Context: an optimization exercise on an open-source flow, tuned for small area, a short achievable clock period and few clock cycles. The choices shown serve that exercise and are no tape-out recipe.
Where RTL was checked, it was by simulation tests only, not by an equivalence proof against the original.
Some runs may be left out. An edit can pass the tests and still lose a function that they never use.
For runs 5 to 8, 10 and 11, only the layout was checked, not whether the RTL still works.
Power and IR drop assume default switching activity.

### config.mk
export PLATFORM = sky130hd
export DESIGN_NAME = ARM_SingleCycle_CPU
export DESIGN_NICKNAME = ARM_SingleCycle_CPU
export VERILOG_FILES = /design/flow/design.v
export SDC_FILE = /design/flow/constraint.sdc
export NUM_CORES = 4
export LEC_CHECK = 0
export CAP_MARGIN = 20
export CORE_MARGIN = 2
export CORE_UTILIZATION = 40
export CTS_BUF_LIST = sky130_fd_sc_hd__clkbuf_8
export PLACE_DENSITY = 0.6
export SETUP_SLACK_MARGIN = 5
export SLEW_MARGIN = 20
### constraint.sdc
create_clock -name core_clock -period 14.0 [get_ports {i_CLK}]
set_input_delay 2.8000 -clock core_clock [delete_from_list [all_inputs] [get_ports {i_CLK}]]
set_output_delay 2.8000 -clock core_clock [all_outputs]
set_load 0.01 [all_outputs]
### design.v
module	ARM_RegisterFile
	(input logic		i_CLK, i_RESET,
	input logic			i_Write_Enable,
	input logic[3:0]	i_Address_ToWrite,
	input logic[31:0]	i_Write_Data,
	input logic[3:0]	i_Address_ToRead1,
	input logic			i_Read1_PC,
	input logic[3:0]	i_Address_ToRead2,
	input logic[31:0]	i_R15,
	output logic[31:0]	o_Read_Data1, o_Read_Data2);
	logic[31:0]			s_Regs[14:0];
	logic[14:0]			s_Valid;
	logic[14:0]			s_Write;
	logic[15:0]			s_Sel1, s_Sel2;
	always_comb
	begin
		for (int i = 0; i < 15; i++)
			s_Write[i] = i_Write_Enable & (i_Address_ToWrite == i);
	end
	always_ff	@(posedge i_CLK, posedge i_RESET)
	begin
		if (i_RESET)	s_Valid <= 15'd0;
		else			s_Valid <= s_Valid | s_Write;
	end
	always_ff	@(posedge i_CLK)
	begin
		for (int i = 0; i < 15; i++)
			if (s_Write[i])	s_Regs[i] <= i_Write_Data;
	end
	always_comb
	begin
		for (int i = 0; i < 15; i++)
		begin
			s_Sel1[i] = ~i_Read1_PC & (i_Address_ToRead1 == i) & s_Valid[i];
			s_Sel2[i] = (i_Address_ToRead2 == i) & s_Valid[i];
		end
		s_Sel1[15] = i_Read1_PC | (i_Address_ToRead1 == 4'd15);
		s_Sel2[15] = (i_Address_ToRead2 == 4'd15);
		o_Read_Data1 = {32{s_Sel1[15]}} & i_R15;
		o_Read_Data2 = {32{s_Sel2[15]}} & i_R15;
		for (int i = 0; i < 15; i++)
		begin
			o_Read_Data1 = o_Read_Data1 | ({32{s_Sel1[i]}} & s_Regs[i]);
			o_Read_Data2 = o_Read_Data2 | ({32{s_Sel2[i]}} & s_Regs[i]);
		end
	end
endmodule
module	ARM_ConditionCheck
	(input logic[3:0]	i_Cond,
	input logic			i_N, i_Z, i_C, i_V,
	output logic		o_Pass);
	logic		s_Base;
	always_comb
	begin
		case (i_Cond[3:1])
			3'b000:		s_Base = i_Z;
			3'b001:		s_Base = i_C;
			3'b010:		s_Base = i_N;
			3'b011:		s_Base = i_V;
			3'b100:		s_Base = i_C & ~i_Z;
			3'b101:		s_Base = i_N == i_V;
			3'b110:		s_Base = ~i_Z & (i_N == i_V);
			default:	s_Base = 1'b1;
		endcase
	end
	assign o_Pass = (i_Cond == 4'b1110) | (s_Base ^ i_Cond[0]);
endmodule
module ARM_SingleCycle_CPU
	#(parameter	BusWidth	= 32)
	(input logic		i_CLK, i_RESET,
	input logic[(BusWidth - 1):0]	i_Instr,
	output logic[(BusWidth - 1):0]	o_PC,
	output logic[(BusWidth - 1):0]	o_Data_Address,
	output logic					o_Mem_Write,
	output logic[(BusWidth - 1):0]	o_Write_Data,
	input logic[(BusWidth - 1):0]	i_Read_Data);
	logic[3:0]	s_Cond, s_Cmd, s_Rn, s_Rd, s_Rm;
	logic[1:0]	s_Op;
	logic		s_I, s_S;
	assign s_Cond	= i_Instr[31:28];
	assign s_Op		= i_Instr[27:26];
	assign s_I		= i_Instr[25];
	assign s_Cmd	= i_Instr[24:21];
	assign s_S		= i_Instr[20];
	assign s_Rn		= i_Instr[19:16];
	assign s_Rd		= i_Instr[15:12];
	assign s_Rm		= i_Instr[3:0];
	logic		s_DP, s_Mem, s_Branch, s_Load;
	assign s_DP		= ~s_Op[1] & ~s_Op[0];
	assign s_Mem	= ~s_Op[1] &  s_Op[0];
	assign s_Branch	=  s_Op[1];
	assign s_Load	= s_Mem & s_S;
	logic		s_Sub, s_Logic, s_Cmp;
	assign s_Sub	= s_DP & s_Cmd[1];
	assign s_Logic	= s_DP & ~s_Cmd[1] & (s_Cmd[3] == s_Cmd[2]);
	assign s_Cmp	= s_Cmd[3] & s_Cmd[1];
	logic[31:0]	s_PC;
	logic		s_N, s_Z, s_C, s_V;
	logic[31:0]	s_PC_Plus4, s_PC_Plus8;
	assign s_PC_Plus4 = s_PC + 32'd4;
	assign s_PC_Plus8 = s_PC + 32'd8;
	logic		s_Cond_Pass;
	ARM_ConditionCheck	ConditionCheck
		(s_Cond, s_N, s_Z, s_C, s_V, s_Cond_Pass);
	logic[31:0]	s_RD1, s_RD2, s_Result;
	logic		s_Reg_Write;
	logic[3:0]	s_RA2;
	assign s_RA2 = s_Op[0] ? s_Rd : s_Rm;
	ARM_RegisterFile	RegisterFile
		(i_CLK, i_RESET,
		s_Reg_Write, s_Rd, s_Result,
		s_Rn, s_Branch, s_RA2,
		s_PC_Plus8,
		s_RD1, s_RD2);
	logic[31:0]	s_B, s_B_X;
	always_comb
	begin
		case (s_Op)
			2'b00:		s_B = s_I ? {24'b0, i_Instr[7:0]} : s_RD2;
			default:	s_B = {{6{i_Instr[23]}}, i_Instr[23:0], 2'b00};
		endcase
	end
	assign s_B_X = s_B ^ {32{s_Sub}};
	logic[12:0]	s_Addr_Lo;
	logic[19:0]	s_Addr_Hi;
	assign s_Addr_Lo = {1'b0, s_RD1[11:0]} + {1'b0, i_Instr[11:0]};
	assign s_Addr_Hi = s_RD1[31:12] + {19'b0, s_Addr_Lo[12]};
	logic[32:0]	s_Sum;
	assign s_Sum = {1'b0, s_RD1} + {1'b0, s_B_X} + {32'b0, s_Sub};
	logic[31:0]	s_ALU;
	assign s_ALU = s_Logic ? (s_Cmd[3] ? (s_RD1 | s_B) : (s_RD1 & s_B)) : s_Sum[31:0];
	assign s_Result = s_Load ? i_Read_Data : s_ALU;
	logic		s_Flag_N, s_Flag_Z, s_Flag_C, s_Flag_V;
	assign s_Flag_N = s_ALU[31];
	assign s_Flag_Z = ~|s_ALU;
	assign s_Flag_C = s_Sum[32];
	assign s_Flag_V = (s_RD1[31] == s_B_X[31]) & (s_Sum[31] != s_RD1[31]);
	logic		s_Flag_Write;
	assign s_Flag_Write = s_Cond_Pass & s_DP & s_S;
	always_ff	@(posedge i_CLK, posedge i_RESET)
	begin
		if (i_RESET)
		begin
			s_N <= 1'b0;
			s_Z <= 1'b0;
			s_C <= 1'b0;
			s_V <= 1'b0;
		end
		else if (s_Flag_Write)
		begin
			s_N <= s_Flag_N;
			s_Z <= s_Flag_Z;
			if (~s_Logic)
			begin
				s_C <= s_Flag_C;
				s_V <= s_Flag_V;
			end
		end
	end
	logic		s_Writes_Rd, s_PC_Src;
	assign s_Writes_Rd	= (s_DP & ~s_Cmp) | s_Load;
	assign s_Reg_Write	= s_Cond_Pass & s_Writes_Rd;
	assign s_PC_Src		= s_Cond_Pass & (s_Branch | ((s_DP | s_Load) & (s_Rd == 4'd15)));
	always_ff	@(posedge i_CLK, posedge i_RESET)
	begin
		if (i_RESET)	s_PC <= 32'd0;
		else			s_PC <= s_PC_Src ? s_Result : s_PC_Plus4;
	end
	assign o_PC				= s_PC;
	assign o_Data_Address	= {s_Addr_Hi, s_Addr_Lo[11:0]};
	assign o_Mem_Write		= s_Cond_Pass & s_Mem & ~s_S;
	assign o_Write_Data		= s_RD2;
endmodule
### run.sh
#!/bin/bash
# synth_recipe.tcl (not shown) runs the flow's synth.tcl, then flattens the netlist and writes it again
# the make line also repeats each setting of config.mk as NAME=value (left out here)
make -C /OpenROAD-flow-scripts/flow DESIGN_CONFIG=/design/flow/config.mk WORK_HOME=/design/flow/orfs CLKGATE_MAP_FILE= SYNTH_SCRIPT=/design/flow/synth_recipe.tcl finish
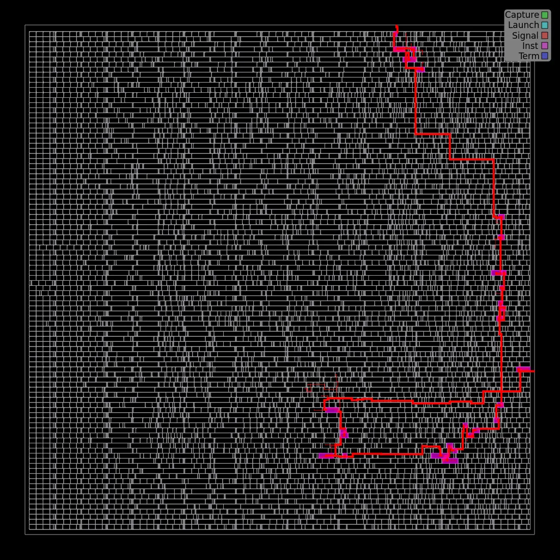
(run_1/final_worst_path.png)
fin crit period: 10.21 ns
setup tns final: 0 ns
fin cells: 3800
Final WS setup: 3.79 ns
fin util: 49.1%

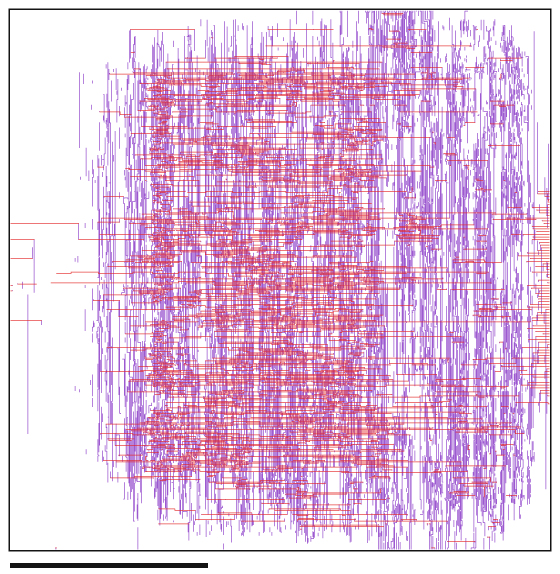
(run_1/metal_stack.png)
Scale bar: 100 um. Only two layers are drawn.
[met2] purple | wire length: 58.9 mm
[met3] red | wire length: 22.2 mm
WL/cell: 36.9 um
via count: 27100
GRT Total Usage: 36.8%

==> reports/metrics.yaml, run 1 <==
status: "complete, no violations"
grt_setup_unrepaired: "yes"
grt_pass1_vias: 25900
cp-start-kind: "input port"
synth_edf_count: 480
port_buffers: 162
dp.cells: 3561
ios: 163
clock-sinks: 531
drcViolationCount: 0
synth_fa_ha_area_share_pct: 2.59
dieArea_um2: 74400
min_path_type: "flop to flop"
ys_seq_area_share_pct: 54.3
period_share_pct: 72.9
overflow: 0
synth_top_family_by_area: "compound AO/OA/AOI/OAI gates"
synth_compound_area_share_pct: 21.1
yosys-top-cells-count: "edfxtp_1, nand2_1, a22oi_1"
crit_arrival_ns: 7.41
cts_buffer_depth: 3
rrSetupSlack_ns: 6.11
final-max-slew-violation-count: 0
relSlewSlack_pct: 21.4
detail_route.vias_per_cell: 7.13
clkTransAtPathRegs_ns: 0.06
ctsHoldBuffers: 0
setup_viol_count_final: 0
yosys-mux-area-fraction_pct: 1.49
drt-initial-drc-count: 5217
die-width_um: 273
globalplace.congestion: 0.993
tightest_slew_ns: 1.17
synthDistinctLibCells: 90
yosys-top-cells-area: "edfxtp_1, a22oi_1, dfrtp_1, a222oi_1, nand2_1"
cts_tree: "built"
synth_xor_area_share_pct: 4.15
synth_area_leader_cell: "edfxtp_1"
totalWireLength_um: 140000
p_per_area_nw_per_um2: 169
ys_warn_count: 4
row_count: 98
cp_top_family: "simple AND/OR/NAND/NOR gates"
crit_fanout: 8
required_ns: 11.20
cts_inserted_buffers: 86
syn_avg_cell_area_um2: 11.3
ys_ff_latch: 531
syn_inst: 2548
start_util_pct: 40.4
hold_start: "s_C"
synth_top_area_share_pct: 49.9
core_region_area_um2: 71500
cts_root_buffer: "clkbuf_8"
h-tree-depth: 3
fp.dieH_um: 273
dp_hpwl_um: 89200
path_buf_inv: 3
fmax_mhz: 97.9
hold_viol: 0
drv_cap: 0
grt_antenna_before_repair: 7
place_ws_ns: 1.64
peakVddDrop_v: 0.0000925
crit_slowest_cell: "a2111o_1"
yosysMostFrequentCell: "edfxtp_1"
synth-async-reset-ratio_pct: 9.60
crit_path_max_incr_delay_ns: 0.41
num-nets-final: 2892
drtAntennaViolNets: 0
grt_max_degree: 55
synth_flop_cell: "edfxtp_1"
crit_path_end_kind: "output port"
leakage_nw: 12.5
crit_type: "input port to output port"
grt_pass1_wl_um: 194000
fill_cells: 6295
drive_gt1_share_pct: 19.8
cpMostUsedCell: "a21oi_2"
yosys.area_share.simple_pct: 13.4
r2r-start: "s_PC[3]"
startpoint: "i_Instr[16]"
dr.pass1.iters: 15
syn_area_um2: 28900
Testbench counts for the RTL of run 1, summed over its fixed seeds: cycles 76,800.
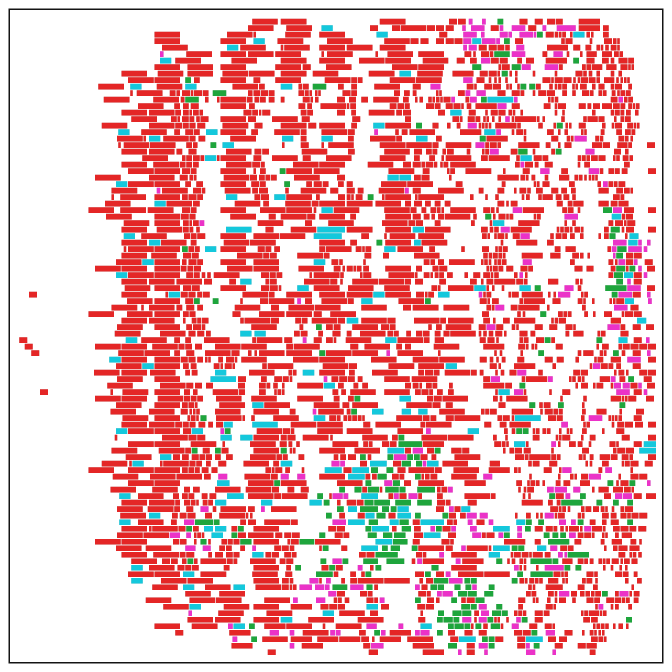
(run_1/drive_strength.png)
[drive 3 to 4] green | cells: 209 | share: 7.3%
[drive 1 or less] red | cells: 2283 | share: 80%
[drive 2] magenta | cells: 212 | share: 7.5%
[drive 6 and up] cyan | cells: 141 | share: 5.0%
post-route cell area: 35100 um^2
area grow syn2layout: 21.5%

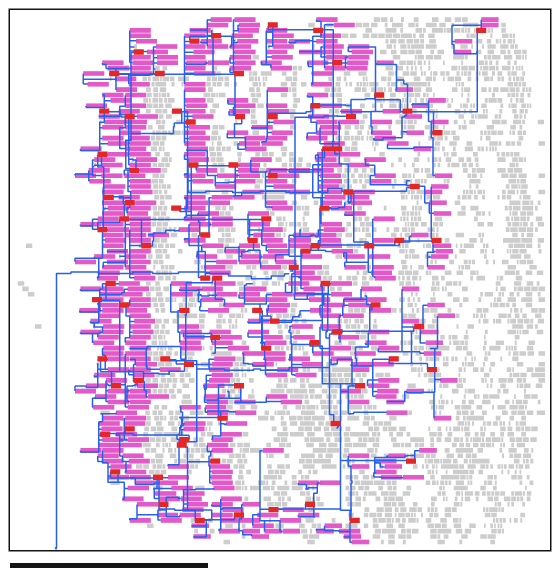
(run_1/clock_map.png)
Scale bar: 100 um.
[flip-flops] magenta | count: 531
[clock wires] blue | length: 6960 um
[cells driving clock nets] red | count: 86
routed clock nets: 87
Clock Latency Late Sink: 0.72 ns
clk pwr: 1.37 mW
clock skew: 0.0279 ns

run 1: where the power goes:
group	internal [mW]	switching, mW	total (mW)
sequential	2.09	0.195	2.29
clock	0.707	0.663	1.37
combinational	0.805	1.48	2.28
total	3.60	2.33	5.94
run 1: metrics by stage:
step / area [um^2] / utilization, % / power, mW / hold WS [ns]
2_1_floorplan: 29200 / - / 3.35 / 0.460
3_3_place_gp: 32000 / 44.8 / 4.36 / 0.510
3_5_place_dp: 32000 / 44.8 / 4.38 / 0.508
4_1_cts: 34700 / 48.5 / 5.80 / 0.525
5_1_grt: 35100 / 49.1 / 6.11 / 0.556
6_report: 35100 / 49.1 / 5.94 / 0.530
run 1: final timing paths:
path / endpoint / cells after the start
setup / recovery: o_Data_Address[27] / 28
hold / removal: s_C / 2
setup reg to reg: s_Z / 24
hold reg to reg: s_C / 2
max in group asynchronous: RegisterFile.s_Valid[0] / 3
min in group asynchronous: s_C / 3
run 1: state kept, by name, indices dropped and copies added (netlist names):
| name | flops |
|---|---|
| s_N | 1 |
| RegisterFile.s_Valid | 15 |
| s_Z | 1 |
| RegisterFile.s_Regs | 480 |
| s_V | 1 |
| s_PC | 32 |
| s_C | 1 |
run 1: cells by family after synthesis:
family / count (synthesis)
AO/OA/AOI/OAI: 807
AND/OR/NAND/NOR: 753
flip-flops: 531
buffers and inverters: 221
XOR/XNOR: 137
adder cells (fa/ha/maj): 61
multiplexers: 38
run 1: tightest hold or removal path: stages, from the launching register on:
cell,delay [ns]
dfrtp_1,0.37
nand2_1,0.05
o21ai_0,0.07
run 1: area by class of cell:
type,count,area (um^2),share of cell area (%)
Antenna cell,5,12.5,0.0356
Clock buffer,92,1270,3.61
Clock inverter,64,442,1.26
Inverter,31,116,0.332
Multi-Input combinational cell,1796,13300,37.8
Sequential cell,531,15700,44.7
Tap cell,950,1190,3.39
Timing Repair Buffer,331,3120,8.89
run 1: layout by cell type, fill, tap and decap left out, drive strengths merged, types with 37 or more instances in the layout:
cell type / Yosys / layout
a22o: 62 / 62
dfrtp: 51 / 51
buf: 33 / 198
ha: 47 / 47
edfxtp: 480 / 480
xnor2: 70 / 70
clkbuf: 157 / 95
o21ai: 117 / 117
nand2: 225 / 225
a222oi: 90 / 90
xor2: 67 / 67
nand3: 82 / 82
clkdlybuf4s50: 0 / 122
nor2: 147 / 147
nor3: 37 / 37
inv: 31 / 53
nand4: 45 / 45
a221oi: 37 / 37
a21oi: 82 / 82
a22oi: 209 / 209
run 1: per-layer routing:
layer  track usage [%]  vias up  share of wire, %
met5                 0        -             0.020
met4              21.3        6               7.3
met3              14.2      713                16
met2              54.5     2657                42
met1              45.7    13000                35
li1                  -    10700                 -
run 1: what timing repair did:
action,CTS,global route
setup buffers,48,25
cloned,3,0
setup endpoints to repair,340,210
gates resized for setup,285,59
pin swaps,44,39
==> inputs of run 2 (changes only) <==
--- a/config.mk
+++ b/config.mk
@@ -10,3 +10,2 @@
 export CORE_UTILIZATION = 40
-export CTS_BUF_LIST = sky130_fd_sc_hd__clkbuf_8
 export PLACE_DENSITY = 0.6
==> reports/metrics.yaml, run 2 <==
dp.cells: 3561  # unchanged
drt-initial-drc-count: 5128  # was 5217
setup_viol_count_final: 0  # unchanged
ios: 163  # unchanged
drive_gt1_share_pct: 19.8  # about the same
crit_type: "input port to output port"  # unchanged
clock-sinks: 531  # unchanged
grt_setup_unrepaired: "yes"  # unchanged
detail_route.vias_per_cell: 7.20  # was 7.13
cp-start-kind: "input port"  # unchanged
hold_viol: 0  # unchanged
regMostFlops: "RegisterFile.s_Regs"  # unchanged
drv_cap: 0  # unchanged
overflow: 0  # unchanged
vias: 27200  # was 27100
synth_edf_count: 480  # unchanged
crit_fanout: 6  # was 8
ys_ff_latch: 531  # unchanged
p_per_area_nw_per_um2: 170  # was 169 nW/um^2
dr.pass1.iters: 11  # was 15
setup-tns-final_ns: 0  # unchanged
crit_path_end_kind: "output port"  # unchanged
ys_seq_area_share_pct: 54.3  # unchanged
fmax_mhz: 97.7  # was 97.9 MHz
start_util_pct: 40.4  # unchanged
min_path_type: "flop to flop"  # unchanged
syn_area_um2: 28900  # unchanged
reg.largest.list: "RegisterFile.s_Regs: 480 flops, s_PC: 32 flops, RegisterFile.s_Valid: 15 flops"  # unchanged
grt_antenna_before_repair: 5  # was 7
synthDistinctLibCells: 90  # unchanged
fill_cells: 6228  # was 6295
globalplace.congestion: 0.993  # unchanged
stdcell_count: 3771  # was 3800
tightest_slew_ns: 1.19  # was 1.17 ns
yosysMostFrequentCell: "edfxtp_1"  # unchanged
num-nets-final: 2891  # was 2892
core_region_area_um2: 71500  # unchanged
grt_pass1_wl_um: 195000  # was 194000 um
final-max-slew-violation-count: 0  # unchanged
crit_arrival_ns: 7.44  # was 7.41 ns
clkTransAtPathRegs_ns: 0.07  # was 0.06 ns
cts_inserted_buffers: 53  # was 86
synth-async-reset-ratio_pct: 9.60  # unchanged
area_growth_pct: 23.0  # was 21.5%
synth_top_area_share_pct: 49.9  # unchanged
mostFrequentLayoutCell: "edfxtp_1"  # unchanged
peakVddDrop_v: 0.0000933  # was 0.0000925 V
multi_input_comb_area_um2: 13400  # was 13300 um^2
yosys-top-cells-count: "edfxtp_1, nand2_1, a22oi_1"  # unchanged
required_ns: 11.20  # about the same
grt_max_degree: 55  # unchanged
final_cell_mix: "edfxtp_1, nand2_1, a22oi_1, buf_4, clkdlybuf4s50_1"  # unchanged
cts_tree: "built"  # unchanged
yosys-top-cells-area: "edfxtp_1, a22oi_1, dfrtp_1, a222oi_1, nand2_1"  # unchanged
h-tree-depth: 2  # was 3
largest_reg_flops: 480  # unchanged
seq_area_um2: 15700  # unchanged
fp.dieH_um: 273  # unchanged
grt_pass1_vias: 25800  # was 25900
syn_avg_cell_area_um2: 11.3  # unchanged
die-width_um: 273  # unchanged
dieArea_um2: 74400  # unchanged
synth_area_leader_cell: "edfxtp_1"  # unchanged
cts_buffer_depth: 3  # unchanged
min_period_ns: 10.24  # was 10.21 ns
relSlewSlack_pct: 20.4  # was 21.4%
ys_warn_count: 4  # unchanged
setup_slack_ns: 3.76  # was 3.79 ns
port_buffers: 162  # unchanged
totalWireLength_um: 141000  # was 140000 um
place_ws_ns: 1.64  # unchanged
leakage_nw: 12.6  # was 12.5 nW
row_count: 98  # unchanged
fin_util_pct: 49.7  # was 49.1%
drtAntennaViolNets: 0  # unchanged
avgRoutedWirePerCell_um: 37.4  # was 36.9 um
ctsHoldBuffers: 0  # unchanged
synth_flop_cell: "edfxtp_1"  # unchanged
cts_root_buffer: "clkbuf_16"  # was clkbuf_8
dp_hpwl_um: 89200  # unchanged
syn_inst: 2548  # unchanged
drcViolationCount: 0  # unchanged
status: "complete, no violations"  # unchanged
period_share_pct: 73.1  # was 72.9%
run 2: metrics by stage:
stage / area (um^2) / hold WS [ns] / power (mW)
CTS: 34800 / 0.527 / 5.83
finish: 35500 / 0.528 / 6.04
detailed placement: 32000 / 0.508 / 4.38
global placement: 32000 / 0.510 / 4.36
global route: 35500 / 0.558 / 6.20
floorplan: 29200 / 0.460 / 3.35
run 2: worst paths after layout:
kind	slack, ns	from	cells past startpoint	endpoint
setup / recovery	3.76	i_Instr[18]	28	o_Data_Address[27]
hold / removal	0.53	s_C	2	s_C
setup reg to reg	6.41	s_PC[3]	24	s_Z
hold reg to reg	0.53	s_C	2	s_C
max in group asynchronous	10.73	i_RESET	3	RegisterFile.s_Valid[10]
min in group asynchronous	2.68	i_RESET	3	s_V
run 2: layer usage:
| layer | track usage [%] | part of all wire, % | up-vias | routed length, um |
|---|---|---|---|---|
| met3 | 13.3 | 15 | 730 | 21400 |
| met1 | 46.2 | 35 | 13100 | 49800 |
| met4 | 20.7 | 7.6 | 6 | 10700 |
| met5 | 0 | 0.024 | - | 34 |
| met2 | 54.9 | 42 | 2689 | 59100 |
| li1 | - | - | 10700 | - |
run 2: area by class of cell:
cell class	count	share of cell area, %
inverter	31	0.334
clock buffer	68	4.03
clock inverter	31	0.732
multi-input combinational	1796	37.7
sequential	531	44.2
timing repair buffer	363	9.68
antenna	1	0.00704
tap	950	3.34
run 2: kinds of logic after synthesis:
kind of cell             synth area share, %
AO/OA/AOI/OAI                           21.1
XOR/XNOR                                4.15
adder cells (fa/ha/maj)                 2.59
buffers and inverters                   2.96
flip-flops                              54.3
multiplexers                            1.49
AND/OR/NAND/NOR                         13.4
run 2: timing repair:
item | in CTS | in global routing
resized for setup | 272 | 91
pin swaps | 50 | 43
setup endpoints to repair | 372 | 257
buffers inserted | 69 | 34
gates cloned | 3 | 2
run 2: critical path, stage by stage:
cell	delay, ns
buf_12	0.12
nor2b_4	0.13
and4_1	0.19
a2111o_1	0.45
nor4_4	0.32
nand2_2	0.16
ha_4	0.21
fa_2	0.37
a21oi_4	0.19
nor2_4	0.06
nor2_2	0.16
o21bai_1	0.11
a21oi_2	0.17
o21bai_1	0.11
a21oi_2	0.21
o21bai_1	0.12
a21oi_2	0.16
nor2b_1	0.07
o21ai_1	0.15
nand2b_1	0.11
ha_4	0.18
and2_4	0.14
and2_4	0.17
nand2_4	0.08
nor3b_4	0.06
buf_4	0.15
xnor2_2	0.12
buf_2	0.17
run 2: power breakdown:
group          internal, mW  switching [mW]
clock network         0.767           0.638
registers              2.09           0.197
logic                 0.845            1.50
total                  3.70            2.34
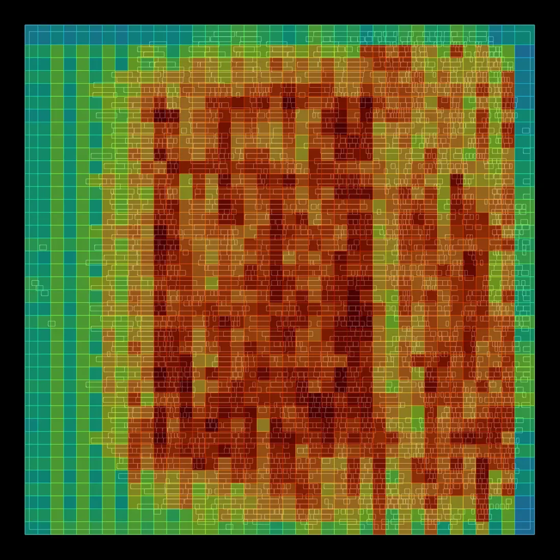
(run_2/final_congestion.png)
Top Usage Layer GRT: met2
GRT Total Usage: 36.8%
grt met3 use: 13.3%

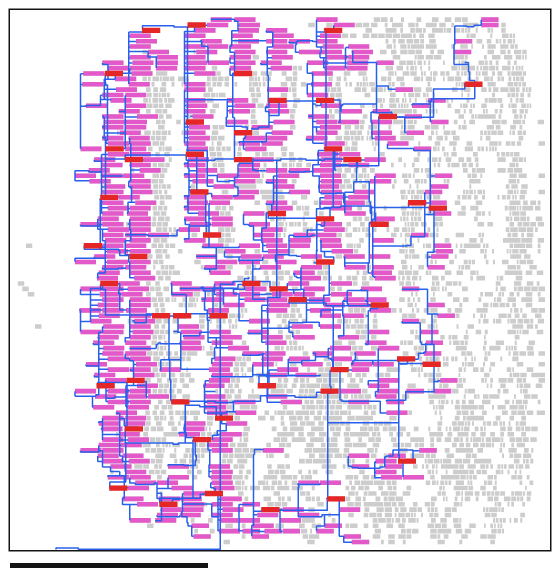
(run_2/clock_map.png)
Scale bar: 100 um.
[clock wires] blue | length: 6360 um
[flip-flops] magenta | count: 531
[cells driving clock nets] red | count: 53
routed clock nets: 54
clock power share: 23.3%
Clock Latency Late Sink: 0.63 ns
clock skew: 0.0165 ns

==> inputs of run 3 (changes only) <==
--- a/config.mk
+++ b/config.mk
@@ -10,4 +10,5 @@
 export CORE_UTILIZATION = 40
+export CTS_BUF_LIST = sky130_fd_sc_hd__clkbuf_8
 export PLACE_DENSITY = 0.6
-export SETUP_SLACK_MARGIN = 5
+export SETUP_SLACK_MARGIN = 4
 export SLEW_MARGIN = 20
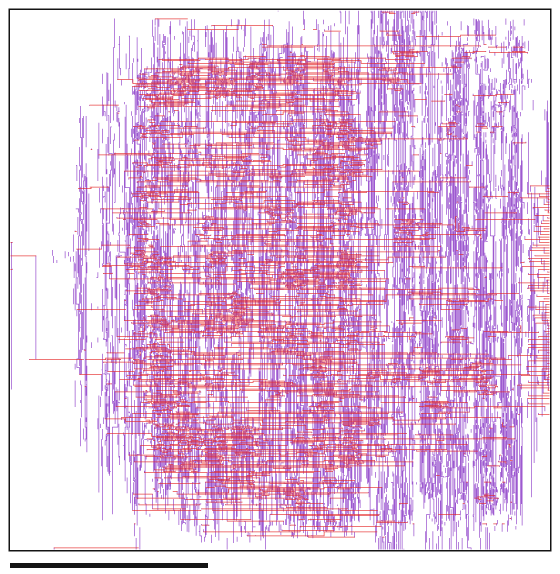
(run_3/metal_stack.png)
Scale bar: 100 um. Only two layers are drawn.
[met2] purple | wire length: 59.3 mm
[met3] red | wire length: 22.5 mm
GRT Total Usage: 36.9%
via count: 27100
drt total wl: 142000 um
WL/cell: 37.3 um

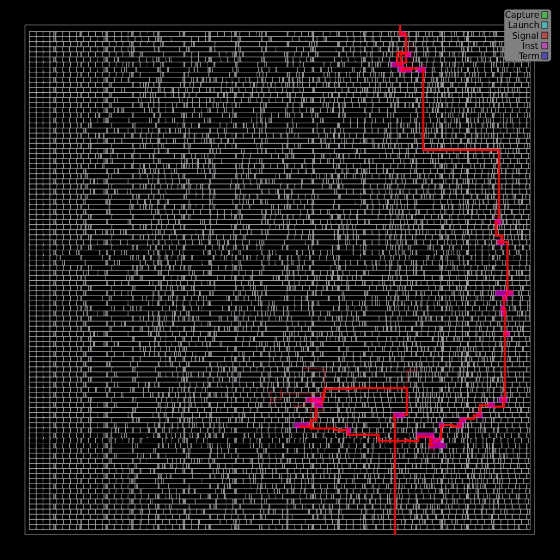
(run_3/final_worst_path.png)
fin crit period: 10.08 ns
fin cells: 3795
fin util: 48.7%

==> reports/metrics.yaml, run 3 <==
synth-async-reset-ratio_pct: 9.60  # unchanged
yosys-top-cells-area: "edfxtp_1, a22oi_1, dfrtp_1, a222oi_1, nand2_1"  # unchanged
leakage_nw: 12.4  # was 12.6 nW
final_cell_mix: "edfxtp_1, nand2_1, a22oi_1, buf_4, clkdlybuf4s50_1"  # unchanged
insertion_delay_ns: 0.75  # was 0.63 ns
min_path_type: "flop to flop"  # unchanged
synth_flop_cell: "edfxtp_1"  # unchanged
synth_top_family_by_area: "compound AO/OA/AOI/OAI gates"  # unchanged
required_ns: 11.20  # about the same
yosys-top-cells-count: "edfxtp_1, nand2_1, a22oi_1"  # unchanged
synth_xor_area_share_pct: 4.15  # unchanged
cts_buffer_depth: 3  # unchanged
ios: 163  # unchanged
regMostFlops: "RegisterFile.s_Regs"  # unchanged
grt_pass1_vias: 25500  # was 25800
finClkSkew_ns: 0.0578  # was 0.0165 ns
grt_setup_unrepaired: "yes"  # unchanged
drive_gt1_share_pct: 17.9  # was 19.8%
num-nets-final: 2882  # was 2891
setup_viol_count_final: 0  # unchanged
ctsHoldBuffers: 0  # unchanged
h-tree-depth: 3  # was 2
syn_area_um2: 28900  # unchanged
synth_compound_area_share_pct: 21.1  # unchanged
fp.dieH_um: 273  # unchanged
largest_reg_flops: 480  # unchanged
yosys-mux-area-fraction_pct: 1.49  # unchanged
cp-start-kind: "input port"  # unchanged
synthDistinctLibCells: 90  # unchanged
crit_path_end_kind: "output port"  # unchanged
crit_arrival_ns: 7.28  # was 7.44 ns
detail_route.vias_per_cell: 7.13  # was 7.20
cts_inserted_buffers: 89  # was 53
cts_root_buffer: "clkbuf_8"  # was clkbuf_16
pwr-share-comb_pct: 38.7  # was 38.8%
dp_hpwl_um: 91400  # was 89200 um
synth_fa_ha_area_share_pct: 2.59  # unchanged
setup-tns-final_ns: 0  # unchanged
final-max-slew-violation-count: 0  # unchanged
internal_power_mw: 3.58  # was 3.70 mW
ys_seq_area_share_pct: 54.3  # unchanged
synth_area_leader_cell: "edfxtp_1"  # unchanged
yosysMostFrequentCell: "edfxtp_1"  # unchanged
ys_warn_count: 4  # unchanged
syn_avg_cell_area_um2: 11.3  # unchanged
relSlewSlack_pct: 12.1  # was 20.4%
reg.largest.list: "RegisterFile.s_Regs: 480 flops, s_PC: 32 flops, RegisterFile.s_Valid: 15 flops"  # unchanged
netSwitchingFraction_pct: 39.7  # was 38.7%
seq_area_um2: 15700  # unchanged
dieArea_um2: 74400  # unchanged
fmax_mhz: 99.2  # was 97.7 MHz
grt_antenna_before_repair: 3  # was 5
mostFrequentLayoutCell: "edfxtp_1"  # unchanged
start_util_pct: 40.4  # unchanged
drtAntennaViolNets: 0  # unchanged
p_sw_mw: 2.36  # was 2.34 mW
period_share_pct: 72.0  # was 73.1%
total_power_mw: 5.94  # was 6.04 mW
clkPwrFrac_pct: 23.0  # was 23.3%
port_buffers: 162  # unchanged
p_per_area_nw_per_um2: 171  # was 170 nW/um^2
dr.pass1.iters: 13  # was 11
seqPwrFrac_pct: 38.3  # was 37.9%
row_count: 98  # unchanged
tightest_slew_ns: 1.31  # was 1.19 ns
drt-initial-drc-count: 5611  # was 5128
syn_inst: 2548  # unchanged
peakVddDrop_v: 0.0000830  # was 0.0000933 V
drv_cap: 0  # unchanged
crit_type: "input port to output port"  # unchanged
multi_input_comb_area_um2: 13100  # was 13400 um^2
fill_cells: 6373  # was 6228
globalplace.congestion: 1.01  # was 0.993
cts_tree: "built"  # unchanged
ys_ff_latch: 531  # unchanged
overflow: 0  # unchanged
rrSetupSlack_ns: 6.05  # was 6.41 ns
grt_pass1_wl_um: 194000  # was 195000 um
crit_fanout: 13  # was 6
grt_max_degree: 54  # was 55
core_region_area_um2: 71500  # unchanged
synth_edf_count: 480  # unchanged
hold_viol: 0  # unchanged
synth_top_area_share_pct: 49.9  # unchanged
status: "complete, no violations"  # unchanged
yosys.area_share.simple_pct: 13.4  # unchanged
area_growth_pct: 20.4  # was 23.0%
clkTransAtPathRegs_ns: 0.06  # was 0.07 ns
drcViolationCount: 0  # unchanged
die-width_um: 273  # unchanged
clock-sinks: 531  # unchanged
[run 3: power groups by stage]
stage	logic, mW	clock network [mW]	registers, mW
2_1_floorplan	1.11	0	2.22
3_3_place_gp	2.07	0	2.30
3_5_place_dp	2.09	0	2.29
4_1_cts	2.16	1.37	2.26
5_1_grt	2.38	1.44	2.28
6_report	2.30	1.37	2.28
[run 3: layer usage]
metal	vias to the layer above	share of wire (%)	track usage (%)
met5	-	0.083	0
met1	13000	35	46.6
met4	4	6.9	20.9
met2	2694	42	53.7
li1	10700	-	-
met3	670	16	14.5
[run 3: path summary, 6_finish.rpt]
kind | depth (start not counted) | endpoint | startpoint
max | 28 | o_Data_Address[27] | i_Instr[18]
min | 2 | s_Z | s_Z
max reg2reg | 24 | s_Z | s_PC[3]
min reg2reg | 2 | s_Z | s_Z
max in group asynchronous | 3 | RegisterFile.s_Valid[3] | i_RESET
min in group asynchronous | 3 | s_Z | i_RESET
[run 3: area by class of cell]
cell class | instances | area share (%)
Sequential cell | 531 | 45.1
Multi-Input combinational cell | 1796 | 37.6
Timing Repair Buffer | 318 | 8.54
Clock buffer | 91 | 3.60
Tap cell | 950 | 3.42
Clock inverter | 73 | 1.34
Inverter | 31 | 0.334
Antenna cell | 5 | 0.0360
[run 3: critical path, stage by stage]
cell and delay [ns]:
buf_8 0.13, nor2b_4 0.14, and4_1 0.20, a2111o_1 0.45
nor4_4 0.34, nand2_2 0.16, ha_4 0.20, fa_2 0.36
a21oi_2 0.15, nor2_2 0.05, nor2_2 0.11, o21bai_1 0.09
a21oi_2 0.16, o21bai_1 0.09, a21oi_2 0.19, o21bai_2 0.10
a21oi_2 0.17, nor2b_1 0.06, o21ai_1 0.12, nand2b_1 0.10
ha_4 0.18, and2_4 0.14, and2_4 0.17, nand2_4 0.08
nor3b_4 0.05, buf_4 0.15, xnor2_2 0.12, buf_2 0.18
[run 3: logic make-up (layout without fill, tap and decap cells)]
logic type	Yosys count	count (layout)
AND/OR/NAND/NOR	753	753
XOR/XNOR	137	137
flip-flops	531	531
AO/OA/AOI/OAI	807	807
adder cells (fa/ha/maj)	61	61
buffers and inverters	221	513
multiplexers	38	38
other	0	5
[run 3: what timing repair did]
action                                  in CTS  in global routing
pin swaps                                   31                 41
resized for setup                          212                 78
gates cloned                                 3                  2
endpoints found under the setup margin      44                 40
endpoints found under the hold margin        0                  0
buffers inserted                            29                 34
[run 3: through the flow]
step | instance area (um^2) | instances | utilization, % | setup slack [ns] | hold WS (ns)
floorplan | 28900 | 2548 | - | 4.00 | 0.460
global placement | 31800 | 3558 | 44.5 | 1.83 | 0.510
detailed placement | 31800 | 3558 | 44.5 | 1.75 | 0.509
CTS | 34200 | 3754 | 47.9 | 3.90 | 0.530
global route | 34800 | 3791 | 48.7 | 3.76 | 0.561
finish | 34800 | 3795 | 48.7 | 3.92 | 0.525
==> inputs of run 4 (changes only) <==
--- a/config.mk
+++ b/config.mk
@@ -12,3 +12,3 @@
 export PLACE_DENSITY = 0.6
-export SETUP_SLACK_MARGIN = 4
+export SETUP_SLACK_MARGIN = 3
 export SLEW_MARGIN = 20
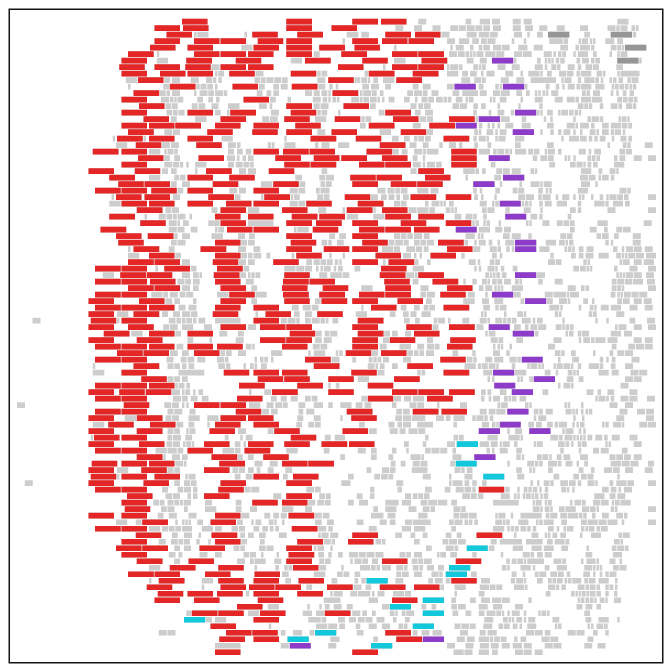
(run_4/registers.png)
[s_PC] purple | flops: 32
[RegisterFile.s_Regs] red | flops: 480
[RegisterFile.s_Valid] cyan | flops: 15
not colored: 4
fin util: 47.3%
sequential cell area share: 46.4%
Reg area: 15700 um^2
Seq power: 2.28 mW

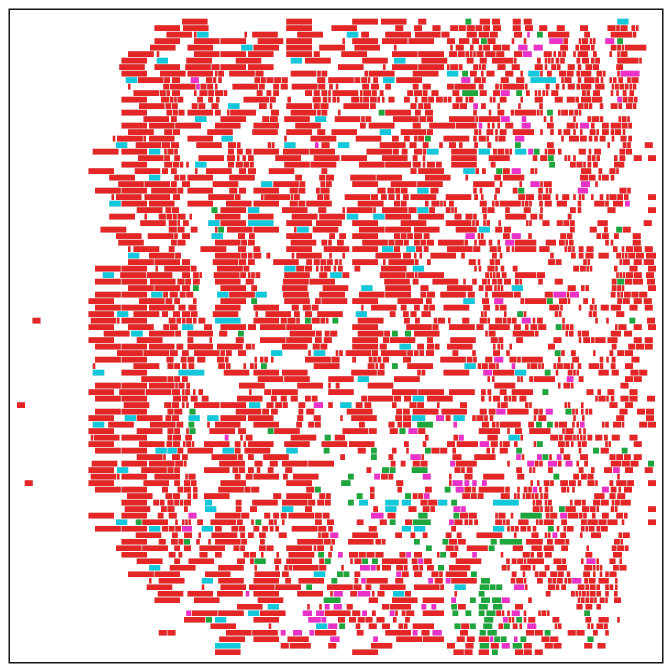
(run_4/drive_strength.png)
[drive 3 to 4] green | cells: 131 | share: 4.7%
[drive 6 and up] cyan | cells: 105 | share: 3.8%
[drive 2] magenta | cells: 118 | share: 4.2%
[drive 1 or less] red | cells: 2431 | share: 87%
Final WS setup: 2.96 ns
non-clock buffer total of the final layout: 262
post-route cell area: 33800 um^2
area grow syn2layout: 16.9%

==> reports/metrics.yaml, run 4 <==
status: "complete, no violations"  # unchanged
ys_ff_latch: 531  # unchanged
grtUsageTotal_pct: 36.4  # was 36.9%
relSlewSlack_pct: 20.1  # was 12.1%
crit_slowest_cell: "clkdlybuf4s50_1"  # was a2111o_1
detail_route.vias_per_cell: 7.11  # was 7.13
grt_antenna_before_repair: 3  # unchanged
cp-start-kind: "input port"  # unchanged
drv_cap: 0  # unchanged
syn_avg_cell_area_um2: 11.3  # unchanged
synth_top_area_share_pct: 49.9  # unchanged
core_region_area_um2: 71500  # unchanged
leakage_nw: 11.9  # was 12.4 nW
cts_tree: "built"  # unchanged
crit_type: "input port to output port"  # unchanged
ctsHoldBuffers: 0  # unchanged
final_cell_mix: "edfxtp_1, nand2_1, a22oi_1, clkdlybuf4s50_1, nor2_1"  # was edfxtp_1, nand2_1, a22oi_1, buf_4, clkdlybuf4s50_1
min_period_ns: 11.04  # was 10.08 ns
dieArea_um2: 74400  # unchanged
grt_max_degree: 53  # was 54
regMostFlops: "RegisterFile.s_Regs"  # unchanged
crit_path_max_incr_delay_ns: 0.56  # was 0.45 ns
crit_path_end_kind: "output port"  # unchanged
synth-async-reset-ratio_pct: 9.60  # unchanged
grt_pass1_wl_um: 191000  # was 194000 um
dp_hpwl_um: 90400  # was 91400 um
yosys-top-cells-count: "edfxtp_1, nand2_1, a22oi_1"  # unchanged
period_share_pct: 78.9  # was 72.0%
overflow: 0  # unchanged
worstSetupEndpoint: "o_Data_Address[27]"  # unchanged
mostFrequentLayoutCell: "edfxtp_1"  # unchanged
clock-sinks: 531  # unchanged
synthDistinctLibCells: 90  # unchanged
avgRoutedWirePerCell_um: 37.3  # about the same
required_ns: 11.20  # about the same
grt_setup_unrepaired: "yes"  # unchanged
synth_area_leader_cell: "edfxtp_1"  # unchanged
rrSetupSlack_ns: 5.51  # was 6.05 ns
fmax_mhz: 90.5  # was 99.2 MHz
row_count: 98  # unchanged
place_area_um2: 31800  # about the same
insertion_delay_ns: 0.74  # was 0.75 ns
num-nets-final: 2826  # was 2882
drt-initial-drc-count: 5210  # was 5611
yosys-top-cells-area: "edfxtp_1, a22oi_1, dfrtp_1, a222oi_1, nand2_1"  # unchanged
crit_fanout: 31  # was 13
place_ws_ns: 1.53  # was 1.75 ns
yosysMostFrequentCell: "edfxtp_1"  # unchanged
setup-tns-final_ns: 0  # unchanged
reg.largest.list: "RegisterFile.s_Regs: 480 flops, s_PC: 32 flops, RegisterFile.s_Valid: 15 flops"  # unchanged
fp.dieH_um: 273  # unchanged
peakVddDrop_v: 0.0000809  # was 0.0000830 V
cts_root_buffer: "clkbuf_8"  # unchanged
die-width_um: 273  # unchanged
finClkSkew_ns: 0.0388  # was 0.0578 ns
setup_viol_count_final: 0  # unchanged
syn_inst: 2548  # unchanged
vias: 26600  # was 27100
ys_warn_count: 4  # unchanged
cts_inserted_buffers: 89  # unchanged
r2r-start: "RegisterFile.s_Valid[3]"  # was s_PC[3]
timing.hold.ws_ns: 0.528  # was 0.525 ns
h-tree-depth: 3  # unchanged
drtAntennaViolNets: 0  # unchanged
drcViolationCount: 0  # unchanged
syn_area_um2: 28900  # unchanged
final-max-slew-violation-count: 0  # unchanged
stdcell_count: 3739  # was 3795
ios: 163  # unchanged
largest_reg_flops: 480  # unchanged
startpoint: "i_Instr[27]"  # was i_Instr[18]
drive_gt1_share_pct: 12.7  # was 17.9%
hold_viol: 0  # unchanged
dp.cells: 3560  # was 3558
ys_seq_area_share_pct: 54.3  # unchanged
synth_edf_count: 480  # unchanged
globalplace.congestion: 1.01  # about the same
tightest_slew_ns: 1.20  # was 1.31 ns
port_buffers: 162  # unchanged
start_util_pct: 40.4  # unchanged
total_power_mw: 5.86  # was 5.94 mW
grt_pass1_vias: 25300  # was 25500
p_per_area_nw_per_um2: 173  # was 171 nW/um^2
clkTransAtPathRegs_ns: 0.05  # was 0.06 ns
synth_flop_cell: "edfxtp_1"  # unchanged
cts_buffer_depth: 3  # unchanged
worstRegToRegCells: 21  # was 24
min_path_type: "flop to flop"  # unchanged
crit_arrival_ns: 8.24  # was 7.28 ns
r2r_end: "s_Z"  # unchanged
totalWireLength_um: 140000  # was 142000 um
dr.pass1.iters: 10  # was 13
[run 4: cell counts after synthesis]
Identical to the previous run, type by type.
[run 4: report_power, final]
group          internal (mW)  leakage [nW]  total (mW)  switching, mW
logic                  0.744          5.99        2.18           1.44
clock network          0.717         0.967        1.39          0.675
registers               2.09          4.94        2.28          0.191
[run 4: timing repair]
| item | 4_1_cts | 5_1_grt |
|---|---|---|
| gates resized for setup | 57 | 20 |
| pin swaps | 6 | 2 |
| setup buffers | 7 | 2 |
| endpoints found under the setup margin | 23 | 13 |
[run 4: worst min-delay path by stage]
stage	from	endpoint	slack (ns)	cells past startpoint
6_report	s_C	s_C	0.53	2
5_1_grt	RegisterFile.s_Valid[6]	RegisterFile.s_Valid[6]	0.56	1
4_1_cts	s_C	s_C	0.53	2
3_5_place_dp	s_C	s_C	0.50	2
3_3_place_gp	s_C	s_C	0.49	2
2_1_floorplan	RegisterFile.s_Valid[8]	RegisterFile.s_Valid[8]	0.46	1
[run 4: cells by family after synthesis]
family / share of synthesized area, %
xor+xnor: 4.15
flops: 54.3
compound gates: 21.1
buf+inv: 2.96
mux: 1.49
fa+ha+maj: 2.59
simple gates: 13.4
[run 4: layout make-up]
type	count	area [um^2]
antenna	4	10.0
clock buffer	90	1240
clock inverter	75	512
fill	6416	37700
inverter	31	116
multi-input combinational	1796	12600
sequential	531	15700
tap	950	1190
timing repair buffer	262	2390
[run 4: critical path: cells and delay by family]
family                     cells  cell delay [ns]
AOI/OAI and AO/OA              9             1.63
xor gates and xnor gates       1             0.13
adders and majority gates      2             0.66
buffers and inverters          4             1.17
and+or+nand+nor               12             1.82
[run 4: routing by layer]
layer | GRT usage [%] | vias up | routed length (um)
li1 | - | 10600 | -
met4 | 21.7 | 2 | 9790
met2 | 53.5 | 2574 | 58800
met5 | 0 | - | 13
met1 | 45.4 | 12800 | 49300
met3 | 13.9 | 629 | 21600
==> run_4/metal_stack.png <==
Scale bar: 100 um. Only two layers are drawn.
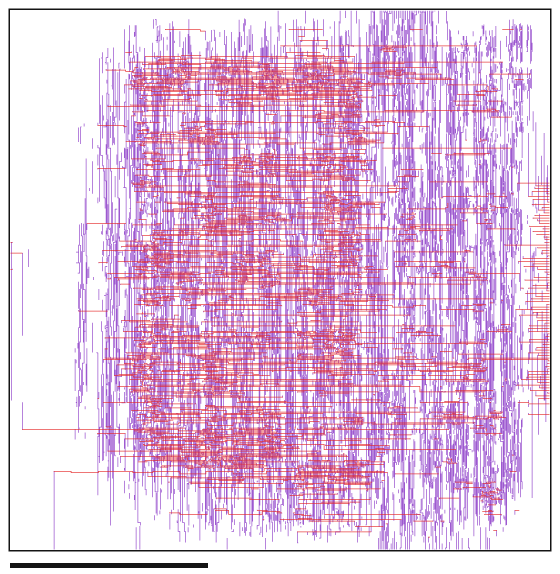

==> inputs of run 5 (changes only) <==
--- a/design.v
+++ b/design.v
@@ -119,2 +119,3 @@
 			2'b00:		s_B = s_I ? {24'b0, i_Instr[7:0]} : s_RD2;
+			2'b01:		s_B = {20'b0, i_Instr[11:0]};
 			default:	s_B = {{6{i_Instr[23]}}, i_Instr[23:0], 2'b00};
@@ -123,6 +124,2 @@
 	assign s_B_X = s_B ^ {32{s_Sub}};
-	logic[12:0]	s_Addr_Lo;
-	logic[19:0]	s_Addr_Hi;
-	assign s_Addr_Lo = {1'b0, s_RD1[11:0]} + {1'b0, i_Instr[11:0]};
-	assign s_Addr_Hi = s_RD1[31:12] + {19'b0, s_Addr_Lo[12]};
 	logic[32:0]	s_Sum;
@@ -169,3 +166,3 @@
 	assign o_PC				= s_PC;
-	assign o_Data_Address	= {s_Addr_Hi, s_Addr_Lo[11:0]};
+	assign o_Data_Address	= s_Sum[31:0];
 	assign o_Mem_Write		= s_Cond_Pass & s_Mem & ~s_S;
--- a/config.mk
+++ b/config.mk
@@ -10,5 +10,3 @@
 export CORE_UTILIZATION = 40
-export CTS_BUF_LIST = sky130_fd_sc_hd__clkbuf_8
 export PLACE_DENSITY = 0.6
-export SETUP_SLACK_MARGIN = 3
 export SLEW_MARGIN = 20
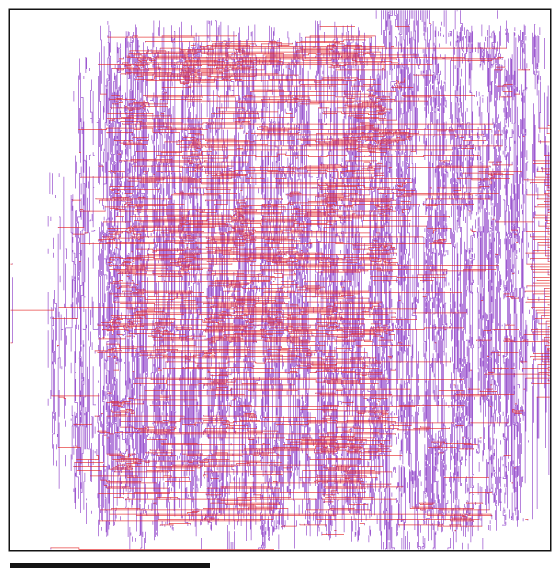
(run_5/metal_stack.png)
Scale bar: 100 um. Only two layers are drawn.
[met2] purple | wire length: 62.5 mm
[met3] red | wire length: 22.6 mm
WL/cell: 41.7 um
via count: 26100
drt total wl: 149000 um

==> reports/metrics.yaml, run 5 <==
hold_viol: 0  # unchanged
area_growth_pct: 17.8  # was 16.9%
place_area_um2: 31600  # was 31800 um^2
syn_inst: 2431  # was 2548
place_ws_ns: 1.09  # was 1.53 ns
drive_gt1_share_pct: 12.4  # was 12.7%
final_cell_mix: "edfxtp_1, a22oi_1, nand2_1, clkdlybuf4s50_1, buf_4"  # was edfxtp_1, nand2_1, a22oi_1, clkdlybuf4s50_1, nor2_1
period_share_pct: 95.0  # was 78.9%
drv_cap: 0  # unchanged
dp_hpwl_um: 101000  # was 90400 um
ctsHoldBuffers: 0  # unchanged
cts_inserted_buffers: 55  # was 89
reg.largest.list: "RegisterFile.s_Regs: 480 flops, s_PC: 32 flops, RegisterFile.s_Valid: 15 flops"  # unchanged
crit_path_max_incr_delay_ns: 1.11  # was 0.56 ns
die-width_um: 270  # was 273 um
dp.cells: 3477  # was 3560
row_count: 97  # was 98
synth_top_area_share_pct: 50.8  # was 49.9%
status: "complete, no violations"  # unchanged
leakage_nw: 11.2  # was 11.9 nW
tightest_slew_ns: 1.26  # was 1.20 ns
crit_fanout: 17  # was 31
setup_slack_ns: 0.701  # was 2.96 ns
overflow: 0  # unchanged
final-max-slew-violation-count: 0  # unchanged
dieArea_um2: 73100  # was 74400 um^2
post_cts_buffers: 0  # was 7
min_path_type: "flop to flop"  # unchanged
drtAntennaViolNets: 0  # unchanged
syn_avg_cell_area_um2: 11.7  # was 11.3 um^2
regMostFlops: "RegisterFile.s_Regs"  # unchanged
p_per_area_nw_per_um2: 172  # was 173 nW/um^2
grt_antenna_before_repair: 5  # was 3
synth_flop_cell: "edfxtp_1"  # unchanged
peakVddDrop_v: 0.000108  # was 0.0000809 V
cts_tree: "built"  # unchanged
synth_area_leader_cell: "edfxtp_1"  # unchanged
path_cells: "clkdlybuf4s50_1, nor3b_1, o221a_1, a222oi_1, o2111ai_1, or3_1, a22oi_1, xnor2_1, ha_1, and4_1, nand2_1, or2_2, o41ai_1, o21ai_0, buf_4, o211ai_1, a211oi_1, o21ai_0, a21oi_1, xnor2_1, clkdlybuf4s50_1"
yosys-top-cells-count: "edfxtp_1, a22oi_1, nand2_1"  # was edfxtp_1, nand2_1, a22oi_1
cts-resized-gates: 0  # was 57
setup_viol_count_final: 0  # unchanged
globalplace.congestion: 1.04  # was 1.01
synth_edf_count: 480  # unchanged
fp.dieH_um: 270  # was 273 um
ys_warn_count: 4  # unchanged
h-tree-depth: 2  # was 3
crit_path_end_kind: "output port"  # unchanged
min_period_ns: 13.30  # was 11.04 ns
crit_slowest_cell: "o221a_1"  # was clkdlybuf4s50_1
yosysMostFrequentCell: "edfxtp_1"  # unchanged
grt_setup_unrepaired: "no"  # was yes
final_area_um2: 33400  # was 33800 um^2
cts_root_buffer: "clkbuf_16"  # was clkbuf_8
start_util_pct: 40.4  # about the same
ios: 163  # unchanged
drcViolationCount: 0  # unchanged
dr.pass1.iters: 9  # was 10
fmax_mhz: 75.2  # was 90.5 MHz
cts_buffer_depth: 3  # unchanged
detail_route.vias_per_cell: 7.28  # was 7.11
synthDistinctLibCells: 100  # was 90
timing.hold.ws_ns: 0.514  # was 0.528 ns
grt_pass1_vias: 24700  # was 25300
grt_max_degree: 54  # was 53
syn_area_um2: 28400  # was 28900 um^2
finClkSkew_ns: 0.0566  # was 0.0388 ns
stdcell_count: 3587  # was 3739
largest_reg_flops: 480  # unchanged
num-nets-final: 2694  # was 2826
clkTransAtPathRegs_ns: 0.06  # was 0.05 ns
required_ns: 11.20  # about the same
crit_arrival_ns: 10.50  # was 8.24 ns
ys_ff_latch: 531  # unchanged
synth-async-reset-ratio_pct: 9.60  # unchanged
setup-tns-final_ns: 0  # unchanged
drt-initial-drc-count: 4472  # was 5210
grtUsageTotal_pct: 39.6  # was 36.4%
yosys-top-cells-area: "edfxtp_1, a22oi_1, dfrtp_1, nand2_1, a222oi_1"  # was edfxtp_1, a22oi_1, dfrtp_1, a222oi_1, nand2_1
ys_seq_area_share_pct: 55.3  # was 54.3%
insertion_delay_ns: 0.65  # was 0.74 ns
grt_pass1_wl_um: 201000  # was 191000 um
core_region_area_um2: 70100  # was 71500 um^2
port_buffers: 162  # unchanged
mostFrequentLayoutCell: "edfxtp_1"  # unchanged
relSlewSlack_pct: 16.0  # was 20.1%
clock-sinks: 531  # unchanged
cp-start-kind: "input port"  # unchanged
crit_type: "input port to output port"  # unchanged
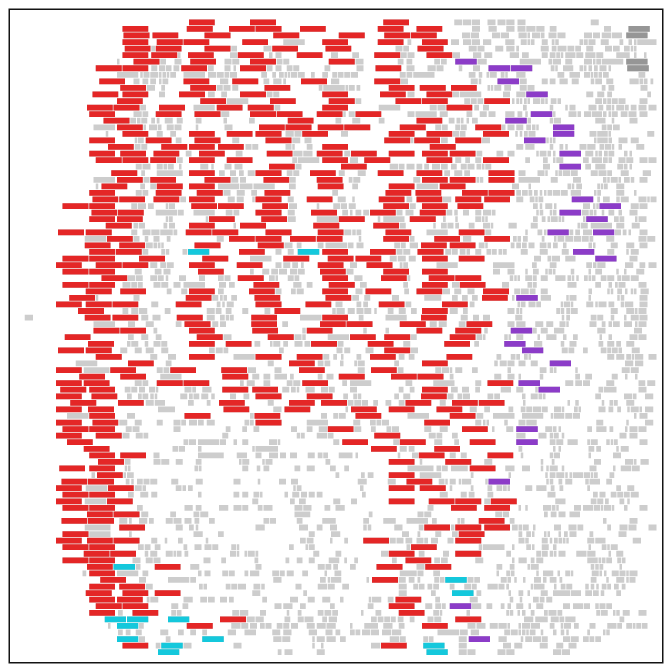
(run_5/registers.png)
[RegisterFile.s_Regs] red | flops: 480
[RegisterFile.s_Valid] cyan | flops: 15
[s_PC] purple | flops: 32
not colored: 4
fin util: 47.6%
Seq power: 2.27 mW
sequential cell area share: 47.0%

[run 5: final timing paths]
kind,startpoint,to,slack (ns),cells after the start
max,i_Instr[3],o_Data_Address[30],0.70,21
min,s_C,s_C,0.51,2
max reg2reg,RegisterFile.s_Valid[2],s_Z,6.13,24
min reg2reg,s_C,s_C,0.51,2
max in group asynchronous,i_RESET,RegisterFile.s_Valid[2],10.61,3
min in group asynchronous,i_RESET,s_PC[15],2.74,3
[run 5: critical path: cells and delay by family]
kind	cells	cell delay (ns)
buf+inv	3	1.57
compound gates	10	3.30
simple gates	5	1.86
fa+ha+maj	1	0.46
xor+xnor	2	0.46
[run 5: layout make-up]
| type | instances | area, um^2 |
|---|---|---|
| Antenna cell | 6 | 15.0 |
| Clock inverter | 42 | 369 |
| Inverter | 34 | 128 |
| Tap cell | 940 | 1180 |
| Fill cell | 6362 | 36700 |
| Sequential cell | 531 | 15700 |
| Multi-Input combinational cell | 1682 | 12000 |
| Timing Repair Buffer | 290 | 2620 |
| Clock buffer | 62 | 1400 |
[run 5: through the flow]
| step | power [mW] | utilization, % |
|---|---|---|
| after global routing | 5.90 | 47.6 |
| final | 5.76 | 47.6 |
| after global placement | 4.22 | 45.0 |
| after floorplan | 3.14 | - |
| after detailed placement | 4.24 | 45.1 |
| after CTS | 5.67 | 47.6 |
[run 5: logic make-up (layout without fill, tap and decap cells)]
kind of cell | count (synthesis) | after routing | share of synthesized area (%)
other | 0 | 6 | 0
adder cells (fa/ha/maj) | 50 | 50 | 2.09
multiplexers | 28 | 28 | 1.12
AO/OA/AOI/OAI | 822 | 822 | 22.1
XOR/XNOR | 116 | 116 | 3.58
buffers and inverters | 218 | 428 | 3.14
flip-flops | 531 | 531 | 55.3
AND/OR/NAND/NOR | 666 | 666 | 12.6
[run 5: metal layers]
layer  vias up  track usage [%]  share of wire (%)
li1      10200                -                  -
met1     12800             51.1                 37
met2      2487             58.0                 42
met3       554             14.6                 15
met4         4             20.7                6.5
met5         -                0              0.019
[run 5: power breakdown]
part | total, mW | internal (mW) | switching, mW | leakage [nW]
logic | 2.03 | 0.686 | 1.35 | 5.40
registers | 2.27 | 2.06 | 0.213 | 4.97
clock network | 1.45 | 0.787 | 0.667 | 0.853
total | 5.76 | 3.53 | 2.23 | 11.2
==> inputs of run 6 (changes only) <==
--- a/config.mk
+++ b/config.mk
@@ -11,2 +11,3 @@
 export PLACE_DENSITY = 0.6
+export SETUP_SLACK_MARGIN = 5
 export SLEW_MARGIN = 20
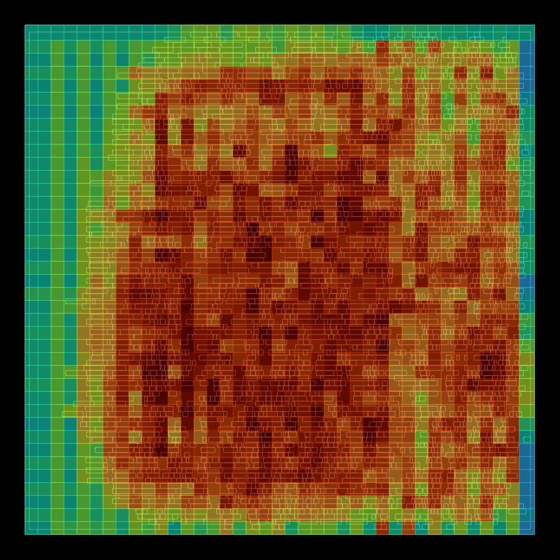
(run_6/final_congestion.png)
fin util: 54.3%
WL/cell: 41.2 um
GR Layer Usage met1: 49.8%
GRT Total Usage: 41.8%
met2 Track Usage GR: 59.7%

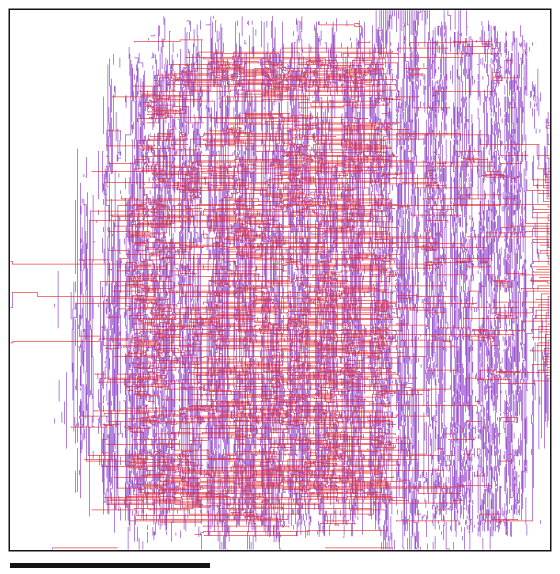
(run_6/metal_stack.png)
Scale bar: 100 um. Only two layers are drawn.
[met2] purple | wire length: 63.9 mm
[met3] red | wire length: 25.6 mm
drt total wl: 158000 um
via count: 28500

==> reports/metrics.yaml, run 6 <==
status: "complete, no violations"  # unchanged
grt_antenna_before_repair: 16  # was 5
p_per_area_nw_per_um2: 166  # was 172 nW/um^2
hold_viol: 0  # unchanged
clock-sinks: 531  # unchanged
peakVddDrop_v: 0.000102  # was 0.000108 V
required_ns: 11.20  # about the same
grt_pass1_vias: 27100  # was 24700
cts_inserted_buffers: 55  # unchanged
ctsHoldBuffers: 0  # unchanged
tightest_slew_ns: 1.12  # was 1.26 ns
h-tree-depth: 2  # unchanged
port_buffers: 162  # unchanged
core_region_area_um2: 70100  # unchanged
drtAntennaViolNets: 0  # unchanged
synth_top_area_share_pct: 50.8  # unchanged
min_period_ns: 10.54  # was 13.30 ns
ys_warn_count: 4  # unchanged
final-max-slew-violation-count: 0  # unchanged
ys_seq_area_share_pct: 55.3  # unchanged
regMostFlops: "RegisterFile.s_Regs"  # unchanged
ys_ff_latch: 531  # unchanged
syn_area_um2: 28400  # unchanged
final_cell_mix: "edfxtp_1, buf_4, a22oi_1, nand2_1, clkdlybuf4s50_1"  # was edfxtp_1, a22oi_1, nand2_1, clkdlybuf4s50_1, buf_4
multi_input_comb_area_um2: 13900  # was 12000 um^2
cts_tree: "built"  # unchanged
row_count: 97  # unchanged
globalplace.congestion: 1.04  # about the same
overflow: 0  # unchanged
synth_compound_area_share_pct: 22.1  # unchanged
finClkSkew_ns: 0.0314  # was 0.0566 ns
yosys.area_share.simple_pct: 12.6  # unchanged
cts_root_buffer: "clkbuf_16"  # unchanged
crit_type: "input port to output port"  # unchanged
drcViolationCount: 0  # unchanged
synth_edf_count: 480  # unchanged
dp_hpwl_um: 95900  # was 101000 um
die-width_um: 270  # unchanged
grt_pass1_wl_um: 213000  # was 201000 um
yosys-mux-area-fraction_pct: 1.12  # unchanged
drt-initial-drc-count: 5258  # was 4472
fmax_mhz: 94.9  # was 75.2 MHz
setup-tns-final_ns: 0  # unchanged
crit_arrival_ns: 7.74  # was 10.50 ns
seq_area_um2: 15700  # unchanged
period_share_pct: 75.3  # was 95.0%
total_power_mw: 6.32  # was 5.76 mW
synth_fa_ha_area_share_pct: 2.09  # unchanged
min_path_type: "flop to flop"  # unchanged
largest_reg_flops: 480  # unchanged
place_ws_ns: 1.35  # was 1.09 ns
synth_top_family_by_area: "compound AO/OA/AOI/OAI gates"  # unchanged
cts_buffer_depth: 3  # unchanged
ios: 163  # unchanged
synth_xor_area_share_pct: 3.58  # unchanged
synth_area_leader_cell: "edfxtp_1"  # unchanged
setup_viol_count_final: 0  # unchanged
grt_setup_unrepaired: "yes"  # was no
dr.pass1.iters: 12  # was 9
drive_gt1_share_pct: 29.5  # was 12.4%
fill_cells: 5916  # was 6362
clkTransAtPathRegs_ns: 0.06  # about the same
drv_cap: 0  # unchanged
reg.largest.list: "RegisterFile.s_Regs: 480 flops, s_PC: 32 flops, RegisterFile.s_Valid: 15 flops"  # unchanged
syn_inst: 2431  # unchanged
area_growth_pct: 34.2  # was 17.8%
grt_max_degree: 52  # was 54
crit_fanout: 7  # was 17
==> run 6: what timing repair did <==
item | CTS | global route
setup buffers | 194 | 47
pin swaps | 131 | 89
gates cloned | 15 | 1
resized for setup | 546 | 109
endpoints found under the setup margin | 195 | 32
endpoints found under the hold margin | 0 | 0
==> run 6: layer usage <==
| layer | GRT usage (%) | part of all wire, % |
|---|---|---|
| met5 | 1.84 | 0.19 |
| met4 | 28.7 | 9.3 |
| met3 | 19.4 | 16 |
| met2 | 59.7 | 40 |
| met1 | 49.8 | 34 |
==> run 6: cells by family after synthesis <==
kind of cell | Yosys count
simple gates | 666
flops | 531
compound gates | 822
mux | 28
fa+ha+maj | 50
xor+xnor | 116
buf+inv | 218
==> run 6: worst paths after layout <==
kind,from,to,slack (ns),cells after the start
setup / recovery,i_Instr[26],o_Data_Address[28],3.46,21
hold / removal,s_C,s_C,0.52,2
setup reg to reg,s_PC[4],s_Z,6.36,24
hold reg to reg,s_C,s_C,0.52,2
max in group asynchronous,i_RESET,RegisterFile.s_Valid[3],10.62,3
min in group asynchronous,i_RESET,s_Z,2.74,3
==> run 6: stage by stage <==
step / util (%) / area (um^2) / hold WS [ns] / instances
3_3_place_gp: 45.2 / 31700 / 0.515 / 3469
2_1_floorplan: - / 28800 / 0.467 / 2431
4_1_cts: 53.0 / 37200 / 0.527 / 3782
3_5_place_dp: 45.2 / 31700 / 0.515 / 3469
5_1_grt: 54.2 / 38000 / 0.555 / 3830
6_report: 54.3 / 38100 / 0.521 / 3842
==> run 6: power by group <==
group | total [mW] | internal [mW] | switching (mW)
combinational | 2.49 | 0.950 | 1.54
clock | 1.57 | 0.913 | 0.662
sequential | 2.26 | 2.06 | 0.202
total | 6.32 | 3.92 | 2.40
==> run 6: worst max-delay path: stages <==
cell and delay, ns:
buf_16 0.10, buf_12 0.11, and3b_2 0.26, o221a_4 0.41, a22o_1 0.27, a221oi_2 0.20
nand4_1 0.40, a22oi_2 0.40, xnor2_2 0.18, ha_4 0.25, nor2b_4 0.13, o31a_1 0.30
o32ai_4 0.45, o41ai_4 0.15, o21ai_2 0.22, o211ai_1 0.12, buf_4 0.17, a211o_1 0.30
a21oi_2 0.17, xnor2_2 0.15, buf_2 0.17
==> run 6: final cells by class <==
type / count / area share (%)
Inverter: 34 / 0.345
Clock inverter: 31 / 1.15
Antenna cell: 12 / 0.0789
Timing Repair Buffer: 533 / 13.7
Multi-Input combinational cell: 1688 / 36.6
Clock buffer: 73 / 3.87
Sequential cell: 531 / 41.2
Tap cell: 940 / 3.09
==> inputs of run 7 (changes only) <==
--- a/config.mk
+++ b/config.mk
@@ -7,2 +7,3 @@
 export LEC_CHECK = 0
+export ABC_CLOCK_PERIOD_IN_PS = 4000
 export CAP_MARGIN = 20
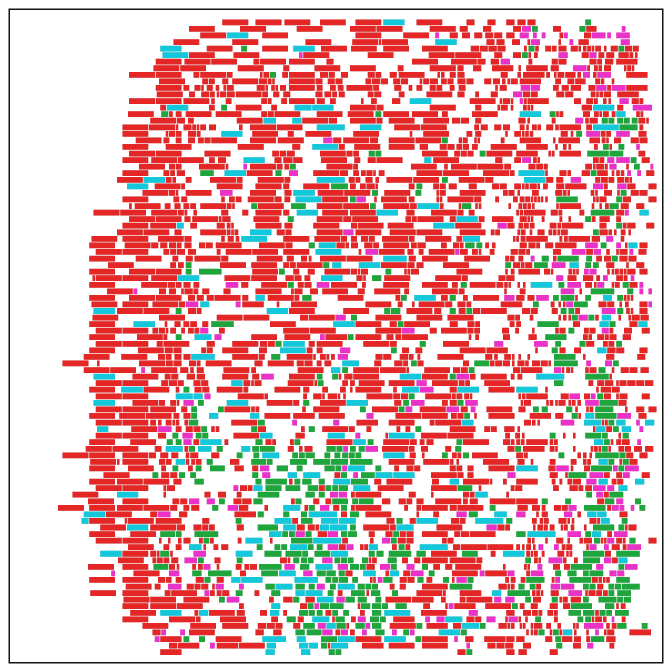
(run_7/drive_strength.png)
[drive 6 and up] cyan | cells: 185 | share: 6.4%
[drive 1 or less] red | cells: 2038 | share: 71%
[drive 3 to 4] green | cells: 437 | share: 15%
[drive 2] magenta | cells: 230 | share: 8.0%
non-clock buffer total of the final layout: 533
Final WS setup: 3.46 ns
post-route cell area: 38100 um^2
area grow syn2layout: 34.2%

==> reports/metrics.yaml, run 7 <==
syn_inst: 2431  # unchanged
relSlewSlack_pct: 25.4  # unchanged
tightest_slew_ns: 1.12  # unchanged
crit_arrival_ns: 7.74  # about the same
num-nets-final: 2943  # unchanged
peakVddDrop_v: 0.000102  # unchanged
crit_path_end_kind: "output port"  # unchanged
drt-initial-drc-count: 5258  # unchanged
ys_warn_count: 4  # unchanged
drv_cap: 0  # unchanged
cts_root_buffer: "clkbuf_16"  # unchanged
ys_ff_latch: 531  # unchanged
p_per_area_nw_per_um2: 166  # unchanged
drcViolationCount: 0  # unchanged
grt_pass1_vias: 27100  # unchanged
synthDistinctLibCells: 100  # unchanged
synth_top_area_share_pct: 50.8  # unchanged
final_cell_mix: "edfxtp_1, buf_4, a22oi_1, nand2_1, clkdlybuf4s50_1"  # unchanged
yosysMostFrequentCell: "edfxtp_1"  # unchanged
setup_viol_count_final: 0  # unchanged
place_area_um2: 31700  # unchanged
reg.largest.list: "RegisterFile.s_Regs: 480 flops, s_PC: 32 flops, RegisterFile.s_Valid: 15 flops"  # unchanged
dieArea_um2: 73100  # unchanged
overflow: 0  # unchanged
grtUsageTotal_pct: 41.8  # unchanged
final-max-slew-violation-count: 0  # unchanged
start_util_pct: 40.4  # unchanged
synth_area_leader_cell: "edfxtp_1"  # unchanged
cts_buffer_depth: 3  # unchanged
crit_fanout: 7  # unchanged
dp_hpwl_um: 95900  # unchanged
syn_area_um2: 28400  # unchanged
synth_flop_cell: "edfxtp_1"  # unchanged
clkTransAtPathRegs_ns: 0.06  # about the same
port_buffers: 162  # unchanged
h-tree-depth: 2  # unchanged
avgRoutedWirePerCell_um: 41.2  # unchanged
synth_edf_count: 480  # unchanged
syn_avg_cell_area_um2: 11.7  # unchanged
cts_inserted_buffers: 55  # unchanged
hold_viol: 0  # unchanged
grt_max_degree: 52  # unchanged
crit_type: "input port to output port"  # unchanged
cts_tree: "built"  # unchanged
cp-start-kind: "input port"  # unchanged
fp.dieH_um: 270  # unchanged
status: "complete, no violations"  # unchanged
dr.pass1.iters: 12  # unchanged
vias: 28500  # unchanged
fmax_mhz: 94.9  # unchanged
mostFrequentLayoutCell: "edfxtp_1"  # unchanged
finClkSkew_ns: 0.0314  # unchanged
clock-sinks: 531  # unchanged
period_share_pct: 75.3  # unchanged
leakage_nw: 13.4  # unchanged
timing.hold.ws_ns: 0.521  # unchanged
yosys-top-cells-area: "edfxtp_1, a22oi_1, dfrtp_1, nand2_1, a222oi_1"  # unchanged
grt_antenna_before_repair: 16  # unchanged
totalWireLength_um: 158000  # unchanged
die-width_um: 270  # unchanged
setup-tns-final_ns: 0  # unchanged
ios: 163  # unchanged
drive_gt1_share_pct: 29.5  # unchanged
total_power_mw: 6.32  # unchanged
insertion_delay_ns: 0.66  # about the same
synth-async-reset-ratio_pct: 9.60  # unchanged
drtAntennaViolNets: 0  # unchanged
required_ns: 11.20  # about the same
yosys-top-cells-count: "edfxtp_1, a22oi_1, nand2_1"  # unchanged
min_path_type: "flop to flop"  # unchanged
detail_route.vias_per_cell: 7.41  # unchanged
globalplace.congestion: 1.04  # unchanged
largest_reg_flops: 480  # unchanged
place_ws_ns: 1.35  # unchanged
regMostFlops: "RegisterFile.s_Regs"  # unchanged
row_count: 97  # unchanged
grt_pass1_wl_um: 213000  # unchanged
core_region_area_um2: 70100  # unchanged
grt_setup_unrepaired: "yes"  # unchanged
ys_seq_area_share_pct: 55.3  # unchanged
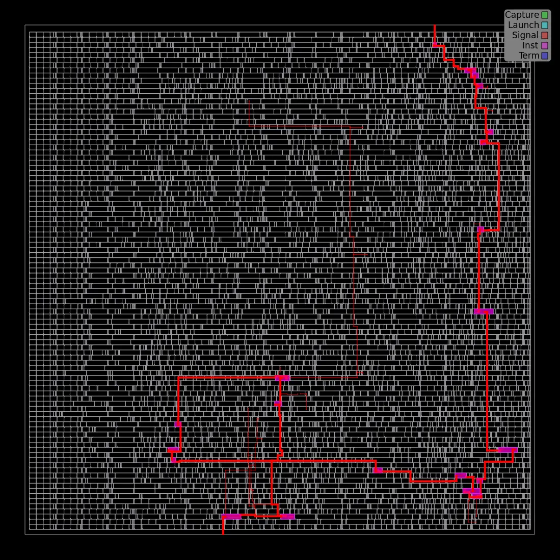
(run_7/final_worst_path.png)
fin cells: 3842
fin crit period: 10.54 ns

run 7: worst max-delay path, cell delays in order:
cell and delay [ns]:
buf_16 0.10, buf_12 0.11, and3b_2 0.26, o221a_4 0.41, a22o_1 0.27, a221oi_2 0.20
nand4_1 0.40, a22oi_2 0.40, xnor2_2 0.18, ha_4 0.25, nor2b_4 0.13, o31a_1 0.30
o32ai_4 0.45, o41ai_4 0.15, o21ai_2 0.22, o211ai_1 0.12, buf_4 0.17, a211o_1 0.30
a21oi_2 0.17, xnor2_2 0.15, buf_2 0.17
run 7: kinds of logic (layout without fill, tap and decap cells):
group | Yosys count | after routing | synth area share [%]
simple gates | 666 | 667 | 12.6
flops | 531 | 531 | 55.3
xor+xnor | 116 | 116 | 3.58
other cells | 0 | 12 | 0
mux | 28 | 28 | 1.12
buf+inv | 218 | 671 | 3.14
compound gates | 822 | 827 | 22.1
fa+ha+maj | 50 | 50 | 2.09
run 7: routing by layer:
metal	global-route usage, %	share of wire [%]	up-vias
li1	-	-	10800
met1	49.8	34	13800
met2	59.7	40	2941
met3	19.4	16	900
met4	28.7	9.3	14
met5	1.84	0.19	-
run 7: repair_timing:
item / CTS / global route
pin swaps: 131 / 89
setup buffers: 194 / 47
resized for setup: 546 / 109
gates cloned: 15 / 1
endpoints found under the setup margin: 195 / 32
hold buffers: 0 / 0
run 7: report_power, final:
group	switching, mW	internal, mW
clock	0.662	0.913
combinational	1.54	0.950
sequential	0.202	2.06
run 7: final cells by class:
class,instances,area [um^2]
Sequential cell,531,15700
Fill cell,5916,32100
Clock buffer,73,1470
Antenna cell,12,30.0
Clock inverter,31,439
Inverter,34,131
Multi-Input combinational cell,1688,13900
Tap cell,940,1180
Timing Repair Buffer,533,5220
run 7: final timing paths:
kind                        startpoint                       to  slack [ns]  depth (start not counted)
setup reg to reg               s_PC[4]                      s_Z        6.36                         24
min in group asynchronous      i_RESET                      s_Z        2.74                          3
setup / recovery           i_Instr[26]       o_Data_Address[28]        3.46                         21
hold / removal                     s_C                      s_C        0.52                          2
max in group asynchronous      i_RESET  RegisterFile.s_Valid[3]       10.62                          3
hold reg to reg                    s_C                      s_C        0.52                          2
run 7: per-stage QoR:
stage / utilization (%) / instances
after floorplan: - / 2431
after global placement: 45.2 / 3469
after detailed placement: 45.2 / 3469
after CTS: 53.0 / 3782
after global routing: 54.2 / 3830
final: 54.3 / 3842
==> inputs of run 8 (changes only) <==
--- a/config.mk
+++ b/config.mk
@@ -7,3 +7,3 @@
 export LEC_CHECK = 0
-export ABC_CLOCK_PERIOD_IN_PS = 4000
+export ABC_AREA = 1
 export CAP_MARGIN = 20
@@ -11,2 +11,3 @@
 export CORE_UTILIZATION = 40
+export CTS_BUF_LIST = sky130_fd_sc_hd__clkbuf_8
 export PLACE_DENSITY = 0.6
==> reports/metrics.yaml, run 8 <==
min_path_type: "flop to flop"  # unchanged
peakVddDrop_v: 0.0000712  # was 0.000102 V
grt_pass1_vias: 27900  # was 27100
hold_viol: 0  # unchanged
cts_tree: "built"  # unchanged
vias: 30400  # was 28500
crit_fanout: 8  # was 7
row_count: 99  # was 97
overflow: 0  # unchanged
hold_start: "s_Z"  # was s_C
die-width_um: 277  # was 270 um
crit_type: "input port to output port"  # unchanged
synth_top_area_share_pct: 48.5  # was 50.8%
largest_reg_flops: 480  # unchanged
ios: 163  # unchanged
synthDistinctLibCells: 72  # was 100
yosysMostFrequentCell: "nand2_1"  # was edfxtp_1
h-tree-depth: 3  # was 2
clkTransAtPathRegs_ns: 0.06  # about the same
mostFrequentLayoutCell: "nand2_1"  # was edfxtp_1
detail_route.vias_per_cell: 6.19  # was 7.41
pwr-share-comb_pct: 42.8  # was 39.3%
drcViolationCount: 0  # unchanged
r2r-start: "s_PC[3]"  # was s_PC[4]
p_sw_mw: 2.53  # was 2.40 mW
setup_slack_ns: 4.42  # was 3.46 ns
crit_path_end_kind: "output port"  # unchanged
insertion_delay_ns: 0.73  # was 0.66 ns
synth_area_leader_cell: "edfxtp_1"  # unchanged
clock-sinks: 531  # unchanged
grt_pass1_wl_um: 212000  # was 213000 um
seqPwrFrac_pct: 35.6  # was 35.7%
num-nets-final: 3981  # was 2943
grt_setup_unrepaired: "yes"  # unchanged
regMostFlops: "RegisterFile.s_Regs"  # unchanged
synth_xor_area_share_pct: 2.82  # was 3.58%
totalWireLength_um: 156000  # was 158000 um
final-max-slew-violation-count: 0  # unchanged
status: "complete, no violations"  # unchanged
reg.largest.list: "RegisterFile.s_Regs: 480 flops, s_PC: 32 flops, RegisterFile.s_Valid: 15 flops"  # unchanged
synth_top_family_by_area: "simple AND/OR/NAND/NOR gates"  # was compound AO/OA/AOI/OAI gates
yosys-top-cells-area: "edfxtp_1, nand2_1, inv_1, dfrtp_1, nor2_1"  # was edfxtp_1, a22oi_1, dfrtp_1, nand2_1, a222oi_1
synth_edf_count: 480  # unchanged
period_share_pct: 68.5  # was 75.3%
tightest_slew_ns: 1.22  # was 1.12 ns
crit_arrival_ns: 6.78  # was 7.74 ns
finClkSkew_ns: 0.0635  # was 0.0314 ns
drtAntennaViolNets: 0  # unchanged
drive_gt1_share_pct: 25.5  # was 29.5%
cts_root_buffer: "clkbuf_8"  # was clkbuf_16
ys_seq_area_share_pct: 52.8  # was 55.3%
drv_cap: 0  # unchanged
grt_max_degree: 63  # was 52
ctsHoldBuffers: 0  # unchanged
grt_antenna_before_repair: 5  # was 16
globalplace.congestion: 1.06  # was 1.04
worstRegToRegCells: 41  # was 24
ys_ff_latch: 531  # unchanged
setup-tns-final_ns: 0  # unchanged
setup_viol_count_final: 0  # unchanged
r2r_end: "s_PC[30]"  # was s_Z
drt-initial-drc-count: 5167  # was 5258
dieArea_um2: 76500  # was 73100 um^2
leakage_nw: 15.9  # was 13.4 nW
yosys-mux-area-fraction_pct: 0  # was 1.12%
synth_compound_area_share_pct: 11.8  # was 22.1%
synth_flop_cell: "edfxtp_1"  # unchanged
start_util_pct: 40.6  # was 40.4%
syn_inst: 3377  # was 2431
required_ns: 11.20  # about the same
fp.dieH_um: 277  # was 270 um
yosys-top-cells-count: "nand2_1, edfxtp_1, inv_1"  # was edfxtp_1, a22oi_1, nand2_1
clkPwrFrac_pct: 21.6  # was 24.9%
port_buffers: 162  # unchanged
whs_endpoint: "s_Z"  # was s_C
dp_hpwl_um: 98000  # was 95900 um
p_per_area_nw_per_um2: 159  # was 166 nW/um^2
relSlewSlack_pct: 18.5  # was 25.4%
-- run 8: cell count changes in the layout (fill, tap and decap cells not counted), moves of 33 or more --
cell,delta
clkbuf_16,-55
nor2_1,+141
a22oi_1,-222
o22ai_1,+78
a22o_1,-40
a222oi_1,-63
nand2_1,+738
inv_1,+318
nand3_1,+101
o21ai_0,+74
nand2_2,+66
xnor2_1,-33
clkbuf_8,+89
-- run 8: metal layers --
metal / GRT usage (%) / part of all wire [%] / up-vias
met3: 13.9 / 16 / 731
met2: 56.5 / 40 / 2849
met1: 49.9 / 35 / 14300
met4: 27.4 / 8.7 / 6
li1: - / - / 12500
met5: 0 / 0.078 / -
-- run 8: cell type report --
| cell class | instances | area (um^2) |
|---|---|---|
| well taps | 959 | 1200 |
| clock inverters | 59 | 398 |
| flip-flops and latches | 531 | 15700 |
| clock buffers | 92 | 1270 |
| repair buffers | 525 | 4890 |
| diodes | 5 | 12.5 |
| inverters | 386 | 1760 |
| multi-input cells | 2346 | 14300 |
| repair inverters | 3 | 27.5 |
| fillers | 6514 | 33600 |
-- run 8: through the flow --
stage | util [%] | power [mW] | cells | hold slack (ns) | instance area (um^2)
final | 54.0 | 6.29 | 4906 | 0.537 | 39600
after global routing | 54.0 | 6.46 | 4903 | 0.599 | 39600
after CTS | 51.9 | 5.97 | 4824 | 0.528 | 38000
after detailed placement | 44.6 | 4.27 | 4461 | 0.484 | 32700
after global placement | 44.6 | 4.28 | 4461 | 0.487 | 32700
after floorplan | - | 3.18 | 3377 | 0.440 | 29700
-- run 8: kinds of logic (layout without fill, tap and decap cells) --
family / after synthesis / after routing
fa+ha+maj: 34 / 34
simple gates: 1665 / 1665
buf+inv: 500 / 1065
other cells: 0 / 5
compound gates: 553 / 553
flops: 531 / 531
xor+xnor: 94 / 94
-- run 8: power by group through the flow --
stage	combinational [mW]	clock, mW	sequential (mW)
final	2.69	1.36	2.24
after global routing	2.79	1.43	2.24
after CTS	2.40	1.35	2.23
after detailed placement	2.02	0	2.26
after global placement	2.02	0	2.26
after floorplan	0.986	0	2.20
-- run 8: worst max-delay path: stages --
cell	delay [ns]
buf_2	0.17
inv_4	0.10
nand2_2	0.11
inv_1	0.12
nand3_4	0.17
buf_4	0.14
buf_4	0.28
o22ai_1	0.12
nor4_1	0.59
nand2_1	0.27
ha_4	0.38
inv_1	0.10
o31ai_2	0.24
buf_4	0.17
nand3_2	0.08
nand3_2	0.09
inv_2	0.04
o21ai_2	0.13
inv_2	0.05
buf_6	0.12
o21ai_4	0.15
xor2_2	0.17
inv_1	0.05
buf_2	0.13
-- run 8: worst max path at each step --
stage | startpoint | end | slack (ns)
floorplan | i_Instr[26] | o_Data_Address[28] | 4.99
global placement | i_Instr[15] | o_Data_Address[26] | 2.12
detailed placement | i_Instr[26] | o_Data_Address[26] | 2.12
CTS | i_Instr[3] | o_Data_Address[22] | 4.44
global route | i_Instr[15] | o_Data_Address[31] | 4.36
finish | i_Instr[17] | o_Data_Address[28] | 4.42
-- run 8: repair_timing --
| action | in CTS | in global routing |
|---|---|---|
| setup buffers | 206 | 75 |
| pin swaps | 130 | 129 |
| gates resized for setup | 622 | 232 |
| endpoints found under the setup margin | 70 | 31 |
| gates cloned | 6 | 2 |
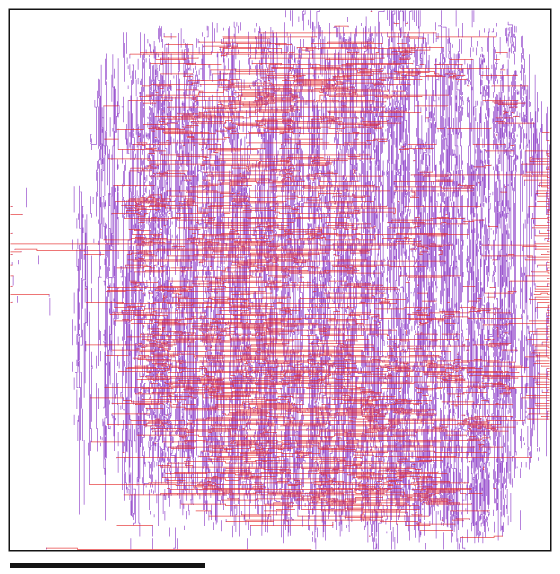
(run_8/metal_stack.png)
Scale bar: 100 um. Only two layers are drawn.
[met2] purple | wire length: 62.8 mm
[met3] red | wire length: 24.3 mm
WL/cell: 31.8 um
GRT Total Usage: 39.5%

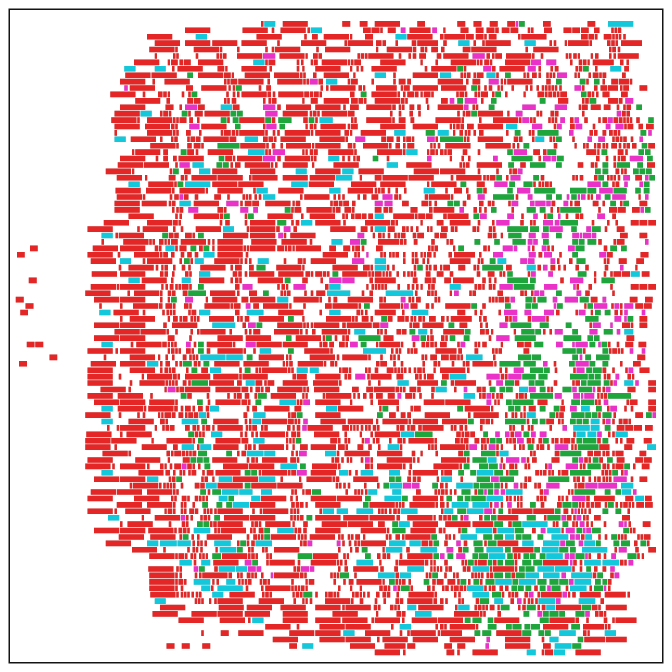
(run_8/drive_strength.png)
[drive 1 or less] red | cells: 2936 | share: 74%
[drive 2] magenta | cells: 305 | share: 7.7%
[drive 3 to 4] green | cells: 471 | share: 12%
[drive 6 and up] cyan | cells: 230 | share: 5.8%
area grow syn2layout: 33.2%
post-route cell area: 39600 um^2

==> inputs of run 9 (changes only) <==
--- a/design.v
+++ b/design.v
@@ -119,3 +119,2 @@
 			2'b00:		s_B = s_I ? {24'b0, i_Instr[7:0]} : s_RD2;
-			2'b01:		s_B = {20'b0, i_Instr[11:0]};
 			default:	s_B = {{6{i_Instr[23]}}, i_Instr[23:0], 2'b00};
@@ -124,2 +123,6 @@
 	assign s_B_X = s_B ^ {32{s_Sub}};
+	logic[12:0]	s_Addr_Lo;
+	logic[19:0]	s_Addr_Hi;
+	assign s_Addr_Lo = {1'b0, s_RD1[11:0]} + {1'b0, i_Instr[11:0]};
+	assign s_Addr_Hi = s_RD1[31:12] + {19'b0, s_Addr_Lo[12]};
 	logic[32:0]	s_Sum;
@@ -166,3 +169,3 @@
 	assign o_PC				= s_PC;
-	assign o_Data_Address	= s_Sum[31:0];
+	assign o_Data_Address	= {s_Addr_Hi, s_Addr_Lo[11:0]};
 	assign o_Mem_Write		= s_Cond_Pass & s_Mem & ~s_S;
==> flow/run.sh (new file) <==
#!/bin/bash
set -euo pipefail
export BUFFER_PORTS_ARGS="-buffer_cell sky130_fd_sc_hd__buf_1"
bash standard.sh > standard_flow.log 2>&1
==> standard.sh (new file) <==
#!/bin/bash
# synth_recipe.tcl (not shown) runs the flow's synth.tcl, then flattens the netlist and writes it again
# the make line also repeats each setting of config.mk as NAME=value (left out here)
make -C /OpenROAD-flow-scripts/flow DESIGN_CONFIG=/design/flow/config.mk WORK_HOME=/design/flow/orfs CLKGATE_MAP_FILE= SYNTH_SCRIPT=/design/flow/synth_recipe.tcl "${@:-finish}"
--- a/config.mk
+++ b/config.mk
@@ -7,3 +7,2 @@
 export LEC_CHECK = 0
-export ABC_AREA = 1
 export CAP_MARGIN = 20
removed: run.sh
==> reports/metrics.yaml, run 9 <==
crit_path_end_kind: "flop"  # was output port
clock-sinks: 531  # unchanged
mostFrequentLayoutCell: "edfxtp_1"  # was nand2_1
min_path_type: "flop to flop"  # unchanged
drv_cap: 0  # unchanged
p_per_area_nw_per_um2: 174  # was 159 nW/um^2
synth_xor_area_share_pct: 4.15  # was 2.82%
synth_flop_cell: "edfxtp_1"  # unchanged
syn_inst: 2548  # was 3377
setup-tns-final_ns: 0  # unchanged
hold_viol: 0  # unchanged
reg.largest.list: "RegisterFile.s_Regs: 480 flops, s_PC: 32 flops, RegisterFile.s_Valid: 15 flops"  # unchanged
grt_pass1_vias: 26500  # was 27900
synthDistinctLibCells: 90  # was 72
dieArea_um2: 74400  # was 76500 um^2
dp_hpwl_um: 88900  # was 98000 um
cts_buffer_depth: 3  # unchanged
drive_gt1_share_pct: 22.6  # was 25.5%
cp-start-kind: "input port"  # unchanged
h-tree-depth: 3  # unchanged
overflow: 0  # unchanged
final-max-slew-violation-count: 0  # unchanged
synth_top_area_share_pct: 49.9  # was 48.5%
die-width_um: 273  # was 277 um
ys_seq_area_share_pct: 54.3  # was 52.8%
period_share_pct: 75.1  # was 68.5%
place_ws_ns: 2.38  # was 2.12 ns
cpMostUsedCell: "buf_6"
grt_setup_unrepaired: "yes"  # unchanged
row_count: 98  # was 99
final_cell_mix: "edfxtp_1, nand2_1, a22oi_1, buf_4, buf_1"  # was nand2_1, edfxtp_1, inv_1, buf_4, nor2_1
syn_avg_cell_area_um2: 11.3  # was 8.80 um^2
grt_pass1_wl_um: 198000  # was 212000 um
ys_warn_count: 4  # unchanged
insertion_delay_ns: 0.72  # was 0.73 ns
grt_max_degree: 54  # was 63
crit_fanout: 6  # was 8
relSlewSlack_pct: 16.4  # was 18.5%
path_buf_inv: 31  # was 12
synth_fa_ha_area_share_pct: 2.59  # was 1.46%
synth_area_leader_cell: "edfxtp_1"  # unchanged
cts_root_buffer: "clkbuf_8"  # unchanged
leakage_nw: 12.6  # was 15.9 nW
peakVddDrop_v: 0.0000856  # was 0.0000712 V
core_region_area_um2: 71500  # was 73200 um^2
regMostFlops: "RegisterFile.s_Regs"  # unchanged
cts_tree: "built"  # unchanged
vias: 27800  # was 30400
fill_cells: 6320  # was 6514
yosys-top-cells-area: "edfxtp_1, a22oi_1, dfrtp_1, a222oi_1, nand2_1"  # was edfxtp_1, nand2_1, inv_1, dfrtp_1, nor2_1
synth_edf_count: 480  # unchanged
synth_top_family_by_area: "compound AO/OA/AOI/OAI gates"  # was simple AND/OR/NAND/NOR gates
fmax_mhz: 95.2  # was 104 MHz
cts_inserted_buffers: 86  # was 88
crit_slowest_cell: "or4b_4"  # was nor4_1
ctsHoldBuffers: 0  # unchanged
synth-async-reset-ratio_pct: 9.60  # unchanged
finClkSkew_ns: 0.0484  # was 0.0635 ns
largest_reg_flops: 480  # unchanged
port_buffers: 162  # unchanged
yosys-top-cells-count: "edfxtp_1, nand2_1, a22oi_1"  # was nand2_1, edfxtp_1, inv_1
synth_compound_area_share_pct: 21.1  # was 11.8%
crit_arrival_ns: 11.12  # was 6.78 ns
setup_viol_count_final: 0  # unchanged
syn_area_um2: 28900  # was 29700 um^2
yosys.area_share.simple_pct: 13.4  # was 24.1%
drcViolationCount: 0  # unchanged
drtAntennaViolNets: 0  # unchanged
yosys-mux-area-fraction_pct: 1.49  # was 0%
totalWireLength_um: 145000  # was 156000 um
yosysMostFrequentCell: "edfxtp_1"  # was nand2_1
dr.pass1.iters: 14  # was 7
clkTransAtPathRegs_ns: 0.06  # about the same
num-nets-final: 2963  # was 3981
grt_antenna_before_repair: 9  # was 5
status: "complete, no violations"  # unchanged
drt-initial-drc-count: 5186  # was 5167
fp.dieH_um: 273  # was 277 um
detail_route.vias_per_cell: 7.18  # was 6.19
crit_type: "input port to flop"  # was input port to output port
start_util_pct: 40.4  # was 40.6%
cp_top_family: "buffers and inverters"  # unchanged
min_period_ns: 10.51  # was 9.58 ns
globalplace.congestion: 0.979  # was 1.06
required_ns: 14.61  # was 11.20 ns
crit_path_max_incr_delay_ns: 0.55  # was 0.59 ns
ys_ff_latch: 531  # unchanged
ios: 163  # unchanged
tightest_slew_ns: 1.24  # was 1.22 ns
Testbench counts for the RTL of run 9, summed over its fixed seeds: cycles 76,800.
[run 9: cell families after synthesis]
kind of cell             Yosys count
AO/OA/AOI/OAI                    807
flip-flops                       531
multiplexers                      38
XOR/XNOR                         137
AND/OR/NAND/NOR                  753
buffers and inverters            221
adder cells (fa/ha/maj)           61
[run 9: power breakdown]
part	internal, mW	switching (mW)	total [mW]
clock network	0.708	0.666	1.37
logic	0.886	1.61	2.50
registers	2.09	0.181	2.27
[run 9: worst register-to-register path, delay by kind of cell, from the launching register on]
family                     cells  cell delay, ns
DFF                            1            0.55
xor gates and xnor gates       1            0.14
and+or+nand+nor               14            2.87
adders and majority gates      1            0.24
AOI/OAI and AO/OA              7            1.69
buffers and inverters         28            3.12
[run 9: timing repair]
| action | 4_1_cts | 5_1_grt |
|---|---|---|
| gates resized for setup | 204 | 104 |
| pin swaps | 59 | 58 |
| endpoints found under the setup margin | 104 | 335 |
| cloned | 5 | 5 |
| buffers inserted | 110 | 30 |
[run 9: per-stage QoR]
step | utilization [%] | cell area [um^2] | total power [mW] | cells | hold WS, ns
3_5_place_dp | 43.3 | 31000 | 4.23 | 3560 | 0.510
3_3_place_gp | 43.3 | 31000 | 4.20 | 3560 | 0.508
4_1_cts | 48.2 | 34400 | 5.78 | 3827 | 0.534
6_report | 49.3 | 35300 | 6.14 | 3869 | 0.531
2_1_floorplan | - | 29200 | 3.35 | 2548 | 0.460
5_1_grt | 49.3 | 35300 | 6.30 | 3863 | 0.583
[run 9: layout make-up]
type	instances	area (um^2)	share of cell area, %
antenna	7	17.5	0.0497
clock buffer	90	1240	3.51
clock inverter	62	443	1.26
inverter	31	116	0.330
multi-input combinational	1798	13500	38.3
sequential	531	15700	44.5
tap	950	1190	3.37
timing repair buffer	400	3060	8.68
[run 9: routing by layer]
| layer | vias up | GRT usage, % | wire (um) |
|---|---|---|---|
| met5 | - | 0 | 28 |
| met4 | 4 | 25.2 | 12000 |
| met3 | 787 | 14.2 | 23000 |
| met2 | 2792 | 55.0 | 60100 |
| met1 | 13400 | 46.2 | 50100 |
| li1 | 10800 | - | - |
[run 9: path summary, 6_finish.rpt]
path,start,to,slack [ns],cells after the start
max in group asynchronous,i_RESET,RegisterFile.s_Valid[7],10.99,3
worst max-delay path,i_Instr[27],s_Z,3.49,54
min in group asynchronous,i_RESET,s_N,2.31,3
worst max register to register,RegisterFile.s_Valid[13],s_Z,5.29,51
worst min register to register,s_C,s_C,0.53,2
worst min-delay path,s_C,s_C,0.53,2
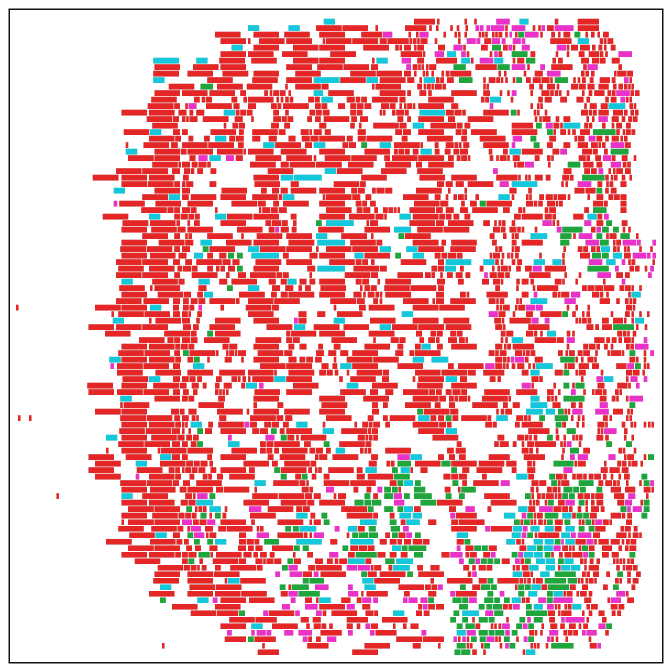
(run_9/drive_strength.png)
[drive 1 or less] red | cells: 2254 | share: 77%
[drive 6 and up] cyan | cells: 182 | share: 6.3%
[drive 3 to 4] green | cells: 246 | share: 8.4%
[drive 2] magenta | cells: 230 | share: 7.9%
post-route cell area: 35300 um^2
area grow syn2layout: 22.0%
Final WS setup: 3.49 ns

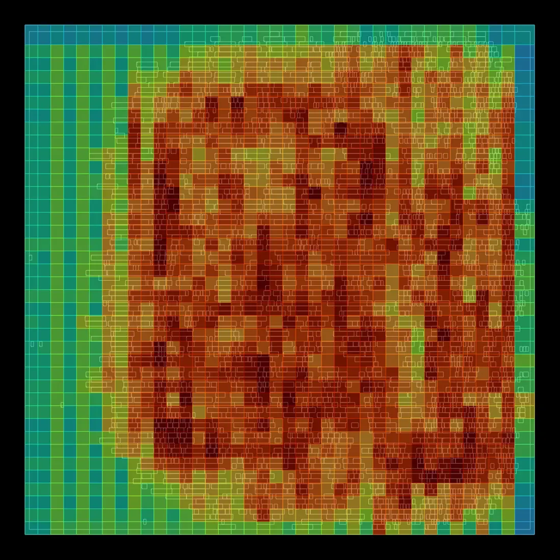
(run_9/final_congestion.png)
grt met3 use: 14.2%
GRT Total Usage: 37.6%
WL/cell: 37.5 um
GR Layer Usage met1: 46.2%

==> inputs of run 10 (changes only) <==
--- a/design.v
+++ b/design.v
@@ -46,2 +46,60 @@
 	end
+endmodule
+module	ARM_PrefixAdder
+	#(parameter	Width	= 32)
+	(input logic[(Width - 1):0]		i_A, i_B,
+	input logic						i_Cin,
+	output logic[(Width - 1):0]		o_Sum,
+	output logic					o_Cout);
+	localparam	Levels = $clog2(Width + 1);
+	logic[Width:0]		s_G[Levels:0];
+	logic[Width:0]		s_P[Levels:0];
+	logic[(Width - 1):0]	s_X;
+	assign s_X = i_A ^ i_B;
+	assign s_G[0] = {i_A & i_B, i_Cin};
+	assign s_P[0] = {s_X, 1'b0};
+	genvar	l, k;
+	generate
+		for (l = 0; l < Levels; l++)
+		begin : level
+			for (k = 0; k <= Width; k++)
+			begin : bit_k
+				if (k >= (1 << l))
+				begin
+					assign s_G[l + 1][k] = s_G[l][k] | (s_P[l][k] & s_G[l][k - (1 << l)]);
+					assign s_P[l + 1][k] = s_P[l][k] & s_P[l][k - (1 << l)];
+				end
+				else
+				begin
+					assign s_G[l + 1][k] = s_G[l][k];
+					assign s_P[l + 1][k] = s_P[l][k];
+				end
+			end
+		end
+	endgenerate
+	assign o_Sum	= s_X ^ s_G[Levels][(Width - 1):0];
+	assign o_Cout	= s_G[Levels][Width];
+endmodule
+module	ARM_PrefixIncrementer
+	#(parameter	Width	= 20)
+	(input logic[(Width - 1):0]		i_A,
+	input logic						i_Inc,
+	output logic[(Width - 1):0]		o_Sum);
+	localparam	Levels = $clog2(Width);
+	logic[(Width - 1):0]	s_P[Levels:0];
+	assign s_P[0] = {i_A[(Width - 2):0], 1'b1};
+	genvar	l, k;
+	generate
+		for (l = 0; l < Levels; l++)
+		begin : level
+			for (k = 0; k < Width; k++)
+			begin : bit_k
+				if (k >= (1 << l))
+					assign s_P[l + 1][k] = s_P[l][k] & s_P[l][k - (1 << l)];
+				else
+					assign s_P[l + 1][k] = s_P[l][k];
+			end
+		end
+	endgenerate
+	assign o_Sum = i_A ^ ({Width{i_Inc}} & s_P[Levels]);
 endmodule
@@ -123,10 +181,18 @@
 	assign s_B_X = s_B ^ {32{s_Sub}};
-	logic[12:0]	s_Addr_Lo;
+	logic[11:0]	s_Addr_Lo;
+	logic		s_Addr_C;
 	logic[19:0]	s_Addr_Hi;
-	assign s_Addr_Lo = {1'b0, s_RD1[11:0]} + {1'b0, i_Instr[11:0]};
-	assign s_Addr_Hi = s_RD1[31:12] + {19'b0, s_Addr_Lo[12]};
-	logic[32:0]	s_Sum;
-	assign s_Sum = {1'b0, s_RD1} + {1'b0, s_B_X} + {32'b0, s_Sub};
+	ARM_PrefixAdder	#(12)	Address_Adder
+		(s_RD1[11:0], i_Instr[11:0], 1'b0,
+		s_Addr_Lo, s_Addr_C);
+	ARM_PrefixIncrementer	#(20)	Address_Incrementer
+		(s_RD1[31:12], s_Addr_C,
+		s_Addr_Hi);
+	logic[31:0]	s_Sum;
+	logic		s_Carry;
+	ARM_PrefixAdder	#(32)	ALU_Adder
+		(s_RD1, s_B_X, s_Sub,
+		s_Sum, s_Carry);
 	logic[31:0]	s_ALU;
-	assign s_ALU = s_Logic ? (s_Cmd[3] ? (s_RD1 | s_B) : (s_RD1 & s_B)) : s_Sum[31:0];
+	assign s_ALU = s_Logic ? (s_Cmd[3] ? (s_RD1 | s_B) : (s_RD1 & s_B)) : s_Sum;
 	assign s_Result = s_Load ? i_Read_Data : s_ALU;
@@ -134,4 +200,6 @@
 	assign s_Flag_N = s_ALU[31];
-	assign s_Flag_Z = ~|s_ALU;
-	assign s_Flag_C = s_Sum[32];
+	logic[31:0]	s_Zero_Bits;
+	assign s_Zero_Bits = (s_RD1 ^ s_B_X) ^ {s_RD1[30:0] | s_B_X[30:0], s_Sub};
+	assign s_Flag_Z = s_Logic ? ~|(s_Cmd[3] ? (s_RD1 | s_B) : (s_RD1 & s_B)) : ~|s_Zero_Bits;
+	assign s_Flag_C = s_Carry;
 	assign s_Flag_V = (s_RD1[31] == s_B_X[31]) & (s_Sum[31] != s_RD1[31]);
@@ -169,3 +237,3 @@
 	assign o_PC				= s_PC;
-	assign o_Data_Address	= {s_Addr_Hi, s_Addr_Lo[11:0]};
+	assign o_Data_Address	= {s_Addr_Hi, s_Addr_Lo};
 	assign o_Mem_Write		= s_Cond_Pass & s_Mem & ~s_S;
==> run.sh (new file) <==
#!/bin/bash
# synth_recipe.tcl (not shown) runs the flow's synth.tcl, then flattens the netlist and writes it again
# the make line also repeats each setting of config.mk as NAME=value (left out here)
make -C /OpenROAD-flow-scripts/flow DESIGN_CONFIG=/design/flow/config.mk WORK_HOME=/design/flow/orfs CLKGATE_MAP_FILE= SYNTH_SCRIPT=/design/flow/synth_recipe.tcl finish
--- a/config.mk
+++ b/config.mk
@@ -14 +14,2 @@
 export SLEW_MARGIN = 20
+export SYNTH_HIERARCHICAL = 1
removed: flow/run.sh
removed: standard.sh
==> reports/metrics.yaml, run 10 <==
status: "failed layout checks"  # was complete, no violations
so_faults: "max-capacitance violations, max-slew violations"
totalWireLength_um: 153000  # was 145000 um
dr.pass1.iters: 9  # was 14
r2r_end: "s_PC[31]"  # was s_Z
crit_type: "input port to output port"  # was input port to flop
period_share_pct: 68.6  # was 75.1%
rrSetupSlack_ns: 6.90  # was 5.29 ns
p_per_area_nw_per_um2: 167  # was 174 nW/um^2
peakVddDrop_v: 0.0000719  # was 0.0000856 V
grt_setup_unrepaired: "yes"  # unchanged
setup-tns-final_ns: 0  # unchanged
relSlewSlack_pct: -9.31  # was 16.4%
cts_root_buffer: "clkbuf_8"  # unchanged
dieArea_um2: 83400  # was 74400 um^2
ios: 163  # unchanged
syn_inst: 3343  # was 2548
num-nets-final: 3720  # was 2963
grt_antenna_before_repair: 5  # was 9
place_area_um2: 35500  # was 31000 um^2
clock-sinks: 531  # unchanged
port_buffers: 162  # unchanged
hold_path_depth: 1  # was 2
cts_inserted_buffers: 90  # was 86
whs_endpoint: "RegisterFile.s_Valid[4]"  # was s_C
path_cells: "buf_12, nor3b_4, bufbuf_16, buf_4, a32oi_1, nand3_1, or4_4, ha_4, a21o_1, nor2b_1, o31a_1, o21ai_2, o21ai_2, a221o_2, nand4_4, nor4_4, buf_6, buf_4, buf_6, xor2_1, buf_2"
reg.largest.list: "RegisterFile.s_Regs: 480 flops, s_PC: 32 flops, RegisterFile.s_Valid: 15 flops"  # unchanged
grt_pass1_wl_um: 208000  # was 198000 um
h-tree-depth: 3  # unchanged
grt_pass1_vias: 28900  # was 26500
mostFrequentLayoutCell: "edfxtp_1"  # unchanged
synth_edf_count: 480  # unchanged
die-width_um: 289  # was 273 um
min_path_type: "flop to flop"  # unchanged
synth_area_leader_cell: "edfxtp_1"  # unchanged
hold_start: "RegisterFile.s_Valid[4]"  # was s_C
cts_tree: "built"  # unchanged
vias: 31300  # was 27800
final_cell_mix: "edfxtp_1, inv_1, nand3_1, nor3_1, buf_4"  # was edfxtp_1, nand2_1, a22oi_1, buf_4, buf_1
final-max-slew-violation-count: 44  # was 0
regMostFlops: "RegisterFile.s_Regs"  # unchanged
synth_flop_cell: "edfxtp_1"  # unchanged
cp-start-kind: "input port"  # unchanged
syn_avg_cell_area_um2: 9.70  # was 11.3 um^2
yosysMostFrequentCell: "edfxtp_1"  # unchanged
overflow: 0  # unchanged
leakage_nw: 15.2  # was 12.6 nW
setup_viol_count_final: 0  # unchanged
crit_fanout: 7  # was 6
synth-async-reset-ratio_pct: 9.60  # unchanged
worstRegToRegCells: 22  # was 51
r2r-start: "s_PC[5]"  # was RegisterFile.s_Valid[13]
avgRoutedWirePerCell_um: 32.4  # was 37.5 um
drv_cap: 2  # was 0
drcViolationCount: 0  # unchanged
required_ns: 11.20  # was 14.61 ns
grt_max_degree: 60  # was 54
ys_seq_area_share_pct: 48.4  # was 54.3%
core_region_area_um2: 80400  # was 71500 um^2
syn_area_um2: 32400  # was 28900 um^2
grtUsageTotal_pct: 35.1  # was 37.6%
ctsHoldBuffers: 0  # unchanged
start_util_pct: 40.3  # was 40.4%
tightest_slew_ns: 1.64  # was 1.24 ns
crit_arrival_ns: 6.81  # was 11.12 ns
crit_path_end_kind: "output port"  # was flop
fmax_mhz: 104  # was 95.2 MHz
drtAntennaViolNets: 0  # unchanged
clkTransAtPathRegs_ns: 0.06  # about the same
yosys-top-cells-count: "edfxtp_1, inv_1, nand3_1"  # was edfxtp_1, nand2_1, a22oi_1
cts_buffer_depth: 3  # unchanged
fp.dieH_um: 289  # was 273 um
crit_slowest_cell: "or4_4"  # was or4b_4
synth_top_area_share_pct: 44.4  # was 49.9%
synthDistinctLibCells: 102  # was 90
hold_viol: 0  # unchanged
largest_reg_flops: 480  # unchanged
finClkSkew_ns: 0.0373  # was 0.0484 ns
ys_ff_latch: 531  # unchanged
drt-initial-drc-count: 5488  # was 5186
dp_hpwl_um: 94600  # was 88900 um
detail_route.vias_per_cell: 6.64  # was 7.18
insertion_delay_ns: 0.73  # was 0.72 ns
drive_gt1_share_pct: 15.7  # was 22.6%
row_count: 104  # was 98
crit_path_max_incr_delay_ns: 0.59  # was 0.55 ns
globalplace.congestion: 0.962  # was 0.979
ys_warn_count: 18  # was 4
yosys-top-cells-area: "edfxtp_1, nand3_1, inv_1, nor3_1, dfrtp_1"  # was edfxtp_1, a22oi_1, dfrtp_1, a222oi_1, nand2_1
[run 10: cell types whose count changed after synthesis, sizes merged, moves of 61 or more]
cell	before	now
a2111oi	4	98
a22oi	209	0
a222oi	90	0
nand2	225	130
nor3	37	277
inv	31	425
a22o	62	1
nand4	45	142
nand3	82	415
[run 10: final cells by class]
class	count	area (um^2)
fillers	7540	41300
flip-flops and latches	531	15700
multi-input cells	2130	14800
repair buffers	395	3830
inverters	425	1600
clock buffers	97	1340
well taps	1060	1330
clock inverters	67	490
diodes	4	10.0
[run 10: critical path, delay by kind of cell]
kind            cells  cell delay (ns)
fa+ha+maj           1             0.18
simple gates        6             1.20
xor+xnor            1             0.12
buf+inv             7             1.08
compound gates      6             1.40
[run 10: power by group]
group / switching (mW) / leakage [nW] / total (mW) / internal, mW
clock network: 0.687 / 1.03 / 1.46 / 0.773
registers: 0.126 / 4.89 / 2.23 / 2.11
logic: 1.81 / 9.31 / 2.81 / 1.00
total: 2.63 / 15.2 / 6.51 / 3.88
[run 10: worst max path at each step]
stage	to	from	cells past startpoint
final	o_Data_Address[23]	i_Instr[18]	21
after floorplan	o_Data_Address[26]	i_Instr[18]	18
after CTS	o_Data_Address[26]	i_Instr[17]	20
after global routing	o_Data_Address[26]	i_Instr[18]	19
after detailed placement	o_Data_Address[28]	i_Instr[19]	18
after global placement	o_Data_Address[26]	i_Instr[19]	18
[run 10: Yosys stat by module, one instance, submodules excluded, a selection]
| module | times used | cells inside | flops+latches |
|---|---|---|---|
| ARM_SingleCycle_CPU | 1 | 783 | 36 |
| ARM_RegisterFile | 1 | 2158 | 495 |
| ARM_ConditionCheck | 1 | 11 | 0 |
[run 10: per-stage QoR]
step / hold slack (ns) / utilization (%) / total power, mW / cells / setup WS, ns
finish: 0.504 / 48.6 / 6.51 / 4709 / 4.39
global route: 0.511 / 48.6 / 6.67 / 4706 / 4.29
CTS: 0.493 / 47.9 / 6.35 / 4676 / 4.35
detailed placement: 0.479 / 44.1 / 4.84 / 4419 / 2.42
global placement: 0.482 / 44.1 / 4.84 / 4419 / 2.46
floorplan: 0.454 / - / 3.65 / 3344 / 5.01
[run 10: logic make-up after synthesis]
group | Yosys count | synth area share [%]
AND/OR/NAND/NOR | 1295 | 21.2
buffers and inverters | 685 | 8.29
flip-flops | 531 | 48.4
AO/OA/AOI/OAI | 512 | 12.2
XOR/XNOR | 174 | 4.70
adder cells (fa/ha/maj) | 110 | 4.07
multiplexers | 35 | 1.15
other | 1 | 0.0116
[run 10: metal layers]
layer,up-vias,part of all wire (%),global-route usage (%)
met3,734,15,11.3
met5,-,0.015,0
li1,12900,-,-
met4,4,8.3,22.7
met1,14900,36,45.6
met2,2762,41,50.2
[run 10: repair_timing]
action / 4_1_cts / 5_1_grt
buffers inserted: 83 / 25
cloned: 10 / 4
setup endpoints to repair: 220 / 112
gates resized for setup: 211 / 89
pin swaps: 52 / 36
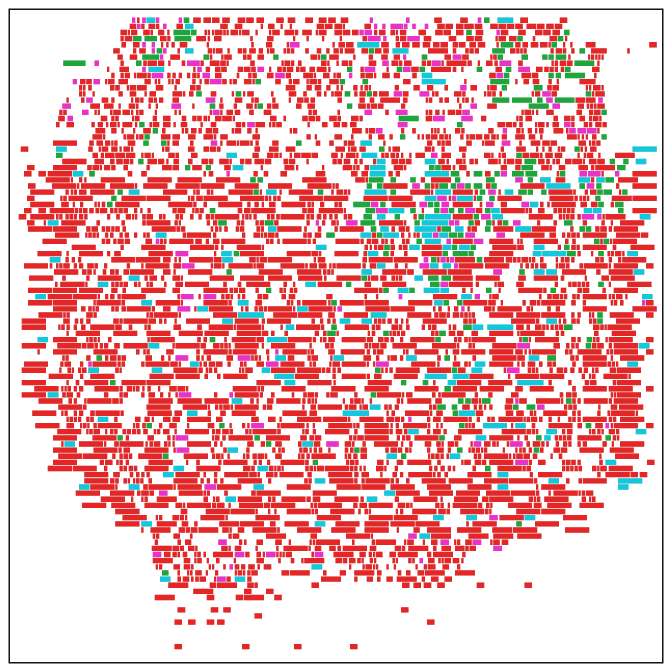
(run_10/drive_strength.png)
[drive 3 to 4] green | cells: 244 | share: 6.7%
[drive 1 or less] red | cells: 3072 | share: 84%
[drive 6 and up] cyan | cells: 163 | share: 4.5%
[drive 2] magenta | cells: 166 | share: 4.6%
post-route cell area: 39100 um^2
area grow syn2layout: 20.5%
Final WS setup: 4.39 ns
non-clock buffer total of the final layout: 395

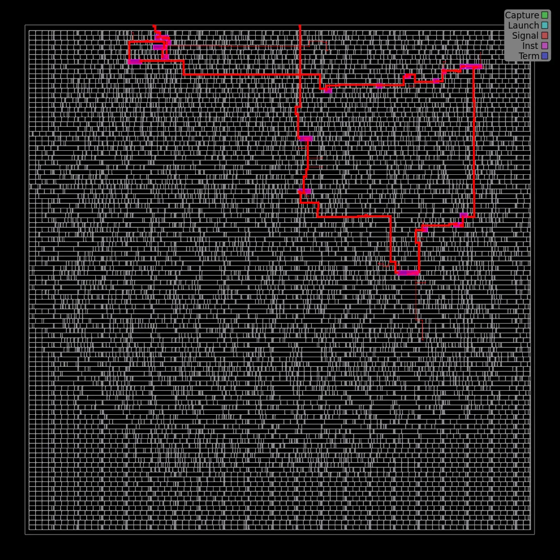
(run_10/final_worst_path.png)
fin util: 48.6%
fin cells: 4709
fin crit period: 9.61 ns

==> inputs of run 11 (changes only) <==
--- a/config.mk
+++ b/config.mk
@@ -14,2 +14 @@
 export SLEW_MARGIN = 20
-export SYNTH_HIERARCHICAL = 1
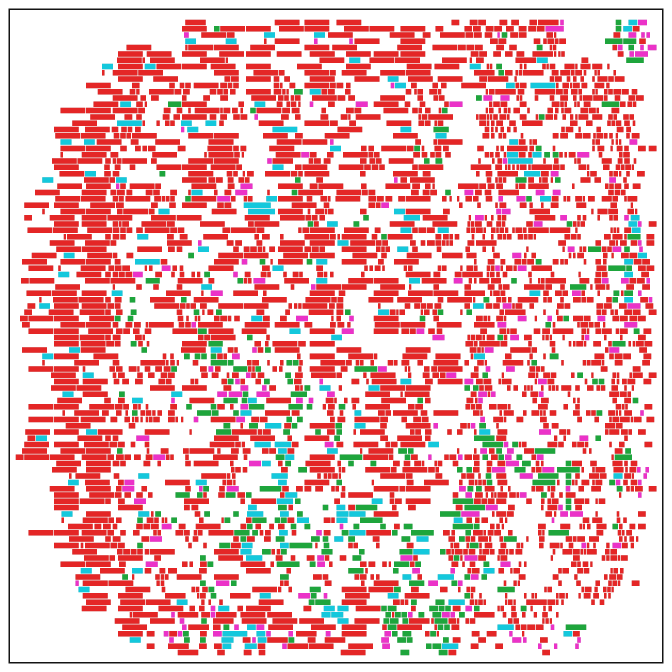
(run_11/drive_strength.png)
[drive 3 to 4] green | cells: 300 | share: 9.5%
[drive 1 or less] red | cells: 2477 | share: 79%
[drive 2] magenta | cells: 210 | share: 6.7%
[drive 6 and up] cyan | cells: 157 | share: 5.0%
non-clock buffer total of the final layout: 413
post-route cell area: 37900 um^2

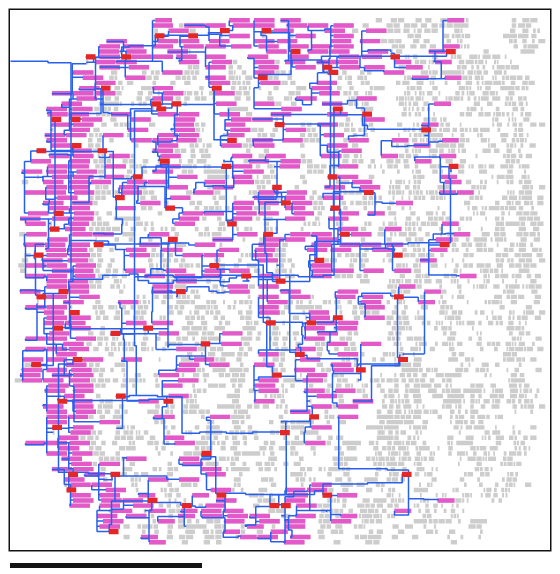
(run_11/clock_map.png)
Scale bar: 100 um.
[cells driving clock nets] red | count: 88
[clock wires] blue | length: 7610 um
[flip-flops] magenta | count: 531
routed clock nets: 89
clk pwr: 1.42 mW
clock power share: 21.5%

==> reports/metrics.yaml, run 11 <==
status: "complete, no violations"  # was failed layout checks
cts_tree: "built"  # unchanged
cts_inserted_buffers: 88  # was 90
cp_top_family: "buffers and inverters"  # was compound AO/OA/AOI/OAI gates
setup_slack_ns: 4.26  # was 4.39 ns
largest_reg_flops: 480  # unchanged
crit_path_max_incr_delay_ns: 0.41  # was 0.59 ns
avgRoutedWirePerCell_um: 42.1  # was 32.4 um
seqPwrFrac_pct: 34.7  # was 34.3%
dp_hpwl_um: 118000  # was 94600 um
path_cells: "buf_12, nor3b_4, buf_6, and2_4, buf_12, buf_4, a22oi_1, nand4_1, a2111oi_2, buf_4, inv_2, ha_4, or2_2, a21oi_1, nand4bb_4, nor4_4, buf_4, buf_4, buf_6, buf_6, buf_6, nand3_2, xnor2_1, buf_2"  # was buf_12, nor3b_4, bufbuf_16, buf_4, a32oi_1, nand3_1, or4_4, ha_4, a21o_1, nor2b_1, o31a_1, o21ai_2, o21ai_2, a221o_2, nand4_4, nor4_4, buf_6, buf_4, buf_6, xor2_1, buf_2
yosys-top-cells-area: "edfxtp_1, a22oi_1, dfrtp_1, xnor2_1, ha_1"  # was edfxtp_1, nand3_1, inv_1, nor3_1, dfrtp_1
syn_inst: 2780  # was 3343
ctsHoldBuffers: 0  # unchanged
fmax_mhz: 103  # was 104 MHz
area_growth_pct: 23.3  # was 20.5%
drt-initial-drc-count: 5447  # was 5488
synth_edf_count: 480  # unchanged
globalplace.congestion: 1.06  # was 0.962
finClkSkew_ns: 0.0408  # was 0.0373 ns
insertion_delay_ns: 0.74  # was 0.73 ns
num-nets-final: 3218  # was 3720
relSlewSlack_pct: 20.3  # was -9.31%
wl_met3_um: 26100  # was 22500 um
synth-async-reset-ratio_pct: 9.60  # unchanged
dr.pass1.iters: 10  # was 9
ys_seq_area_share_pct: 51.0  # was 48.4%
peakVddDrop_v: 0.0000821  # was 0.0000719 V
period_share_pct: 69.6  # was 68.6%
highest_layer: "met5"  # unchanged
synth_area_leader_cell: "edfxtp_1"  # unchanged
timing.hold.ws_ns: 0.550  # was 0.504 ns
fp.dieH_um: 281  # was 289 um
stdcell_count: 4182  # was 4709
mostFrequentLayoutCell: "edfxtp_1"  # unchanged
detail_route.vias_per_cell: 7.20  # was 6.64
grt_pass1_wl_um: 236000  # was 208000 um
dieArea_um2: 79200  # was 83400 um^2
p_per_area_nw_per_um2: 174  # was 167 nW/um^2
synth_flop_cell: "edfxtp_1"  # unchanged
ios: 163  # unchanged
fill_cells: 6828  # was 7540
vias: 30100  # was 31300
cp-start-kind: "input port"  # unchanged
dp.cells: 3903  # was 4419
synth_top_area_share_pct: 46.8  # was 44.4%
start_util_pct: 40.5  # was 40.3%
yosysMostFrequentCell: "edfxtp_1"  # unchanged
min_path_type: "flop to flop"  # unchanged
syn_area_um2: 30800  # was 32400 um^2
drive_gt1_share_pct: 21.2  # was 15.7%
synthDistinctLibCells: 102  # unchanged
clock-sinks: 531  # unchanged
grt_setup_unrepaired: "yes"  # unchanged
h-tree-depth: 3  # unchanged
setup_viol_count_final: 0  # unchanged
syn_avg_cell_area_um2: 11.1  # was 9.70 um^2
tightest_slew_ns: 1.19  # was 1.64 ns
min_period_ns: 9.74  # was 9.61 ns
crit_type: "input port to output port"  # unchanged
overflow: 0  # unchanged
synth_top_family_by_area: "compound AO/OA/AOI/OAI gates"  # was simple AND/OR/NAND/NOR gates
reg.largest.list: "RegisterFile.s_Regs: 480 flops, s_PC: 32 flops, RegisterFile.s_Valid: 15 flops"  # unchanged
drtAntennaViolNets: 0  # unchanged
yosys.area_share.simple_pct: 13.5  # was 21.2%
internal_power_mw: 3.80  # was 3.88 mW
grt_pass1_vias: 28800  # was 28900
synth_fa_ha_area_share_pct: 4.02  # was 4.07%
crit_path_end_kind: "output port"  # unchanged
crit_fanout: 10  # was 7
cts_root_buffer: "clkbuf_8"  # unchanged
crit_slowest_cell: "a2111oi_2"  # was or4_4
regMostFlops: "RegisterFile.s_Regs"  # unchanged
leakage_nw: 13.5  # was 15.2 nW
final-max-slew-violation-count: 0  # was 44
clkTransAtPathRegs_ns: 0.07  # was 0.06 ns
seq_area_um2: 15700  # unchanged
multi_input_comb_area_um2: 15100  # was 14800 um^2
totalWireLength_um: 176000  # was 153000 um
grtUsageTotal_pct: 43.6  # was 35.1%
cts_buffer_depth: 3  # unchanged
row_count: 101  # was 104
fin_util_pct: 49.9  # was 48.6%
drt-met1-wl_um: 60000  # was 55100 um
setup-tns-final_ns: 0  # unchanged
place_area_um2: 34200  # was 35500 um^2
die-width_um: 281  # was 289 um
drcViolationCount: 0  # unchanged
ys_ff_latch: 531  # unchanged
core_region_area_um2: 76100  # was 80400 um^2
synth_compound_area_share_pct: 21.8  # was 12.2%
ys_warn_count: 12  # was 18
grt_antenna_before_repair: 18  # was 5
drv_cap: 0  # was 2
total_power_mw: 6.60  # was 6.51 mW
required_ns: 11.20  # about the same
hold_viol: 0  # unchanged
place_ws_ns: 2.24  # was 2.42 ns
p_sw_mw: 2.80  # was 2.63 mW
dr_wl_met2_um: 72800  # was 62200 um
yosys-top-cells-count: "edfxtp_1, a22oi_1, nand2_1"  # was edfxtp_1, inv_1, nand3_1
port_buffers: 162  # unchanged
rrSetupSlack_ns: 5.61  # was 6.90 ns
yosys-mux-area-fraction_pct: 1.13  # was 1.15%
grt_max_degree: 57  # was 60
pwr-share-comb_pct: 43.8  # was 43.2%
final_cell_mix: "edfxtp_1, a22oi_1, buf_4, nand2_1, clkdlybuf4s50_1"  # was edfxtp_1, inv_1, nand3_1, nor3_1, buf_4
path_buf_inv: 12  # was 7
crit_arrival_ns: 6.94  # was 6.81 ns
synth_xor_area_share_pct: 4.61  # was 4.70%
netSwitchingFraction_pct: 42.4  # was 40.4%
[run 11: tightest hold or removal path, delay by kind of cell, from the launching register on]
family,cells,cell delay (ns)
flip-flops,1,0.38
AO/OA/AOI/OAI,1,0.07
AND/OR/NAND/NOR,1,0.06
[run 11: area by class of cell]
| cell class | count | share of cell area (%) |
|---|---|---|
| multi-input combinational | 1953 | 39.7 |
| clock inverter | 68 | 1.22 |
| timing repair buffer | 413 | 10.0 |
| antenna | 8 | 0.0528 |
| sequential | 531 | 41.3 |
| inverter | 86 | 0.851 |
| tap | 1030 | 3.40 |
| clock buffer | 93 | 3.37 |
[run 11: worst paths after layout]
check,start,to,cells past startpoint
worst max-delay path,i_Instr[18],o_Data_Address[22],24
worst min-delay path,s_V,s_V,2
worst max register to register,s_PC[3],RegisterFile.s_Regs[7][30],22
worst min register to register,s_V,s_V,2
max in group asynchronous,i_RESET,RegisterFile.s_Valid[0],3
min in group asynchronous,i_RESET,s_C,3
[run 11: power groups by stage]
stage	Sequential [mW]	Clock (mW)	Combinational [mW]
3_3_place_gp	2.31	0	2.55
4_1_cts	2.27	1.42	2.69
5_1_grt	2.29	1.49	2.95
2_1_floorplan	2.21	0	1.30
3_5_place_dp	2.31	0	2.57
6_report	2.29	1.42	2.89
[run 11: cell families (layout without fill, tap and decap cells)]
family	after synthesis	after routing
flip-flops	531	531
adder cells (fa/ha/maj)	103	103
buffers and inverters	297	660
other	0	8
AND/OR/NAND/NOR	755	756
AO/OA/AOI/OAI	901	901
XOR/XNOR	162	162
multiplexers	31	31
[run 11: what timing repair did]
action / in CTS / in global routing
hold endpoints to repair: 0 / 0
buffers inserted: 87 / 19
gates resized for setup: 332 / 70
pin swaps: 57 / 39
endpoints found under the setup margin: 466 / 248
cloned: 4 / 0
[run 11: layer usage]
layer | up-vias | GRT usage [%]
li1 | 11700 | -
met4 | 16 | 33.3
met2 | 2903 | 63.7
met3 | 879 | 17.3
met1 | 14700 | 51.6
met5 | - | 0

## Gallery

Sizing map.
shot_01.png
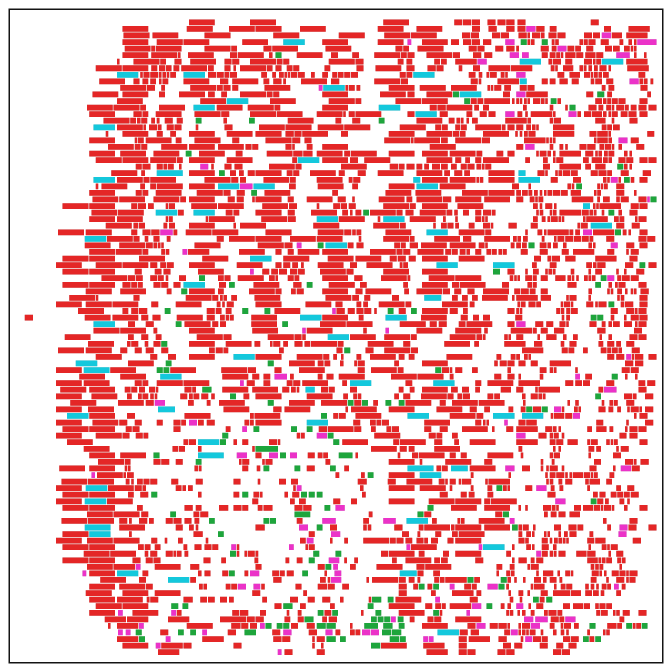
shot_02.png
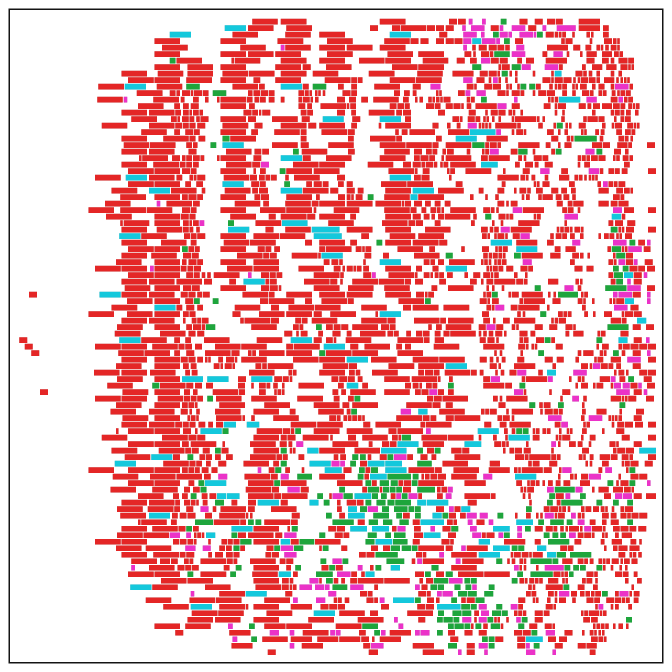
- shot_01.png = run 5
- shot_02.png = run 2

Key to shot_02.png:
[drive 6 and up] cyan | cells: 109 | share: 3.9%
[drive 2] magenta | cells: 198 | share: 7.0%
[drive 1 or less] red | cells: 2261 | share: 80%
[drive 3 to 4] green | cells: 252 | share: 8.9%


==> gallery <==
Routed metal, one color a layer.
Scale bar: 100 um. Only two layers are drawn.
Plate I
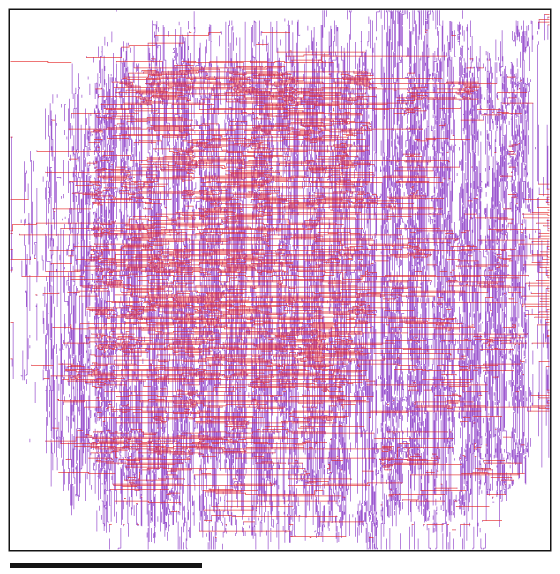
Plate II
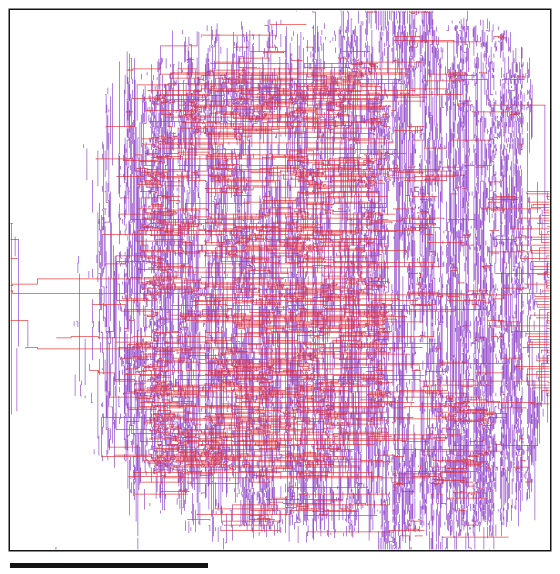
Plate III
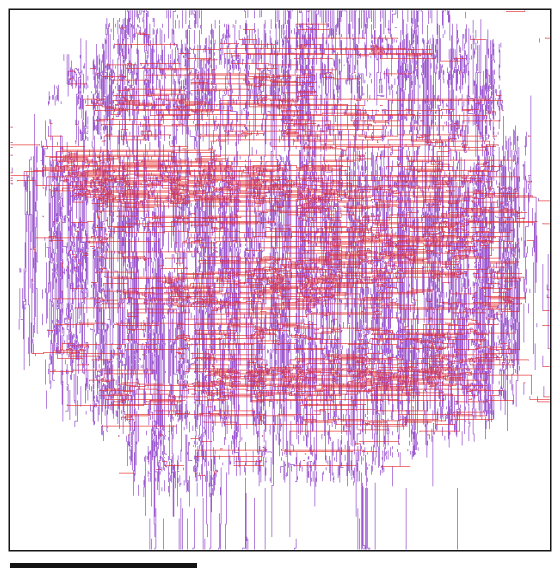
Plate III -> run 10
Plate I -> run 11
Plate II -> run 9
The one with the most wire is Plate I.

[re-timing with driven ports]
The flow's constraints put no driver on any port. The routed layouts listed below were extracted and timed again, unchanged, in two steps.
Step 1 sets driving cells, clkbuf_16 on the clock port and buf_2 on the other inputs (assumed; they add their load-dependent delay and slew).
Step 2 times the ports against the registers' clock, not the clock port: input delays grow and output delays shrink by t, the midpoint of the rising clock arrivals with the driver on.
Three values: ideal, step 1, step 2; two values: the first two.
run	t (ns)	slack for setup (ns)	latest minus earliest clock arrival (ns)	worst slew at a driven data input, ns	pins driven straight from the clock port
run 1	0.767	3.789 / 3.683 / 3.315	0.028 / 0.028	0.19	1
run 2	0.681	3.763 / 3.644 / 3.644	0.017 / 0.016	0.19	1
run 3	0.786	3.920 / 3.767 / 3.355	0.058 / 0.058	0.21	1
run 4	0.779	2.956 / 2.919 / 2.273	0.038 / 0.038	0.07	1
run 5	0.681	0.701 / 0.677 / 0.677	0.057 / 0.057	0.06	1
run 6	0.718	3.462 / 3.236 / 3.236	0.031 / 0.031	0.23	1
run 7	0.718	3.462 / 3.236 / 3.236	0.031 / 0.031	0.23	1
run 8	0.761	4.417 / 4.380 / 4.380	0.064 / 0.064	0.13	1
run 9	0.753	3.491 / 3.474 / 2.771	0.049 / 0.048	0.07	1
run 10	0.783	4.390 / 4.176 / 4.176	0.038 / 0.038	0.22	1
run 11	0.786	4.259 / 4.210 / 4.081	0.041 / 0.041	0.08	1
For run 9, which loses most, drivers alone change the setup slack by -0.017 ns; drivers and shift together by -0.720 ns.
